Source: an optimization exercise on an open RTL-to-GDS flow (aim: small area and a short achievable clock period). Production flows keep margins and buffers that such runs may drop.
At most, simulation tests tie the RTL to the original design; equivalence was not proved.
The series may have gaps, and a smaller design here may also do less where the tests do not look.
Only the layout flow was run in runs 2 to 5; the RTL was not checked for function there.

===== config.mk =====
export PLATFORM = sky130hd
export DESIGN_NAME = alu_top
export DESIGN_NICKNAME = alu_top
export VERILOG_FILES = /design/flow/design.v
export SDC_FILE = /design/flow/constraint.sdc
export NUM_CORES = 4
export LEC_CHECK = 0
export CAP_MARGIN = 20
export CORE_MARGIN = 2
export CORE_UTILIZATION = 40
export SLEW_MARGIN = 20

===== constraint.sdc =====
create_clock -name core_clock -period 12.0 [get_ports {clk}]
set_input_delay 2.4000 -clock core_clock [delete_from_list [all_inputs] [get_ports {clk}]]
set_output_delay 2.4000 -clock core_clock [all_outputs]
set_load 0.01 [all_outputs]

===== design.v =====
`timescale 1ns / 1ps
module alu(input wire [31:0] a, input wire [31:0] b, input wire [3:0] opcode, output reg [31:0] result,output reg zero_flag,
				output reg carry_flag, output reg sign_flag, output reg overflow_flag
    );
	 reg signed [31:0] multiplicand;
	 reg signed [31:0] multiplier;
	 reg signed [31:0] product_high;
	 reg signed [31:0] product_low;
	 wire [31:0] rst, produ,prods;
	 wire cst;
	 wire [31:0] left_shifted;
	 wire [31:0] right_shifted;
	 wire [31:0] input1;
	 wire [31:0] input2;
	 assign input1 = a;
	 assign input2 = b;
	 Hibrid_adder A(.a(input1), .b(input2), .sum(rst), .cout(cst));
	 array_multiplier M(.a(input1), .b(input2), .y(produ));
	 wire [31:0] input11;
	 wire [31:0] input22;
	 checkBit C(.a(a),.y(input11));
	 checkBit D(.a(b),.y(input22));
	 array_multiplier N(.a(input11), .b(input22), .y(prods));
		always @(*)
		begin
			carry_flag <= 0; 
			zero_flag <= 0;
			sign_flag <= 0;
			overflow_flag <= 0;
			case(opcode)
				4'b0000:
					begin
						result <= rst;
						carry_flag <= cst;  
						zero_flag <= (result == 32'd0)?1:0; 
						sign_flag <= result[31];  
						overflow_flag <= carry_flag^(result[31]^(a[31]^b[31]));  
					end
				4'b0001:
					begin
						result <= ~b+1; 
						zero_flag <= (result == 32'd0)?1:0; 
						sign_flag <= result[31];  
						overflow_flag <= carry_flag^(result[31]^(a[31]^b[31]));  
					end
				4'b0010:
					begin
						result <= produ; 
						zero_flag <= (result == 32'd0)?1:0; 
						sign_flag <= result[31];  
						overflow_flag <= carry_flag^(result[31]^(a[31]^b[31]));  
					end
				4'b0011: 
					begin
						 if(a[31]!=b[31])
						 begin
								result <= ~prods + 1;
								sign_flag <= result[31];
						 end
						 else
						 begin
								result <= prods;
								sign_flag <= result[31]; 
						 end
						 zero_flag <= (result == 32'd0)?1:0; 
						 overflow_flag <= carry_flag^(result[31]^(a[31]^b[31]));  
					end
				4'b0100:
					begin
						result <= rst;
						carry_flag <= cst;  
						zero_flag <= (result == 32'd0)?1:0; 
						sign_flag <= result[31];  
						overflow_flag <= carry_flag^(result[31]^(a[31]^b[31]));  
					end
				4'b0101:
					begin
						result <= ~b+1; 
						zero_flag <= (result == 32'd0)?1:0; 
						sign_flag <= result[31];  
						overflow_flag <= carry_flag^(result[31]^(a[31]^b[31]));  
					end
				4'b0110: result <= a&b; 
				4'b0111: result <= a^b; 
				4'b1010: result <= a<<b; 
				4'b1011: result <= a>>b; 
				4'b1100: result <= a<<b; 
				4'b1101: result <= a>>b; 
				4'b1110: result <= a<<<b; 
				4'b1111: result <= a>>>b; 
				default:
					begin
							result <= 32'd0;  
							zero_flag <= 0;
							sign_flag <= 0;
							overflow_flag <= 0;
							carry_flag <= 0;
					end
			endcase
	end
endmodule
module Hibrid_adder( 
		input [31:0] a,
		input [31:0] b,
		output [31:0] sum,
		output cout
    );
	 wire cin = 0;
	 wire [6:0] c;
	 fourBitAdder Add1(.a(a[3:0]), .b(b[3:0]), .cin(cin) ,.sum(sum[3:0]), .cout(c[0]));
	 fourBitAdder Add2(.a(a[7:4]), .b(b[7:4]), .cin(c[0]) ,.sum(sum[7:4]), .cout(c[1]));
	 fourBitAdder Add3(.a(a[11:8]), .b(b[11:8]), .cin(c[1]) ,.sum(sum[11:8]), .cout(c[2]));
	 fourBitAdder Add4(.a(a[15:12]), .b(b[15:12]), .cin(c[2]) ,.sum(sum[15:12]), .cout(c[3]));
	 fourBitAdder Add5(.a(a[19:16]), .b(b[19:16]), .cin(c[3]) ,.sum(sum[19:16]), .cout(c[4]));
	 fourBitAdder Add6(.a(a[23:20]), .b(b[23:20]), .cin(c[4]) ,.sum(sum[23:20]), .cout(c[5]));
	 fourBitAdder Add7(.a(a[27:24]), .b(b[27:24]), .cin(c[5]) ,.sum(sum[27:24]), .cout(c[6]));
	 fourBitAdder Add8(.a(a[31:28]), .b(b[31:28]), .cin(c[6]) ,.sum(sum[31:28]), .cout(cout));
endmodule
module fourBitAdder(input [3:0] a, input [3:0] b, input cin, output [3:0] sum, output cout);
	 wire [3:0] G,P,C;
	 assign G = a&b;
	 assign P = a^b;
	 assign C[0] = cin;
	 assign C[1] = G[0] + (P[0]&C[0]);
	 assign C[2] = G[1] + (P[1]&G[0]) + (P[1]&P[0]&cin);
	 assign C[3] = G[2] + (P[2]&G[1]) + (P[2]&P[1]&G[0]) +  (P[2]&P[1]&P[0]&cin);
	 assign cout = G[3]+ (P[3]&G[2]) + (P[3]&P[2]&G[1]) +  (P[3]&P[2]&P[1]&G[0]) + (P[3]&P[2]&P[1]&P[0]&cin);	 
	 assign sum = {cout,P^C};
endmodule
module array_multiplier(a, b, y);
		parameter width = 32;
		input [width-1:0] a, b;
		output [2*width-1:0] y;
		wire [width*width-1:0] partials;
		genvar i;
		assign partials[width-1 : 0] = a[0] ? b : 0;
		generate for (i = 1; i < width; i = i+1) 
		begin:gen
			 assign partials[width*(i+1)-1 : width*i] = (a[i] ? b << i : 0) + partials[width*i-1 : width*(i-1)];
		end endgenerate
		assign y = partials[width*width-1 : width*(width-1)];
endmodule
module checkBit(a, y);
		input [31:0] a;
		output reg [31:0] y;
		always @(*)
		begin
			if(a[31] == 1)
			begin
				y <= ~a + 1;
			end
			else
			begin
				y <= a;
			end
		end
endmodule
module alu_top (
    input  wire        clk,
    input  wire [31:0] a,
    input  wire [31:0] b,
    input  wire [3:0]  opcode,
    output reg  [31:0] result,
    output reg         zero_flag,
    output reg         carry_flag,
    output reg         sign_flag,
    output reg         overflow_flag
);
    reg [31:0] a_q, b_q;
    reg [3:0]  op_q;
    wire [31:0] res_w;
    wire        z_w, c_w, s_w, v_w;
    alu u_alu (
        .a(a_q), .b(b_q), .opcode(op_q),
        .result(res_w), .zero_flag(z_w), .carry_flag(c_w),
        .sign_flag(s_w), .overflow_flag(v_w)
    );
    always @(posedge clk) begin
        a_q           <= a;
        b_q           <= b;
        op_q          <= opcode;
        result        <= res_w;
        zero_flag     <= z_w;
        carry_flag    <= c_w;
        sign_flag     <= s_w;
        overflow_flag <= v_w;
    end
endmodule

===== run.sh =====
#!/bin/bash
# synth_recipe.tcl (not shown) runs the flow's synth.tcl, then flattens the netlist and writes it again
# the make line also repeats each setting of config.mk as NAME=value (left out here)
make -C /OpenROAD-flow-scripts/flow DESIGN_CONFIG=/design/flow/config.mk WORK_HOME=/design/flow/orfs CLKGATE_MAP_FILE= SYNTH_SCRIPT=/design/flow/synth_recipe.tcl finish

run_1/floorplan.png
Scale: 1 px per micron. Pins as bars on the die edge. Tap cells in grey.
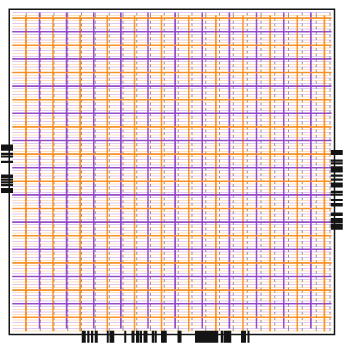
| colour | net |
|---|---|
| purple | VDD |
| orange | VSS |
met4 straps: 23
met1 rails: 118
met5 straps: 23
signal pins: 105

run_1/class_map.png
Scale: 2 px per micron.
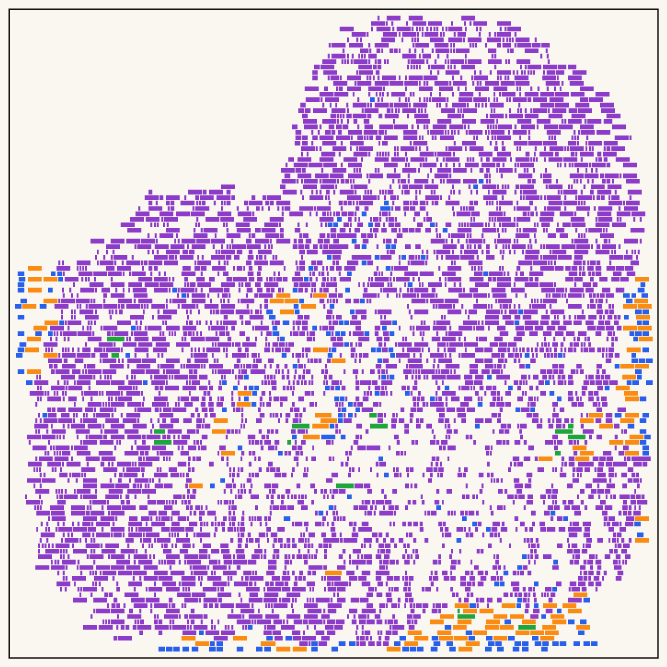
| colour | class | cells |
|---|---|---|
| blue | remaining buffers and delay cells | 259 |
| orange | sequential cells | 104 |
| purple | remaining logic cells | 4503 |
| green | clock drivers and dummy loads | 16 |

==> impl_metrics.ini, run 1 <==
[synthesis]
ys_seq_area_share_pct = 5.094
yosys.area.top_type = fa_1
synth.area.top_cells = fa_1 41%, ha_1 8.3%, nand2_1 8.2%
synthArstFlopShare_pct = 0
synthCells = 4919
yosysWarnings = 5
synth_top_cell_area_share_pct = 40.95
ys.flop_type = dfxtp_1
ys_types = 91
syn_avg_cell_area_sq_um = 8.308
synth_edf_count = 0
synthesis.area_sq_um = 40870

[routing]
drtPass1Iterations = 8
detail_route.vias_per_cell = 5.754
vias = 36010
drtIter0Drc = 4595
drc = 0
routed_wl_microns = 169100
drtAntennaViolNets = 0
wire_per_inst_microns = 27.03

[cts]
clockBufferDepth = 2
htree_levels = 3
cts_tree = done
cts_hold_buf = 0
clk_latency_ns = 0.43
clock-root-buffer = clkbuf_16
path_clk_slew_ns = 0.11
post-cts-setup-buffer-count = 0
cts-buffers-inserted = 9

[timing]
setup_viol = 0
rsz0062_at_grt = no
hold_violations = 0
max_freq_mhz = 90.16
final.setup_skew_ns = 0.03221
fin_setup_tns_ns = 0
worst_slew_pin_slew_ns = 1.146
slew_viol_final = 0
period_needed_ns = 11.09
slew_headroom_pct = 22.92

[grt]
antenna_found_initial = 17
grt_pass1_wl_microns = 248200
track_usage_pct = 32.81
grt_pass1_vias = 36680
grt_max_degree = 95

[setup_path]
arrival_ns = 11.44
crit_fanout = 21
crit_family = adder cells
required_ns = 12.35
cp.buffers_inverters = 3
critPathKind = register to register
crit_path_frequent_cell = o21ai_0
critPathSlowestCell = or4b_2
critPathLaunchType = register
slowest_delay_ns = 0.72
critPathCaptureType = register

[cells_and_area]
final_common_cell = nand2_1
fin_util_pct = 43.49
finalNetCount = 6052
area_growth_pct = 8.125
drive_gt1_share_pct = 5.223
final_cell_mix = 890 x nand2_1, 836 x fa_1, 802 x inv_1, 303 x nor2_1, 270 x ha_1

[floorplanning]
ioPinCount = 105
start_util_pct = 40.23
dieArea_sq_um = 104700
die_x_microns = 323.6
num_rows = 117
core_area_sq_um = 101600
fp.dieH_microns = 323.6

[placed_design]
hpwlAfterDp_microns = 133600
io_buffers = 104

[flow_run]
maxCapViolCount = 0

[worst_hold_path]
hold_class = register to register

[status]
status = finished clean
run_1/clock_wires.png
Scale: 1 px per micron.
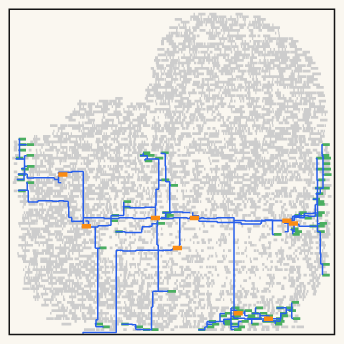
[orange] clock-net drivers | count: 9
[blue] clock wires | length: 2280 microns
[green] flip-flops | count: 104
routed clock nets: 10

==> run 1: cell families (layout without fill, tap and decap cells) <==
logic type	after synthesis	after routing	share of synthesized area [%]
AOI/OAI and AO/OA	577	577	9.237
adders and majority gates	1106	1106	49.22
other	0	7	0
xor gates and xnor gates	326	326	7.020
and+or+nand+nor	1649	1649	18.07
muxes	39	39	1.007
DFF	104	104	5.094
buffers and inverters	1118	1081	10.35
==> run 1: cell usage after synthesis, types with 15 or more instances <==
cell      instances
ha_1            270
buf_1            52
nand2b_1         27
a21o_1           15
xor2_1           84
o211ai_1         17
nand2_1         890
a21boi_0         17
and2_1          209
a31oi_1          18
nor3_1           39
nand3_1          37
mux2i_1          31
xnor2_1         241
fa_1            836
a21oi_1         149
or3_1            18
or4_1            21
inv_1           803
clkbuf_1        250
a211oi_1         23
o21ai_0         152
nor2_1          304
dfxtp_1         104
o31ai_1          29
a222oi_1         21
==> run 1: final cells by class <==
type / instances / area, sq um / area share [%]
antenna: 7 / 17.52 / 0.03964
clock buffer: 10 / 229.0 / 0.5182
clock inverter: 6 / 62.56 / 0.1416
inverter: 806 / 3025 / 6.847
multi-input combinational: 3697 / 34810 / 78.78
sequential: 104 / 2105 / 4.763
tap: 1368 / 1712 / 3.873
timing repair buffer: 259 / 2225 / 5.034
==> run 1: per-layer routing <==
| layer | up-vias | wire (microns) | global-route usage [%] |
|---|---|---|---|
| met5 | - | 133 | 0 |
| met4 | 12 | 9316 | 14.72 |
| met3 | 441 | 20590 | 9.702 |
| met2 | 2135 | 71640 | 49.00 |
| met1 | 18270 | 67430 | 43.94 |
| li1 | 15150 | - | - |
==> run 1: state kept, by name, indices dropped and copies added, names as in the netlist <==
| name | count |
|---|---|
| zero_flag | 1 |
| b_q | 32 |
| result | 32 |
| carry_flag | 1 |
| overflow_flag | 1 |
| sign_flag | 1 |
| op_q | 4 |
| a_q | 32 |
==> run 1: worst paths after layout <==
| path | start | to | slack [ns] | cells past startpoint |
|---|---|---|---|---|
| hold reg to reg | op_q[3]$_DFF_P_ | overflow_flag$_SDFF_PN0_ | 0.86 | 2 |
| setup / recovery | a_q[5]$_DFF_P_ | zero_flag$_SDFF_PN0_ | 0.91 | 37 |
| setup reg to reg | a_q[5]$_DFF_P_ | zero_flag$_SDFF_PN0_ | 0.91 | 37 |
| hold / removal | op_q[3]$_DFF_P_ | overflow_flag$_SDFF_PN0_ | 0.86 | 2 |
==> run 1: through the flow <==
step | setup slack, ns | hold WS, ns | cell area, sq um | std cells
2_1_floorplan | 0.2482 | 0.6009 | 40870 | 4919
3_3_place_gp | 0.6731 | 0.8419 | 43780 | 6233
3_5_place_dp | 0.4014 | 0.8595 | 43850 | 6234
4_1_cts | 0.3648 | 0.8593 | 44140 | 6250
5_1_grt | 0.03742 | 0.8843 | 44180 | 6254
6_report | 0.9085 | 0.8566 | 44190 | 6257
==> run 1: worst reg2reg max path, delay by kind of cell, from the launching register on <==
kind / cells / cell delay, ns
adders and majority gates: 9 / 3.66
DFF: 1 / 0.33
xor gates and xnor gates: 2 / 0.47
AOI/OAI and AO/OA: 13 / 3.04
buffers and inverters: 3 / 0.15
and+or+nand+nor: 10 / 3.36
==> run 1: timing repair <==
action / 4_1_cts / 5_1_grt
hold endpoints to repair: 0 / 0
resized for setup: 0 / 5
endpoints found under the setup margin: 0 / 4
run_1/layers.png
Scale: 2 px per micron. Two of the layers only.
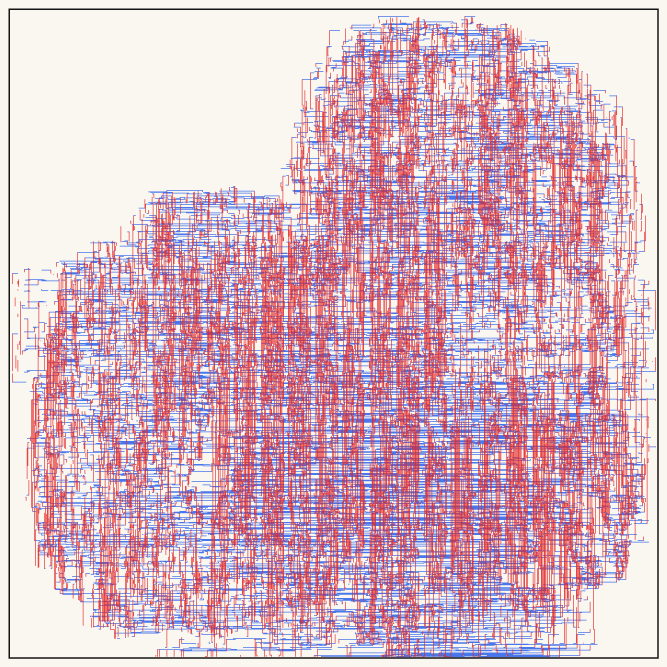

--- run 2: outline of the changes from run 1 ---
design.v: 188 -> 861 lines; modules unchanged: 0
  mul32lo: new, 789 lines
  alu_top: edited, 31 -> 72 lines
  removed: alu, Hibrid_adder, fourBitAdder, array_multiplier, checkBit
==> module alu_top as of run 2 <==
module alu_top (
    input  wire        clk,
    input  wire [31:0] a,
    input  wire [31:0] b,
    input  wire [3:0]  opcode,
    output wire [31:0] result,
    output wire        zero_flag,
    output wire        carry_flag,
    output wire        sign_flag,
    output wire        overflow_flag
);
    wire op_add = ~opcode[3] & ~opcode[1] & ~opcode[0];              
    wire op_neg = ~opcode[3] & ~opcode[1] &  opcode[0];              
    wire op_mul = ~opcode[3] & ~opcode[2] &  opcode[1];              
    wire op_and = ~opcode[3] &  opcode[2] &  opcode[1] & ~opcode[0];  
    wire op_xor = ~opcode[3] &  opcode[2] &  opcode[1] &  opcode[0];  
    wire op_sh  =  opcode[3] & (opcode[2] | opcode[1]);              
    wire op_shl = op_sh & ~opcode[0];
    wire op_shr = op_sh &  opcode[0];
    wire op_ari = ~opcode[3] & ~(opcode[2] & opcode[1]);             
    wire big = |b[31:5];
    wire [31:0] onehot = big ? 32'd0 : (32'd1 << b[4:0]);
    wire [31:0] a_rev;
    genvar i;
    generate for (i = 0; i < 32; i = i + 1) begin : g_ra
        assign a_rev[i] = a[31-i];
    end endgenerate
    wire [31:0] x_d = op_shr ? a_rev : a;
    wire [31:0] y_d = op_sh ? onehot : b;
    reg [31:0] x_q, y_q;
    reg s_add, s_neg, s_mul, s_rev, s_and, s_xor, s_ari;
    always @(posedge clk) begin
        x_q   <= x_d;
        y_q   <= y_d;
        s_add <= op_add;
        s_neg <= op_neg;
        s_mul <= op_mul | op_shl;
        s_rev <= op_shr;
        s_and <= op_and;
        s_xor <= op_xor;
        s_ari <= op_ari;
    end
    wire [32:0] sum = {1'b0, x_q} + {1'b0, y_q};
    wire [31:0] neg = -y_q;
    wire [31:0] prod;
    mul32lo u_mul (.x(x_q), .y(y_q), .p(prod));
    wire [31:0] prod_rev;
    generate for (i = 0; i < 32; i = i + 1) begin : g_rp
        assign prod_rev[i] = prod[31-i];
    end endgenerate
    wire [31:0] res = ({32{s_add}} & sum[31:0])
                    | ({32{s_neg}} & neg)
                    | ({32{s_mul}} & prod)
                    | ({32{s_rev}} & prod_rev)
                    | ({32{s_and}} & (x_q & y_q))
                    | ({32{s_xor}} & (x_q ^ y_q));
    wire cy  = s_add & sum[32];
    wire ovp = s_ari & (cy ^ x_q[31] ^ y_q[31]);
    reg [31:0] res_q;
    reg cy_q, ovp_q, ari_q;
    always @(posedge clk) begin
        res_q <= res;
        cy_q  <= cy;
        ovp_q <= ovp;
        ari_q <= s_ari;
    end
    assign result        = res_q;
    assign carry_flag    = cy_q;
    assign sign_flag     = ari_q & res_q[31];
    assign zero_flag     = ari_q & ~|res_q;
    assign overflow_flag = ovp_q ^ sign_flag;
endmodule
run_2/layers.png
Scale: 2 px per micron. Two of the layers only.
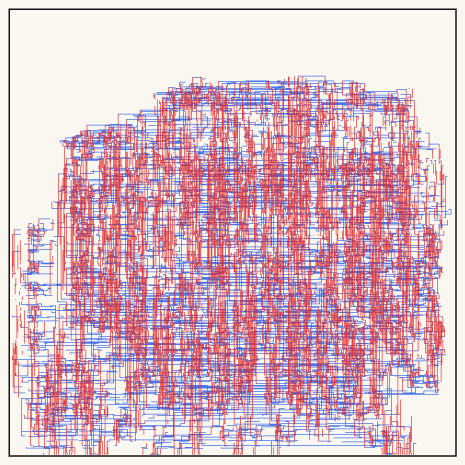
| colour | layer | wire length |
|---|---|---|
| blue | M1 | 29.7 mm |
| red | M2 | 33.5 mm |

run_2/class_map.png
Scale: 3 px per micron.
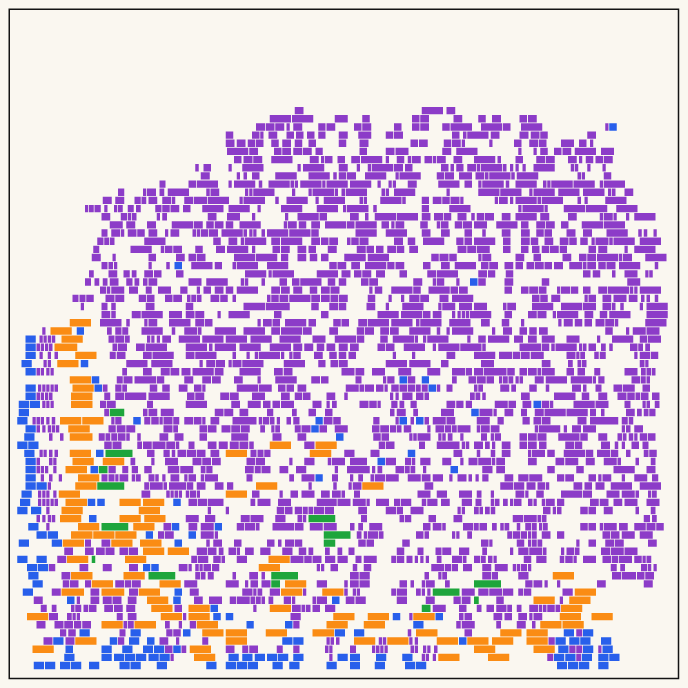
| colour | class | cells |
|---|---|---|
| blue | remaining buffers and delay cells | 156 |
| purple | remaining logic cells | 1947 |
| green | clock drivers and dummy loads | 16 |
| orange | sequential cells | 106 |

run_2/placed.png
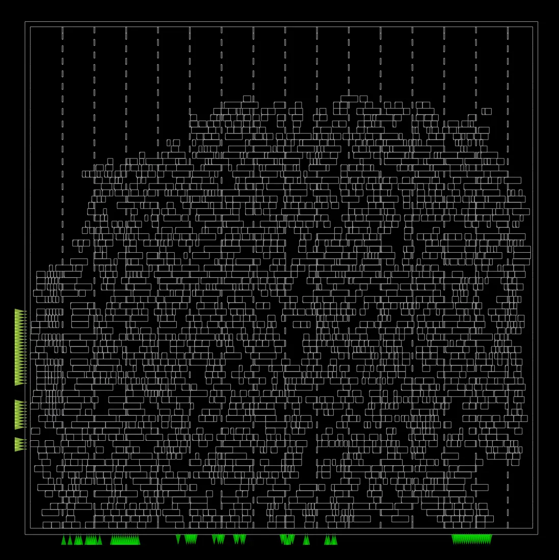
seq_cells: 106
# Taps: 615
fraction of area in registers: 10.27%

==> run 2 against run 1 <==
  * Still clean on timing, DRC and antenna
  * Synthesized cell count down 54%
  * First-iteration DRC count down 52%
  * Clock skew down 0.023 ns
  * Maximum frequency rose by 38%
==> impl_metrics.ini, run 2 <==
[floorplanning]
start_util_pct = 40.28
ioPinCount = 105
num_rows = 80
core_area_sq_um = 47450
dieArea_sq_um = 49540
fp.dieH_microns = 222.6
die_x_microns = 222.6

[synthesis]
synthCells = 2253
ys_types = 88
yosys.area.top_type = fa_1
ys.flop_type = dfxtp_1
synthesis.area_sq_um = 19110
yosysWarnings = 1
synth_top_cell_area_share_pct = 20.53
synth.area.top_cells = fa_1 21%, xnor2_1 15%, dfxtp_1 11%
synth_common_cells = 327 x xnor2_1, 243 x a22oi_1, 215 x inv_1
synth_most_common_cell = xnor2_1
syn_avg_cell_area_sq_um = 8.483
yosys_register_bits = 106
synth_edf_count = 0
synthArstFlopShare_pct = 0
ys_seq_area_share_pct = 11.10
syn_nets = 2626

[timing]
finalCritPeriodShare_pct = 66.96
slew_headroom_pct = 26.03
setup_viol = 0
final.setup_skew_ns = 0.008875
hold_violations = 0
rsz0062_at_grt = no
period_needed_ns = 8.036
worst_slack_ns = 3.964
max_freq_mhz = 124.4
worst_slew_pin_slew_ns = 1.110
slew_viol_final = 0
fin_setup_tns_ns = 0

[flow_run]
maxCapViolCount = 0

[routing]
wire_per_inst_microns = 26.14
drtAntennaViolNets = 0
detail_route.vias_per_cell = 6.365
routed_wl_microns = 74240
vias = 18080
drtPass1Iterations = 8
drc = 0
drtIter0Drc = 2207

[cts]
cts_tree = done
htree_levels = 3
clockBufferDepth = 2
cts-buffers-inserted = 9
clk_latency_ns = 0.36
cts_resized = 0
cts_hold_buf = 0
clock-root-buffer = clkbuf_16
path_clk_slew_ns = 0.07
post-cts-setup-buffer-count = 0
cts.sink_count = 106

[status]
status = finished clean

[grt]
antenna_found_initial = 1
gr-total-overflow = 0
track_usage_pct = 29.35
grt_max_degree = 45
grt_pass1_wl_microns = 110600
grt_pass1_vias = 17720

[setup_path]
rr_worst_depth = 21
critPathSlowestCell = clkinv_1
critPathKind = register to register
crit_path_frequent_cell = fa_1
slowest_delay_ns = 1.00
path_depth = 21
arrival_ns = 8.26
required_ns = 12.22
critPathLaunchType = register
crit_family = adder cells
crit_fanout = 27
cp.buffers_inverters = 4
critPathCaptureType = register
cp_cell_sequence = buf_4 -> clkinv_1 -> ha_1 -> buf_4 -> a22oi_1 -> xnor2_1 -> fa_1 -> fa_1 -> inv_1 -> fa_1 -> fa_1 -> ha_1 -> a211oi_1 -> nor2_1 -> o31ai_1 -> o311ai_4 -> a31oi_4 -> nor2_1 -> a31o_1 -> xor2_1 -> a221o_1

[cells_and_area]
final_cell_mix = 327 x xnor2_1, 243 x a22oi_1, 215 x inv_1, 205 x nand2_1, 196 x fa_1
antenna_cells = 0
area_growth_pct = 8.386
final_common_cell = xnor2_1
reg_top3 = res_q: 32 flops, x_q: 32 flops, y_q: 32 flops
fin_util_pct = 43.66
drive_gt1_share_pct = 4.809
stdcell_count = 2840
finalNetCount = 2593

[placed_design]
io_buffers = 104
hpwlAfterDp_microns = 53330
post-place-ws_ns = 4.163
dp.cells = 2824
finalWeightedCongestion = 0.9463

[worst_hold_path]
hold_class = register to register
whs_path_depth = 0
[run 2: path summary, 6_finish.rpt]
kind	start	end	slack, ns
worst max-delay path	y_q[3]$_DFF_P_	res_q[25]$_DFF_P_	3.96
worst max register to register	y_q[3]$_DFF_P_	res_q[25]$_DFF_P_	3.96
worst min-delay path	s_ari$_DFF_P_	ari_q$_DFF_P_	0.35
worst min register to register	s_ari$_DFF_P_	ari_q$_DFF_P_	0.35
[run 2: cells by family (layout without fill, tap and decap cells)]
logic type | after synthesis | after routing | share of synthesized area [%]
buffers and inverters | 428 | 400 | 9.165
AOI/OAI and AO/OA | 626 | 626 | 24.36
xor gates and xnor gates | 360 | 360 | 16.72
DFF | 106 | 106 | 11.10
muxes | 5 | 5 | 0.2815
adders and majority gates | 304 | 304 | 27.60
and+or+nand+nor | 424 | 424 | 10.77
[run 2: layer usage]
metal  wire, microns  up-vias  global-route usage, %  share of wire, %
met3            7974      200                  5.990                11
li1                -     7806                      -                 -
met1           29690     8938                  38.94                40
met2           33510     1133                  46.98                45
met4            3067        0                  11.28               4.1
met5               0        -                      0                 0
[run 2: metrics by stage]
stage / hold slack [ns] / area, sq um
6_report: 0.3520 / 20710
5_1_grt: 0.3664 / 20710
4_1_cts: 0.3592 / 20710
3_5_place_dp: 0.3380 / 20430
3_3_place_gp: 0.3357 / 20430
2_1_floorplan: 0.3230 / 19110
[run 2: layout make-up]
cell class / count / area (sq um)
Clock buffer: 11 / 242.7
Clock inverter: 5 / 42.54
Fill cell: 4773 / 26730
Inverter: 228 / 855.8
Multi-Input combinational cell: 1719 / 15250
Sequential cell: 106 / 2127
Tap cell: 615 / 769.5
Timing Repair Buffer: 156 / 1431
## Run 3: what changed since run 2
--- a/design.v
+++ b/design.v
@@ -1,50 +1,51 @@
-module mul32lo (input wire [31:0] x, input wire [31:0] y, output wire [31:0] p);
-  wire neg0 = y[1];
-  wire one0 = y[0] ^ 1'b0;
-  wire two0 = (y[1] & ~y[0] & ~1'b0) | (~y[1] & y[0] & 1'b0);
-  wire neg1 = y[3];
-  wire one1 = y[2] ^ y[1];
-  wire two1 = (y[3] & ~y[2] & ~y[1]) | (~y[3] & y[2] & y[1]);
-  wire neg2 = y[5];
-  wire one2 = y[4] ^ y[3];
-  wire two2 = (y[5] & ~y[4] & ~y[3]) | (~y[5] & y[4] & y[3]);
-  wire neg3 = y[7];
-  wire one3 = y[6] ^ y[5];
-  wire two3 = (y[7] & ~y[6] & ~y[5]) | (~y[7] & y[6] & y[5]);
-  wire neg4 = y[9];
-  wire one4 = y[8] ^ y[7];
-  wire two4 = (y[9] & ~y[8] & ~y[7]) | (~y[9] & y[8] & y[7]);
-  wire neg5 = y[11];
-  wire one5 = y[10] ^ y[9];
-  wire two5 = (y[11] & ~y[10] & ~y[9]) | (~y[11] & y[10] & y[9]);
-  wire neg6 = y[13];
-  wire one6 = y[12] ^ y[11];
-  wire two6 = (y[13] & ~y[12] & ~y[11]) | (~y[13] & y[12] & y[11]);
-  wire neg7 = y[15];
-  wire one7 = y[14] ^ y[13];
-  wire two7 = (y[15] & ~y[14] & ~y[13]) | (~y[15] & y[14] & y[13]);
-  wire neg8 = y[17];
-  wire one8 = y[16] ^ y[15];
-  wire two8 = (y[17] & ~y[16] & ~y[15]) | (~y[17] & y[16] & y[15]);
-  wire neg9 = y[19];
-  wire one9 = y[18] ^ y[17];
-  wire two9 = (y[19] & ~y[18] & ~y[17]) | (~y[19] & y[18] & y[17]);
-  wire neg10 = y[21];
-  wire one10 = y[20] ^ y[19];
-  wire two10 = (y[21] & ~y[20] & ~y[19]) | (~y[21] & y[20] & y[19]);
-  wire neg11 = y[23];
-  wire one11 = y[22] ^ y[21];
-  wire two11 = (y[23] & ~y[22] & ~y[21]) | (~y[23] & y[22] & y[21]);
-  wire neg12 = y[25];
-  wire one12 = y[24] ^ y[23];
-  wire two12 = (y[25] & ~y[24] & ~y[23]) | (~y[25] & y[24] & y[23]);
-  wire neg13 = y[27];
-  wire one13 = y[26] ^ y[25];
-  wire two13 = (y[27] & ~y[26] & ~y[25]) | (~y[27] & y[26] & y[25]);
-  wire neg14 = y[29];
-  wire one14 = y[28] ^ y[27];
-  wire two14 = (y[29] & ~y[28] & ~y[27]) | (~y[29] & y[28] & y[27]);
-  wire neg15 = y[31];
-  wire one15 = y[30] ^ y[29];
-  wire two15 = (y[31] & ~y[30] & ~y[29]) | (~y[31] & y[30] & y[29]);
+module mul32lo (input wire [31:0] x, input wire [15:0] one, input wire [15:0] two,
+    input wire [15:0] neg, output wire [31:0] p);
+  wire neg0 = neg[0];
+  wire one0 = one[0];
+  wire two0 = two[0];
+  wire neg1 = neg[1];
+  wire one1 = one[1];
+  wire two1 = two[1];
+  wire neg2 = neg[2];
+  wire one2 = one[2];
+  wire two2 = two[2];
+  wire neg3 = neg[3];
+  wire one3 = one[3];
+  wire two3 = two[3];
+  wire neg4 = neg[4];
+  wire one4 = one[4];
+  wire two4 = two[4];
+  wire neg5 = neg[5];
+  wire one5 = one[5];
+  wire two5 = two[5];
+  wire neg6 = neg[6];
+  wire one6 = one[6];
+  wire two6 = two[6];
+  wire neg7 = neg[7];
+  wire one7 = one[7];
+  wire two7 = two[7];
+  wire neg8 = neg[8];
+  wire one8 = one[8];
+  wire two8 = two[8];
+  wire neg9 = neg[9];
+  wire one9 = one[9];
+  wire two9 = two[9];
+  wire neg10 = neg[10];
+  wire one10 = one[10];
+  wire two10 = two[10];
+  wire neg11 = neg[11];
+  wire one11 = one[11];
+  wire two11 = two[11];
+  wire neg12 = neg[12];
+  wire one12 = one[12];
+  wire two12 = two[12];
+  wire neg13 = neg[13];
+  wire one13 = one[13];
+  wire two13 = two[13];
+  wire neg14 = neg[14];
+  wire one14 = one[14];
+  wire two14 = two[14];
+  wire neg15 = neg[15];
+  wire one15 = one[15];
+  wire two15 = two[15];
   wire pp0_0 = (one0 & x[0]) ^ neg0;
@@ -809,2 +810,9 @@
     wire op_ari = ~opcode[3] & ~(opcode[2] & opcode[1]);             
+    wire [32:0] sum = {1'b0, a} + {1'b0, b};
+    wire [31:0] oth = ({32{op_add}} & sum[31:0])
+                    | ({32{op_neg}} & (-b))
+                    | ({32{op_and}} & (a & b))
+                    | ({32{op_xor}} & (a ^ b));
+    wire cy  = op_add & sum[32];
+    wire ovp = op_ari & (cy ^ a[31] ^ b[31]);
     wire big = |b[31:5];
@@ -818,19 +826,27 @@
     wire [31:0] y_d = op_sh ? onehot : b;
-    reg [31:0] x_q, y_q;
-    reg s_add, s_neg, s_mul, s_rev, s_and, s_xor, s_ari;
+    wire [32:0] ye = {y_d, 1'b0};
+    wire [15:0] one_d, two_d, neg_d;
+    generate for (i = 0; i < 16; i = i + 1) begin : g_be
+        assign neg_d[i] = ye[2*i+2];
+        assign one_d[i] = ye[2*i+1] ^ ye[2*i];
+        assign two_d[i] = (ye[2*i+2] & ~ye[2*i+1] & ~ye[2*i])
+                        | (~ye[2*i+2] & ye[2*i+1] & ye[2*i]);
+    end endgenerate
+    reg [31:0] x_q, oth_q;
+    reg [15:0] one_q, two_q, neg_q;
+    reg s_mul, s_rev, cy_q, ovp_q, ari_q;
     always @(posedge clk) begin
         x_q   <= x_d;
-        y_q   <= y_d;
-        s_add <= op_add;
-        s_neg <= op_neg;
+        one_q <= one_d;
+        two_q <= two_d;
+        neg_q <= neg_d;
+        oth_q <= oth;
         s_mul <= op_mul | op_shl;
         s_rev <= op_shr;
-        s_and <= op_and;
-        s_xor <= op_xor;
-        s_ari <= op_ari;
+        cy_q  <= cy;
+        ovp_q <= ovp;
+        ari_q <= op_ari;
     end
-    wire [32:0] sum = {1'b0, x_q} + {1'b0, y_q};
-    wire [31:0] neg = -y_q;
     wire [31:0] prod;
-    mul32lo u_mul (.x(x_q), .y(y_q), .p(prod));
+    mul32lo u_mul (.x(x_q), .one(one_q), .two(two_q), .neg(neg_q), .p(prod));
     wire [31:0] prod_rev;
@@ -839,23 +855,16 @@
     end endgenerate
-    wire [31:0] res = ({32{s_add}} & sum[31:0])
-                    | ({32{s_neg}} & neg)
-                    | ({32{s_mul}} & prod)
-                    | ({32{s_rev}} & prod_rev)
-                    | ({32{s_and}} & (x_q & y_q))
-                    | ({32{s_xor}} & (x_q ^ y_q));
-    wire cy  = s_add & sum[32];
-    wire ovp = s_ari & (cy ^ x_q[31] ^ y_q[31]);
+    wire [31:0] res = oth_q | ({32{s_mul}} & prod) | ({32{s_rev}} & prod_rev);
     reg [31:0] res_q;
-    reg cy_q, ovp_q, ari_q;
+    reg cy_q2, ovp_q2, ari_q2;
     always @(posedge clk) begin
-        res_q <= res;
-        cy_q  <= cy;
-        ovp_q <= ovp;
-        ari_q <= s_ari;
+        res_q  <= res;
+        cy_q2  <= cy_q;
+        ovp_q2 <= ovp_q;
+        ari_q2 <= ari_q;
     end
     assign result        = res_q;
-    assign carry_flag    = cy_q;
-    assign sign_flag     = ari_q & res_q[31];
-    assign zero_flag     = ari_q & ~|res_q;
-    assign overflow_flag = ovp_q ^ sign_flag;
+    assign carry_flag    = cy_q2;
+    assign sign_flag     = ari_q2 & res_q[31];
+    assign zero_flag     = ari_q2 & ~|res_q;
+    assign overflow_flag = ovp_q2 ^ sign_flag;
 endmodule
--- a/config.mk
+++ b/config.mk
@@ -10,2 +10,3 @@
 export CORE_UTILIZATION = 40
+export SETUP_SLACK_MARGIN = 5
 export SLEW_MARGIN = 20
run_3/placed.png
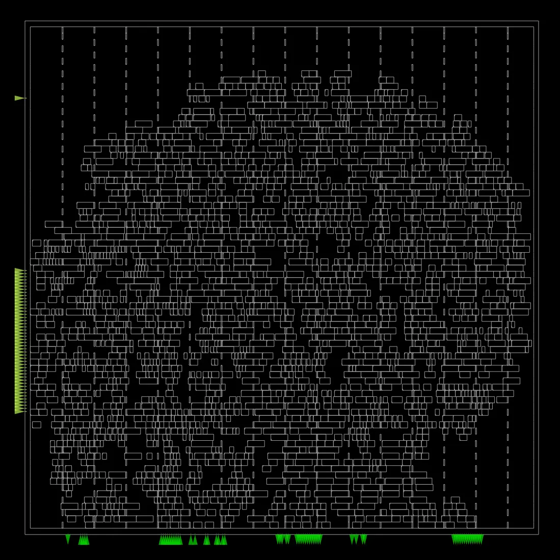
fraction of area in registers: 14.36%
Final Util: 44.65%
seq_cells: 152

run_3/cts.png
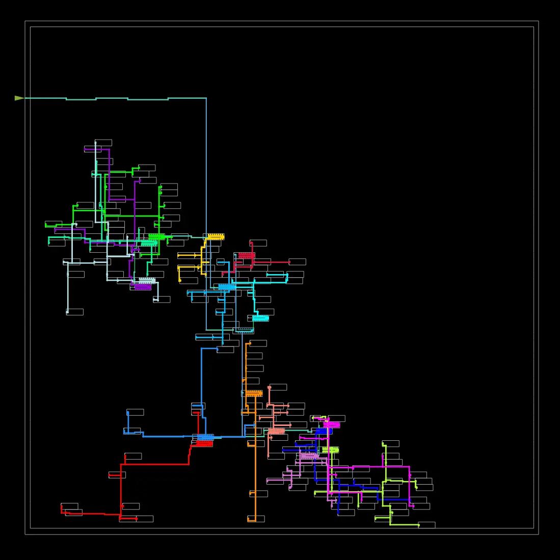
CTS H-tree depth: 4
cts bufs inserted: 17

==> run 3 against run 2 <==
  * Register-to-register slack better by 1.6 ns
  * Cell area up 2.5%
  * Die area up 0.27%
  * Area after synthesis up 0.27%
  * Maximum frequency up 25%
  * Highest routed layer unchanged
  * Setup slack better by 1.6 ns
  * Sequential share of layout area up 4.1 points
  * Critical path depth down 2
  * Critical path type unchanged
==> impl_metrics.ini, run 3 <==
[status]
status = finished clean

[placed_design]
placed_cell_area_sq_um = 20670
post-place-ws_ns = 5.615
finalWeightedCongestion = 0.9606
io_buffers = 104

[synthesis]
synth.area.top_cells = fa_1 20%, dfxtp_1 16%, a22oi_1 11%
synthesis.area_sq_um = 19160
synth_most_common_cell = a22oi_1
ys_types = 70
yosysWarnings = 1
synth_edf_count = 0
yosys.area.top_type = fa_1
synth_common_cells = 271 x a22oi_1, 228 x xnor2_1, 208 x nand2_1
synthCells = 2197
syn_avg_cell_area_sq_um = 8.723
syn_nets = 2559

[timing]
rsz0062_at_grt = no
worst_slack_ns = 5.580
slew_headroom_pct = 28.21
slew_viol_final = 0
max_freq_mhz = 155.8
setup_viol = 0
hold_ws_ns = 0.3295

[grt]
track_usage_pct = 27.12
grt_pass1_wl_microns = 102500
antenna_found_initial = 1
grt_pass1_vias = 16580

[setup_path]
r2r-end = res_q[31]$_DFF_P_
crit_fanout = 17
r2r_start = one_q[1]$_DFF_P_
rr_worst_depth = 19
reg2reg_setup_slack_ns = 5.58

[floorplanning]
fp.dieH_microns = 222.9
dieArea_sq_um = 49680
die_x_microns = 222.9
core_area_sq_um = 47550
num_rows = 80

[worst_hold_path]
hold_class = register to register
whs_endpoint = ovp_q2$_DFF_P_
hp-start = ovp_q$_DFF_P_

[cts]
clockBufferDepth = 2
clock-root-buffer = clkbuf_16
clk_latency_ns = 0.42
post-cts-setup-buffer-count = 0
path_clk_slew_ns = 0.08
cts_resized = 0
cts.sink_count = 152
cts_hold_buf = 0

[routing]
vias = 17060
drtIter0Drc = 1934
drc = 0
detail_route.vias_per_cell = 6.057
drtAntennaViolNets = 0
routed_wl_microns = 68160

[cells_and_area]
ff_latch_area_sq_um = 3048
multi_input_area_sq_um = 14710
run_3/clock_wires.png
Scale: 1.5 px per micron.
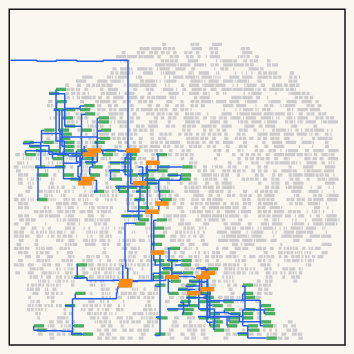
[orange] clock-net drivers | count: 17
[green] flip-flops | count: 152
[blue] clock wires | length: 2210 microns
routed clock nets: 18

==> run 3: worst max-delay path: stages (launching register included) <==
cell and delay (ns):
dfxtp_1 0.72, buf_4 0.36, a22oi_1 0.14, xor2_1 0.20, fa_1 0.53, fa_1 0.44, fa_1 0.42, inv_1 0.09
fa_1 0.42, fa_1 0.45, ha_1 0.37, nand2_1 0.16, o21ai_0 0.15, a221o_1 0.35, a31o_2 0.28, a22o_1 0.22
a211o_1 0.28, a31oi_1 0.21, xnor2_1 0.11, a221o_1 0.36
==> run 3: logic make-up (layout without fill, tap and decap cells) <==
| family | after synthesis | count (layout) | synth area share (%) |
|---|---|---|---|
| AOI/OAI and AO/OA | 591 | 591 | 22.32 |
| and+or+nand+nor | 404 | 404 | 10.10 |
| buffers and inverters | 378 | 383 | 7.482 |
| xor gates and xnor gates | 375 | 375 | 17.21 |
| adders and majority gates | 293 | 293 | 26.81 |
| DFF | 152 | 152 | 15.88 |
| muxes | 4 | 4 | 0.2089 |
==> run 3: final cells by class <==
cell class | count | area share [%]
clock inverters | 14 | 0.6188
repair buffers | 150 | 6.530
well taps | 615 | 3.625
clock buffers | 18 | 2.022
flip-flops and latches | 152 | 14.36
inverters | 201 | 3.554
multi-input cells | 1667 | 69.29
==> run 3: worst max path at each step <==
stage	cells past startpoint	startpoint	endpoint
after floorplan	20	neg_q[0]$_DFF_P_	res_q[0]$_DFF_P_
after global placement	17	neg_q[4]$_DFF_P_	res_q[0]$_DFF_P_
after detailed placement	17	neg_q[4]$_DFF_P_	res_q[0]$_DFF_P_
after CTS	17	neg_q[4]$_DFF_P_	res_q[0]$_DFF_P_
after global routing	17	one_q[4]$_DFF_P_	res_q[0]$_DFF_P_
final	19	one_q[1]$_DFF_P_	res_q[31]$_DFF_P_
==> run 3: metal layers <==
metal | part of all wire [%] | GRT usage [%] | vias up
met1 | 42 | 37.71 | 8327
met4 | 4.6 | 11.21 | 0
met2 | 45 | 42.52 | 988
met5 | 0 | 0 | -
li1 | - | - | 7599
met3 | 8.4 | 3.609 | 149
==> run 3: stage by stage <==
step / cells / util, %
global route: 2817 / 44.65
global placement: 2785 / 43.47
detailed placement: 2785 / 43.47
finish: 2817 / 44.65
floorplan: 2197 / -
CTS: 2817 / 44.64
## Run 4: what changed since run 3
--- a/config.mk
+++ b/config.mk
@@ -10,3 +10,2 @@
 export CORE_UTILIZATION = 40
-export SETUP_SLACK_MARGIN = 5
 export SLEW_MARGIN = 20
run_4/class_map.png
Scale: 3 px per micron.
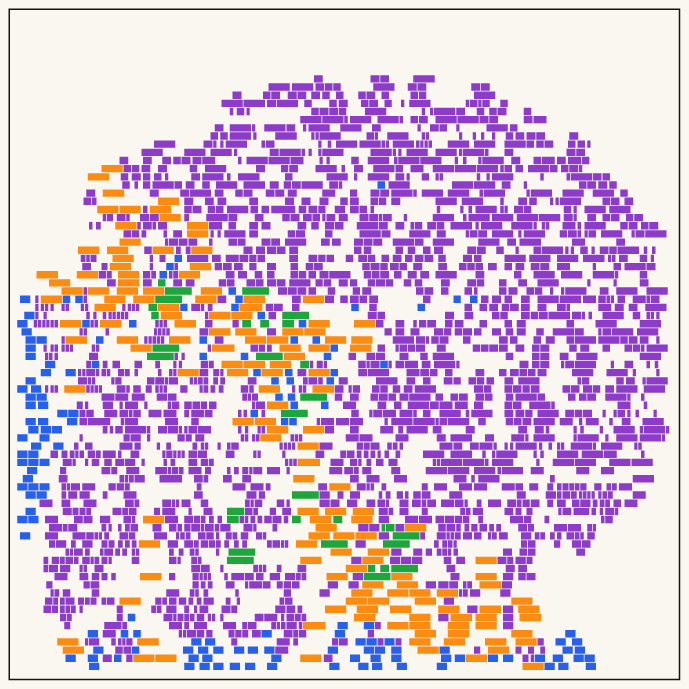
| colour | class | cells |
|---|---|---|
| orange | sequential cells | 152 |
| green | clock drivers and dummy loads | 32 |
| blue | remaining buffers and delay cells | 150 |
| purple | remaining logic cells | 1868 |

run_4/floorplan.png
Scale: 1.5 px per micron. Pins as bars on the die edge. Tap cells in grey.
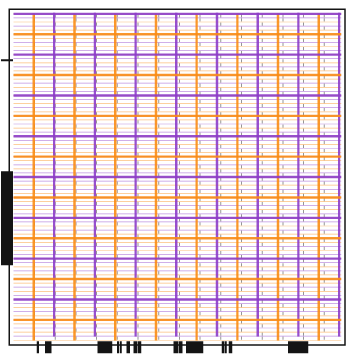
| colour | net |
|---|---|
| purple | VDD |
| orange | VSS |
met5 straps: 16
met4 straps: 16
tap cells: 615

==> run 4 against run 3 <==
  * Global-route usage stayed put
  * Area after synthesis stayed put
  * Register-to-register slack hardly changed
  * Count of clock-buffer cells in the layout stayed put
  * Wire length stayed put
  * Critical endpoint unchanged
  * Largest cell class unchanged
  * Highest routed layer unchanged
==> impl_metrics.ini, run 4 <==
[status]
status = finished clean

[setup_path]
slowest_delay_ns = 0.72
critPathSlowestCell = dfxtp_1
crit_fanout = 17
crit_family = adder cells
cp.buffers_inverters = 2
crit_path_frequent_cell = fa_1
rr_worst_depth = 19
r2r_start = one_q[1]$_DFF_P_
critPathLaunchType = register
r2r-end = res_q[31]$_DFF_P_
reg2reg_setup_slack_ns = 5.58
required_ns = 12.30
cp_cell_sequence = buf_4 -> a22oi_1 -> xor2_1 -> fa_1 -> fa_1 -> fa_1 -> inv_1 -> fa_1 -> fa_1 -> ha_1 -> nand2_1 -> o21ai_0 -> a221o_1 -> a31o_2 -> a22o_1 -> a211o_1 -> a31oi_1 -> xnor2_1 -> a221o_1
critPathKind = register to register
critPathCaptureType = register

[timing]
slew_headroom_pct = 28.21
finalCritPeriodShare_pct = 53.50
worst_slew_pin_slew_ns = 1.073
worst_slack_ns = 5.580
max_freq_mhz = 155.8
final.setup_skew_ns = 0.01976
period_needed_ns = 6.420
fin_setup_tns_ns = 0
rsz0062_at_grt = no

[cells_and_area]
finalNetCount = 2551
final_cell_mix = 271 x a22oi_1, 228 x xnor2_1, 208 x nand2_1, 197 x inv_1, 196 x fa_1
final_cell_area_sq_um = 21230
drive_gt1_share_pct = 4.723
antenna_cells = 0
fin_util_pct = 44.65
area_growth_pct = 10.77

[routing]
drtIter0Drc = 1934
drc = 0
vias = 17060
drtAntennaViolNets = 0
detail_route.vias_per_cell = 6.057
wire_per_inst_microns = 24.20
drtPass1Iterations = 9

[worst_hold_path]
whs_endpoint = ovp_q2$_DFF_P_
hold_class = register to register
hp-start = ovp_q$_DFF_P_

[synthesis]
ys.flop_type = dfxtp_1
syn_avg_cell_area_sq_um = 8.723
synth_edf_count = 0
ys_seq_area_share_pct = 15.88
synth_common_cells = 271 x a22oi_1, 228 x xnor2_1, 208 x nand2_1
yosysWarnings = 1
synthCells = 2197
yosys.area.top_type = fa_1
yosys_register_bits = 152
synthArstFlopShare_pct = 0
ys_types = 70
synthesis.area_sq_um = 19160
synth.area.top_cells = fa_1 20%, dfxtp_1 16%, a22oi_1 11%
synth_top_cell_area_share_pct = 20.47
syn_nets = 2559

[cts]
htree_levels = 4
cts-buffers-inserted = 17
clockBufferDepth = 2
cts.sink_count = 152
path_clk_slew_ns = 0.08
post-cts-setup-buffer-count = 0
cts_hold_buf = 0
cts_tree = done
clock-root-buffer = clkbuf_16
cts_resized = 0
clk_latency_ns = 0.42

[grt]
grt_pass1_vias = 16580
gr-total-overflow = 0
antenna_found_initial = 1
track_usage_pct = 27.12
grt_pass1_wl_microns = 102500

[floorplanning]
fp.dieH_microns = 222.9
die_x_microns = 222.9
num_rows = 80
ioPinCount = 105
dieArea_sq_um = 49680
start_util_pct = 40.31

[placed_design]
hpwlAfterDp_microns = 51270
placed_cell_area_sq_um = 20670
finalWeightedCongestion = 0.9606
io_buffers = 104
post-place-ws_ns = 5.615

[flow_run]
maxCapViolCount = 0
run_4/layers.png
Scale: 2 px per micron. Two of the layers only.
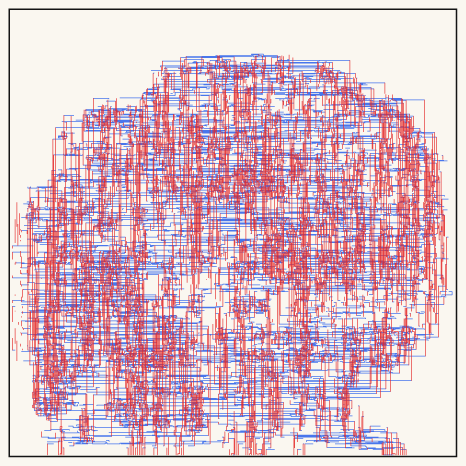
| colour | layer | wire length |
|---|---|---|
| blue | M1 | 28.6 mm |
| red | M2 | 30.6 mm |

[run 4: cell counts after synthesis]
No cell type changed its count.
[run 4: metal layers]
metal | vias to the layer above | share of wire (%) | GRT usage [%]
met4 | 0 | 4.6 | 11.21
met1 | 8327 | 42 | 37.71
met2 | 988 | 45 | 42.52
met5 | - | 0 | 0
met3 | 149 | 8.4 | 3.609
li1 | 7599 | - | -
[run 4: cell families (layout without fill, tap and decap cells)]
group                    after synthesis  count (layout)  synth area share [%]
AO/OA/AOI/OAI                        591             591                 22.32
flip-flops                           152             152                 15.88
adder cells (fa/ha/maj)              293             293                 26.81
buffers and inverters                378             383                 7.482
XOR/XNOR                             375             375                 17.21
AND/OR/NAND/NOR                      404             404                 10.10
multiplexers                           4               4                0.2089
[run 4: cell type report]
type	count	area (sq um)
inverter	201	754.5
tap	615	769.5
sequential	152	3048
timing repair buffer	150	1386
clock buffer	18	429.2
clock inverter	14	131.4
fill	4630	26320
multi-input combinational	1667	14710
[run 4: how the worst max path moves through the flow]
stage | slack (ns) | start | cells past startpoint | to
2_1_floorplan | 5.81 | neg_q[0]$_DFF_P_ | 20 | res_q[0]$_DFF_P_
3_3_place_gp | 5.67 | neg_q[4]$_DFF_P_ | 17 | res_q[0]$_DFF_P_
3_5_place_dp | 5.62 | neg_q[4]$_DFF_P_ | 17 | res_q[0]$_DFF_P_
4_1_cts | 5.58 | neg_q[4]$_DFF_P_ | 17 | res_q[0]$_DFF_P_
5_1_grt | 5.29 | one_q[4]$_DFF_P_ | 17 | res_q[0]$_DFF_P_
6_report | 5.58 | one_q[1]$_DFF_P_ | 19 | res_q[31]$_DFF_P_
[run 4: through the flow]
stage / cells / hold WS, ns
floorplan: 2197 / 0.3096
global placement: 2785 / 0.3115
detailed placement: 2785 / 0.3121
CTS: 2817 / 0.3293
global route: 2817 / 0.3477
finish: 2817 / 0.3295
## Run 5: what changed since run 4
--- a/design.v
+++ b/design.v
@@ -788,3 +788,165 @@
   wire [31:0] rb = {s475, s473, s471, s469, s467, s465, s463, s461, s459, s457, s455, s453, s451, s449, s447, s445, s443, s441, s439, s437, s435, s433, s431, s429, s427, s425, s423, s421, s419, s417, 1'b0, pp0_0};
-  assign p = ra + rb;
+  wire [31:0] g0 = ra & rb;
+  wire [31:0] p0 = ra ^ rb;
+  wire G1_1 = g0[1] | (p0[1] & g0[0]);
+  wire P1_1 = p0[1] & p0[0];
+  wire G1_3 = g0[3] | (p0[3] & g0[2]);
+  wire P1_3 = p0[3] & p0[2];
+  wire G1_5 = g0[5] | (p0[5] & g0[4]);
+  wire P1_5 = p0[5] & p0[4];
+  wire G1_7 = g0[7] | (p0[7] & g0[6]);
+  wire P1_7 = p0[7] & p0[6];
+  wire G1_9 = g0[9] | (p0[9] & g0[8]);
+  wire P1_9 = p0[9] & p0[8];
+  wire G1_11 = g0[11] | (p0[11] & g0[10]);
+  wire P1_11 = p0[11] & p0[10];
+  wire G1_13 = g0[13] | (p0[13] & g0[12]);
+  wire P1_13 = p0[13] & p0[12];
+  wire G1_15 = g0[15] | (p0[15] & g0[14]);
+  wire P1_15 = p0[15] & p0[14];
+  wire G1_17 = g0[17] | (p0[17] & g0[16]);
+  wire P1_17 = p0[17] & p0[16];
+  wire G1_19 = g0[19] | (p0[19] & g0[18]);
+  wire P1_19 = p0[19] & p0[18];
+  wire G1_21 = g0[21] | (p0[21] & g0[20]);
+  wire P1_21 = p0[21] & p0[20];
+  wire G1_23 = g0[23] | (p0[23] & g0[22]);
+  wire P1_23 = p0[23] & p0[22];
+  wire G1_25 = g0[25] | (p0[25] & g0[24]);
+  wire P1_25 = p0[25] & p0[24];
+  wire G1_27 = g0[27] | (p0[27] & g0[26]);
+  wire P1_27 = p0[27] & p0[26];
+  wire G1_29 = g0[29] | (p0[29] & g0[28]);
+  wire P1_29 = p0[29] & p0[28];
+  wire G1_31 = g0[31] | (p0[31] & g0[30]);
+  wire P1_31 = p0[31] & p0[30];
+  wire G2_2 = g0[2] | (p0[2] & G1_1);
+  wire P2_2 = p0[2] & P1_1;
+  wire G2_3 = G1_3 | (P1_3 & G1_1);
+  wire P2_3 = P1_3 & P1_1;
+  wire G2_6 = g0[6] | (p0[6] & G1_5);
+  wire P2_6 = p0[6] & P1_5;
+  wire G2_7 = G1_7 | (P1_7 & G1_5);
+  wire P2_7 = P1_7 & P1_5;
+  wire G2_10 = g0[10] | (p0[10] & G1_9);
+  wire P2_10 = p0[10] & P1_9;
+  wire G2_11 = G1_11 | (P1_11 & G1_9);
+  wire P2_11 = P1_11 & P1_9;
+  wire G2_14 = g0[14] | (p0[14] & G1_13);
+  wire P2_14 = p0[14] & P1_13;
+  wire G2_15 = G1_15 | (P1_15 & G1_13);
+  wire P2_15 = P1_15 & P1_13;
+  wire G2_18 = g0[18] | (p0[18] & G1_17);
+  wire P2_18 = p0[18] & P1_17;
+  wire G2_19 = G1_19 | (P1_19 & G1_17);
+  wire P2_19 = P1_19 & P1_17;
+  wire G2_22 = g0[22] | (p0[22] & G1_21);
+  wire P2_22 = p0[22] & P1_21;
+  wire G2_23 = G1_23 | (P1_23 & G1_21);
+  wire P2_23 = P1_23 & P1_21;
+  wire G2_26 = g0[26] | (p0[26] & G1_25);
+  wire P2_26 = p0[26] & P1_25;
+  wire G2_27 = G1_27 | (P1_27 & G1_25);
+  wire P2_27 = P1_27 & P1_25;
+  wire G2_30 = g0[30] | (p0[30] & G1_29);
+  wire P2_30 = p0[30] & P1_29;
+  wire G2_31 = G1_31 | (P1_31 & G1_29);
+  wire P2_31 = P1_31 & P1_29;
+  wire G3_4 = g0[4] | (p0[4] & G2_3);
+  wire P3_4 = p0[4] & P2_3;
+  wire G3_5 = G1_5 | (P1_5 & G2_3);
+  wire P3_5 = P1_5 & P2_3;
+  wire G3_6 = G2_6 | (P2_6 & G2_3);
+  wire P3_6 = P2_6 & P2_3;
+  wire G3_7 = G2_7 | (P2_7 & G2_3);
+  wire P3_7 = P2_7 & P2_3;
+  wire G3_12 = g0[12] | (p0[12] & G2_11);
+  wire P3_12 = p0[12] & P2_11;
+  wire G3_13 = G1_13 | (P1_13 & G2_11);
+  wire P3_13 = P1_13 & P2_11;
+  wire G3_14 = G2_14 | (P2_14 & G2_11);
+  wire P3_14 = P2_14 & P2_11;
+  wire G3_15 = G2_15 | (P2_15 & G2_11);
+  wire P3_15 = P2_15 & P2_11;
+  wire G3_20 = g0[20] | (p0[20] & G2_19);
+  wire P3_20 = p0[20] & P2_19;
+  wire G3_21 = G1_21 | (P1_21 & G2_19);
+  wire P3_21 = P1_21 & P2_19;
+  wire G3_22 = G2_22 | (P2_22 & G2_19);
+  wire P3_22 = P2_22 & P2_19;
+  wire G3_23 = G2_23 | (P2_23 & G2_19);
+  wire P3_23 = P2_23 & P2_19;
+  wire G3_28 = g0[28] | (p0[28] & G2_27);
+  wire P3_28 = p0[28] & P2_27;
+  wire G3_29 = G1_29 | (P1_29 & G2_27);
+  wire P3_29 = P1_29 & P2_27;
+  wire G3_30 = G2_30 | (P2_30 & G2_27);
+  wire P3_30 = P2_30 & P2_27;
+  wire G3_31 = G2_31 | (P2_31 & G2_27);
+  wire P3_31 = P2_31 & P2_27;
+  wire G4_8 = g0[8] | (p0[8] & G3_7);
+  wire P4_8 = p0[8] & P3_7;
+  wire G4_9 = G1_9 | (P1_9 & G3_7);
+  wire P4_9 = P1_9 & P3_7;
+  wire G4_10 = G2_10 | (P2_10 & G3_7);
+  wire P4_10 = P2_10 & P3_7;
+  wire G4_11 = G2_11 | (P2_11 & G3_7);
+  wire P4_11 = P2_11 & P3_7;
+  wire G4_12 = G3_12 | (P3_12 & G3_7);
+  wire P4_12 = P3_12 & P3_7;
+  wire G4_13 = G3_13 | (P3_13 & G3_7);
+  wire P4_13 = P3_13 & P3_7;
+  wire G4_14 = G3_14 | (P3_14 & G3_7);
+  wire P4_14 = P3_14 & P3_7;
+  wire G4_15 = G3_15 | (P3_15 & G3_7);
+  wire P4_15 = P3_15 & P3_7;
+  wire G4_24 = g0[24] | (p0[24] & G3_23);
+  wire P4_24 = p0[24] & P3_23;
+  wire G4_25 = G1_25 | (P1_25 & G3_23);
+  wire P4_25 = P1_25 & P3_23;
+  wire G4_26 = G2_26 | (P2_26 & G3_23);
+  wire P4_26 = P2_26 & P3_23;
+  wire G4_27 = G2_27 | (P2_27 & G3_23);
+  wire P4_27 = P2_27 & P3_23;
+  wire G4_28 = G3_28 | (P3_28 & G3_23);
+  wire P4_28 = P3_28 & P3_23;
+  wire G4_29 = G3_29 | (P3_29 & G3_23);
+  wire P4_29 = P3_29 & P3_23;
+  wire G4_30 = G3_30 | (P3_30 & G3_23);
+  wire P4_30 = P3_30 & P3_23;
+  wire G4_31 = G3_31 | (P3_31 & G3_23);
+  wire P4_31 = P3_31 & P3_23;
+  wire G5_16 = g0[16] | (p0[16] & G4_15);
+  wire P5_16 = p0[16] & P4_15;
+  wire G5_17 = G1_17 | (P1_17 & G4_15);
+  wire P5_17 = P1_17 & P4_15;
+  wire G5_18 = G2_18 | (P2_18 & G4_15);
+  wire P5_18 = P2_18 & P4_15;
+  wire G5_19 = G2_19 | (P2_19 & G4_15);
+  wire P5_19 = P2_19 & P4_15;
+  wire G5_20 = G3_20 | (P3_20 & G4_15);
+  wire P5_20 = P3_20 & P4_15;
+  wire G5_21 = G3_21 | (P3_21 & G4_15);
+  wire P5_21 = P3_21 & P4_15;
+  wire G5_22 = G3_22 | (P3_22 & G4_15);
+  wire P5_22 = P3_22 & P4_15;
+  wire G5_23 = G3_23 | (P3_23 & G4_15);
+  wire P5_23 = P3_23 & P4_15;
+  wire G5_24 = G4_24 | (P4_24 & G4_15);
+  wire P5_24 = P4_24 & P4_15;
+  wire G5_25 = G4_25 | (P4_25 & G4_15);
+  wire P5_25 = P4_25 & P4_15;
+  wire G5_26 = G4_26 | (P4_26 & G4_15);
+  wire P5_26 = P4_26 & P4_15;
+  wire G5_27 = G4_27 | (P4_27 & G4_15);
+  wire P5_27 = P4_27 & P4_15;
+  wire G5_28 = G4_28 | (P4_28 & G4_15);
+  wire P5_28 = P4_28 & P4_15;
+  wire G5_29 = G4_29 | (P4_29 & G4_15);
+  wire P5_29 = P4_29 & P4_15;
+  wire G5_30 = G4_30 | (P4_30 & G4_15);
+  wire P5_30 = P4_30 & P4_15;
+  wire G5_31 = G4_31 | (P4_31 & G4_15);
+  wire P5_31 = P4_31 & P4_15;
+  assign p = p0 ^ {G5_30, G5_29, G5_28, G5_27, G5_26, G5_25, G5_24, G5_23, G5_22, G5_21, G5_20, G5_19, G5_18, G5_17, G5_16, G4_15, G4_14, G4_13, G4_12, G4_11, G4_10, G4_9, G4_8, G3_7, G3_6, G3_5, G3_4, G2_3, G2_2, G1_1, g0[0], 1'b0};
 endmodule
run_5/placed.png
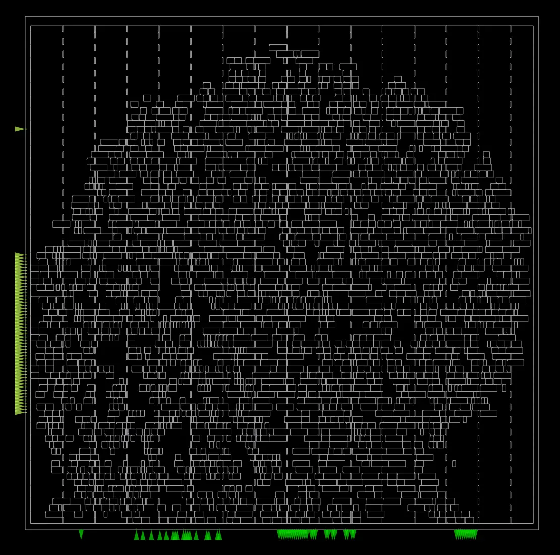
Final Util: 44.95%
Core Box Area: 46650 sq um
FP Rows: 79
final-layout fill cell count: 4566

run_5/layers.png
Scale: 2 px per micron. Two of the layers only.
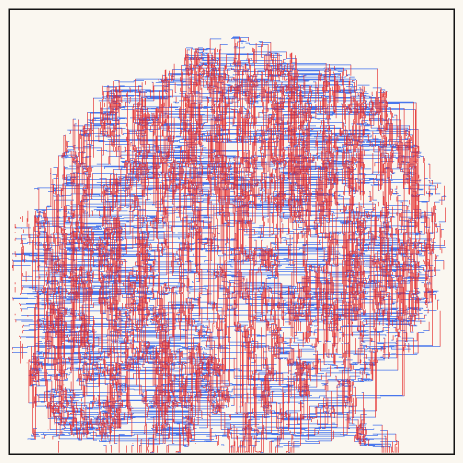
| colour | layer | wire length |
|---|---|---|
| red | M2 | 31.8 mm |
| blue | M1 | 28.4 mm |

run_5/cts.png
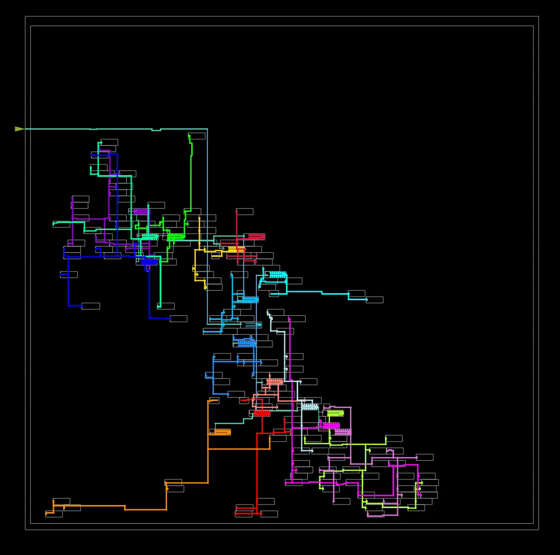
CTS sink count: 152
Root Driver: clkbuf_16

==> run 5 against run 4 <==
  * First-iteration DRC count up 7.5%
  * Flip-flop and latch count unchanged
  * Wire length up 2.1%
  * Maximum frequency up 1.4%
  * Setup slack better by 0.090 ns
  * Cell area down 1.2%
  * Cell count down 2.0%
  * Critical endpoint is now res_q[5]$_DFF_P_
==> impl_metrics.ini, run 5 <==
[grt]
grt_pass1_wl_microns = 104800
grt_pass1_vias = 17080
gr-total-overflow = 0
grt_max_degree = 41
track_usage_pct = 27.88
antenna_found_initial = 2

[setup_path]
critPathSlowestCell = dfxtp_1
crit_path_frequent_cell = fa_1
cp_cell_sequence = buf_4 -> a22oi_1 -> xnor2_1 -> ha_1 -> xnor2_1 -> fa_1 -> fa_1 -> inv_1 -> fa_1 -> fa_1 -> ha_1 -> a21o_1 -> a221o_1 -> a31oi_1 -> nand2_1 -> a21oi_1 -> o21ai_0 -> xor2_1 -> a221o_1
slowest_delay_ns = 0.77
crit_family = adder cells
arrival_ns = 6.63
r2r_start = one_q[2]$_DFF_P_
critPathKind = register to register
crit_fanout = 17
reg2reg_setup_slack_ns = 5.67
required_ns = 12.30
critPathCaptureType = register
cp.buffers_inverters = 2
rr_worst_depth = 19
critPathLaunchType = register
r2r-end = res_q[5]$_DFF_P_

[synthesis]
synth_edf_count = 0
synthArstFlopShare_pct = 0
syn_nets = 2523
ys_types = 76
yosysWarnings = 1
syn_avg_cell_area_sq_um = 8.789
synthCells = 2157
ys_seq_area_share_pct = 16.05
yosys_register_bits = 152
synth_most_common_cell = a22oi_1
ys.flop_type = dfxtp_1
synth_common_cells = 262 x a22oi_1, 222 x xnor2_1, 205 x inv_1
synth_top_cell_area_share_pct = 21.01
yosys.area.top_type = fa_1
synth.area.top_cells = fa_1 21%, dfxtp_1 16%, a22oi_1 10%
synthesis.area_sq_um = 18960

[cts]
cts_hold_buf = 0
cts-buffers-inserted = 17
post-cts-setup-buffer-count = 0
clk_latency_ns = 0.43
cts_resized = 0
path_clk_slew_ns = 0.08
cts_tree = done
htree_levels = 4
clockBufferDepth = 2

[timing]
worst_slew_pin_slew_ns = 1.106
slew_headroom_pct = 26.19
slew_viol_final = 0
period_needed_ns = 6.330
hold_violations = 0
hold_ws_ns = 0.3337
max_freq_mhz = 158.0
rsz0062_at_grt = no
setup_viol = 0
finalCritPeriodShare_pct = 52.75
worst_slack_ns = 5.670
final.setup_skew_ns = 0.01917
fin_setup_tns_ns = 0

[routing]
drtAntennaViolNets = 0
wire_per_inst_microns = 25.20
drtPass1Iterations = 6
vias = 16920
detail_route.vias_per_cell = 6.125
drc = 0
routed_wl_microns = 69600
drtIter0Drc = 2079

[floorplanning]
ioPinCount = 105
fp.dieH_microns = 221.7
die_x_microns = 221.7
dieArea_sq_um = 49150
start_util_pct = 40.64

[cells_and_area]
ff_latch_area_sq_um = 3049
multi_input_area_sq_um = 14430
drive_gt1_share_pct = 4.687
stdcell_count = 2762
final_common_cell = a22oi_1
antenna_cells = 0
final_cell_mix = 262 x a22oi_1, 222 x xnor2_1, 205 x inv_1, 199 x fa_1, 186 x nand2_1
finalNetCount = 2508
area_growth_pct = 10.63
final_cell_area_sq_um = 20970
reg_top3 = oth_q: 32 flops, res_q: 32 flops, x_q: 32 flops

[worst_hold_path]
hp-start = cy_q$_DFF_P_
hold_class = register to register
whs_endpoint = cy_q2$_DFF_P_
whs_path_depth = 0

[placed_design]
hpwlAfterDp_microns = 50450
io_buffers = 104
finalWeightedCongestion = 0.9293
placed_cell_area_sq_um = 20420
post-place-ws_ns = 5.610
dp.cells = 2730

[flow_run]
maxCapViolCount = 0

[status]
status = finished clean
run 5: layout make-up:
type	count	area share [%]
Multi-Input combinational cell	1611	68.79
Clock buffer	18	2.046
Tap cell	607	3.621
Clock inverter	14	0.5966
Timing Repair Buffer	152	6.682
Sequential cell	152	14.54
Inverter	208	3.723
run 5: logic make-up after synthesis:
| family | synth area share (%) |
|---|---|
| mux | 0.1056 |
| xor+xnor | 17.03 |
| compound gates | 22.07 |
| buf+inv | 7.933 |
| simple gates | 9.332 |
| fa+ha+maj | 27.48 |
| flops | 16.05 |
run 5: metal layers:
metal,vias up,global-route usage [%],wire length [microns]
met5,-,0,16
met2,935,44.52,31850
met4,2,12.60,3218
met3,196,4.585,6124
li1,7437,-,-
met1,8347,37.08,28390
run 5: worst max-delay path by stage:
stage | endpoint | startpoint | cells after the start
finish | res_q[5]$_DFF_P_ | one_q[2]$_DFF_P_ | 19
global route | res_q[0]$_DFF_P_ | one_q[2]$_DFF_P_ | 20
CTS | res_q[5]$_DFF_P_ | two_q[1]$_DFF_P_ | 18
detailed placement | res_q[26]$_DFF_P_ | two_q[1]$_DFF_P_ | 18
global placement | res_q[0]$_DFF_P_ | two_q[1]$_DFF_P_ | 19
floorplan | res_q[0]$_DFF_P_ | neg_q[0]$_DFF_P_ | 21

separate check: timing with driven ports:
The results above use ideal ports. As a check the final layouts listed here were re-extracted and re-timed, cells and wires unchanged.
Step 1 assumes that a clkbuf_16 drives the clock port and a buf_2 every other input.
Step 2 moves the port delays by t, midway between the first and last clock arrival at a register: inputs arrive t later, outputs are due t later. That takes back most of the time a late clock gives input paths.
a / b / c = ideal ports / drivers / drivers and shift; a / b = the first two.
run | t (ns) | setup slack, ns | worst data-port slew with drivers (ns)
run 1 | 0.466 | 0.909 / 0.909 / 0.909 | 0.19
run 2 | 0.395 | 3.964 / 3.964 / 3.964 | 0.04
run 3 | 0.466 | 5.580 / 5.580 / 5.580 | 0.04
run 4 | 0.466 | 5.580 / 5.580 / 5.580 | 0.04
run 5 | 0.470 | 5.670 / 5.670 / 5.670 | 0.04
After both steps setup and hold are still met in every run listed.
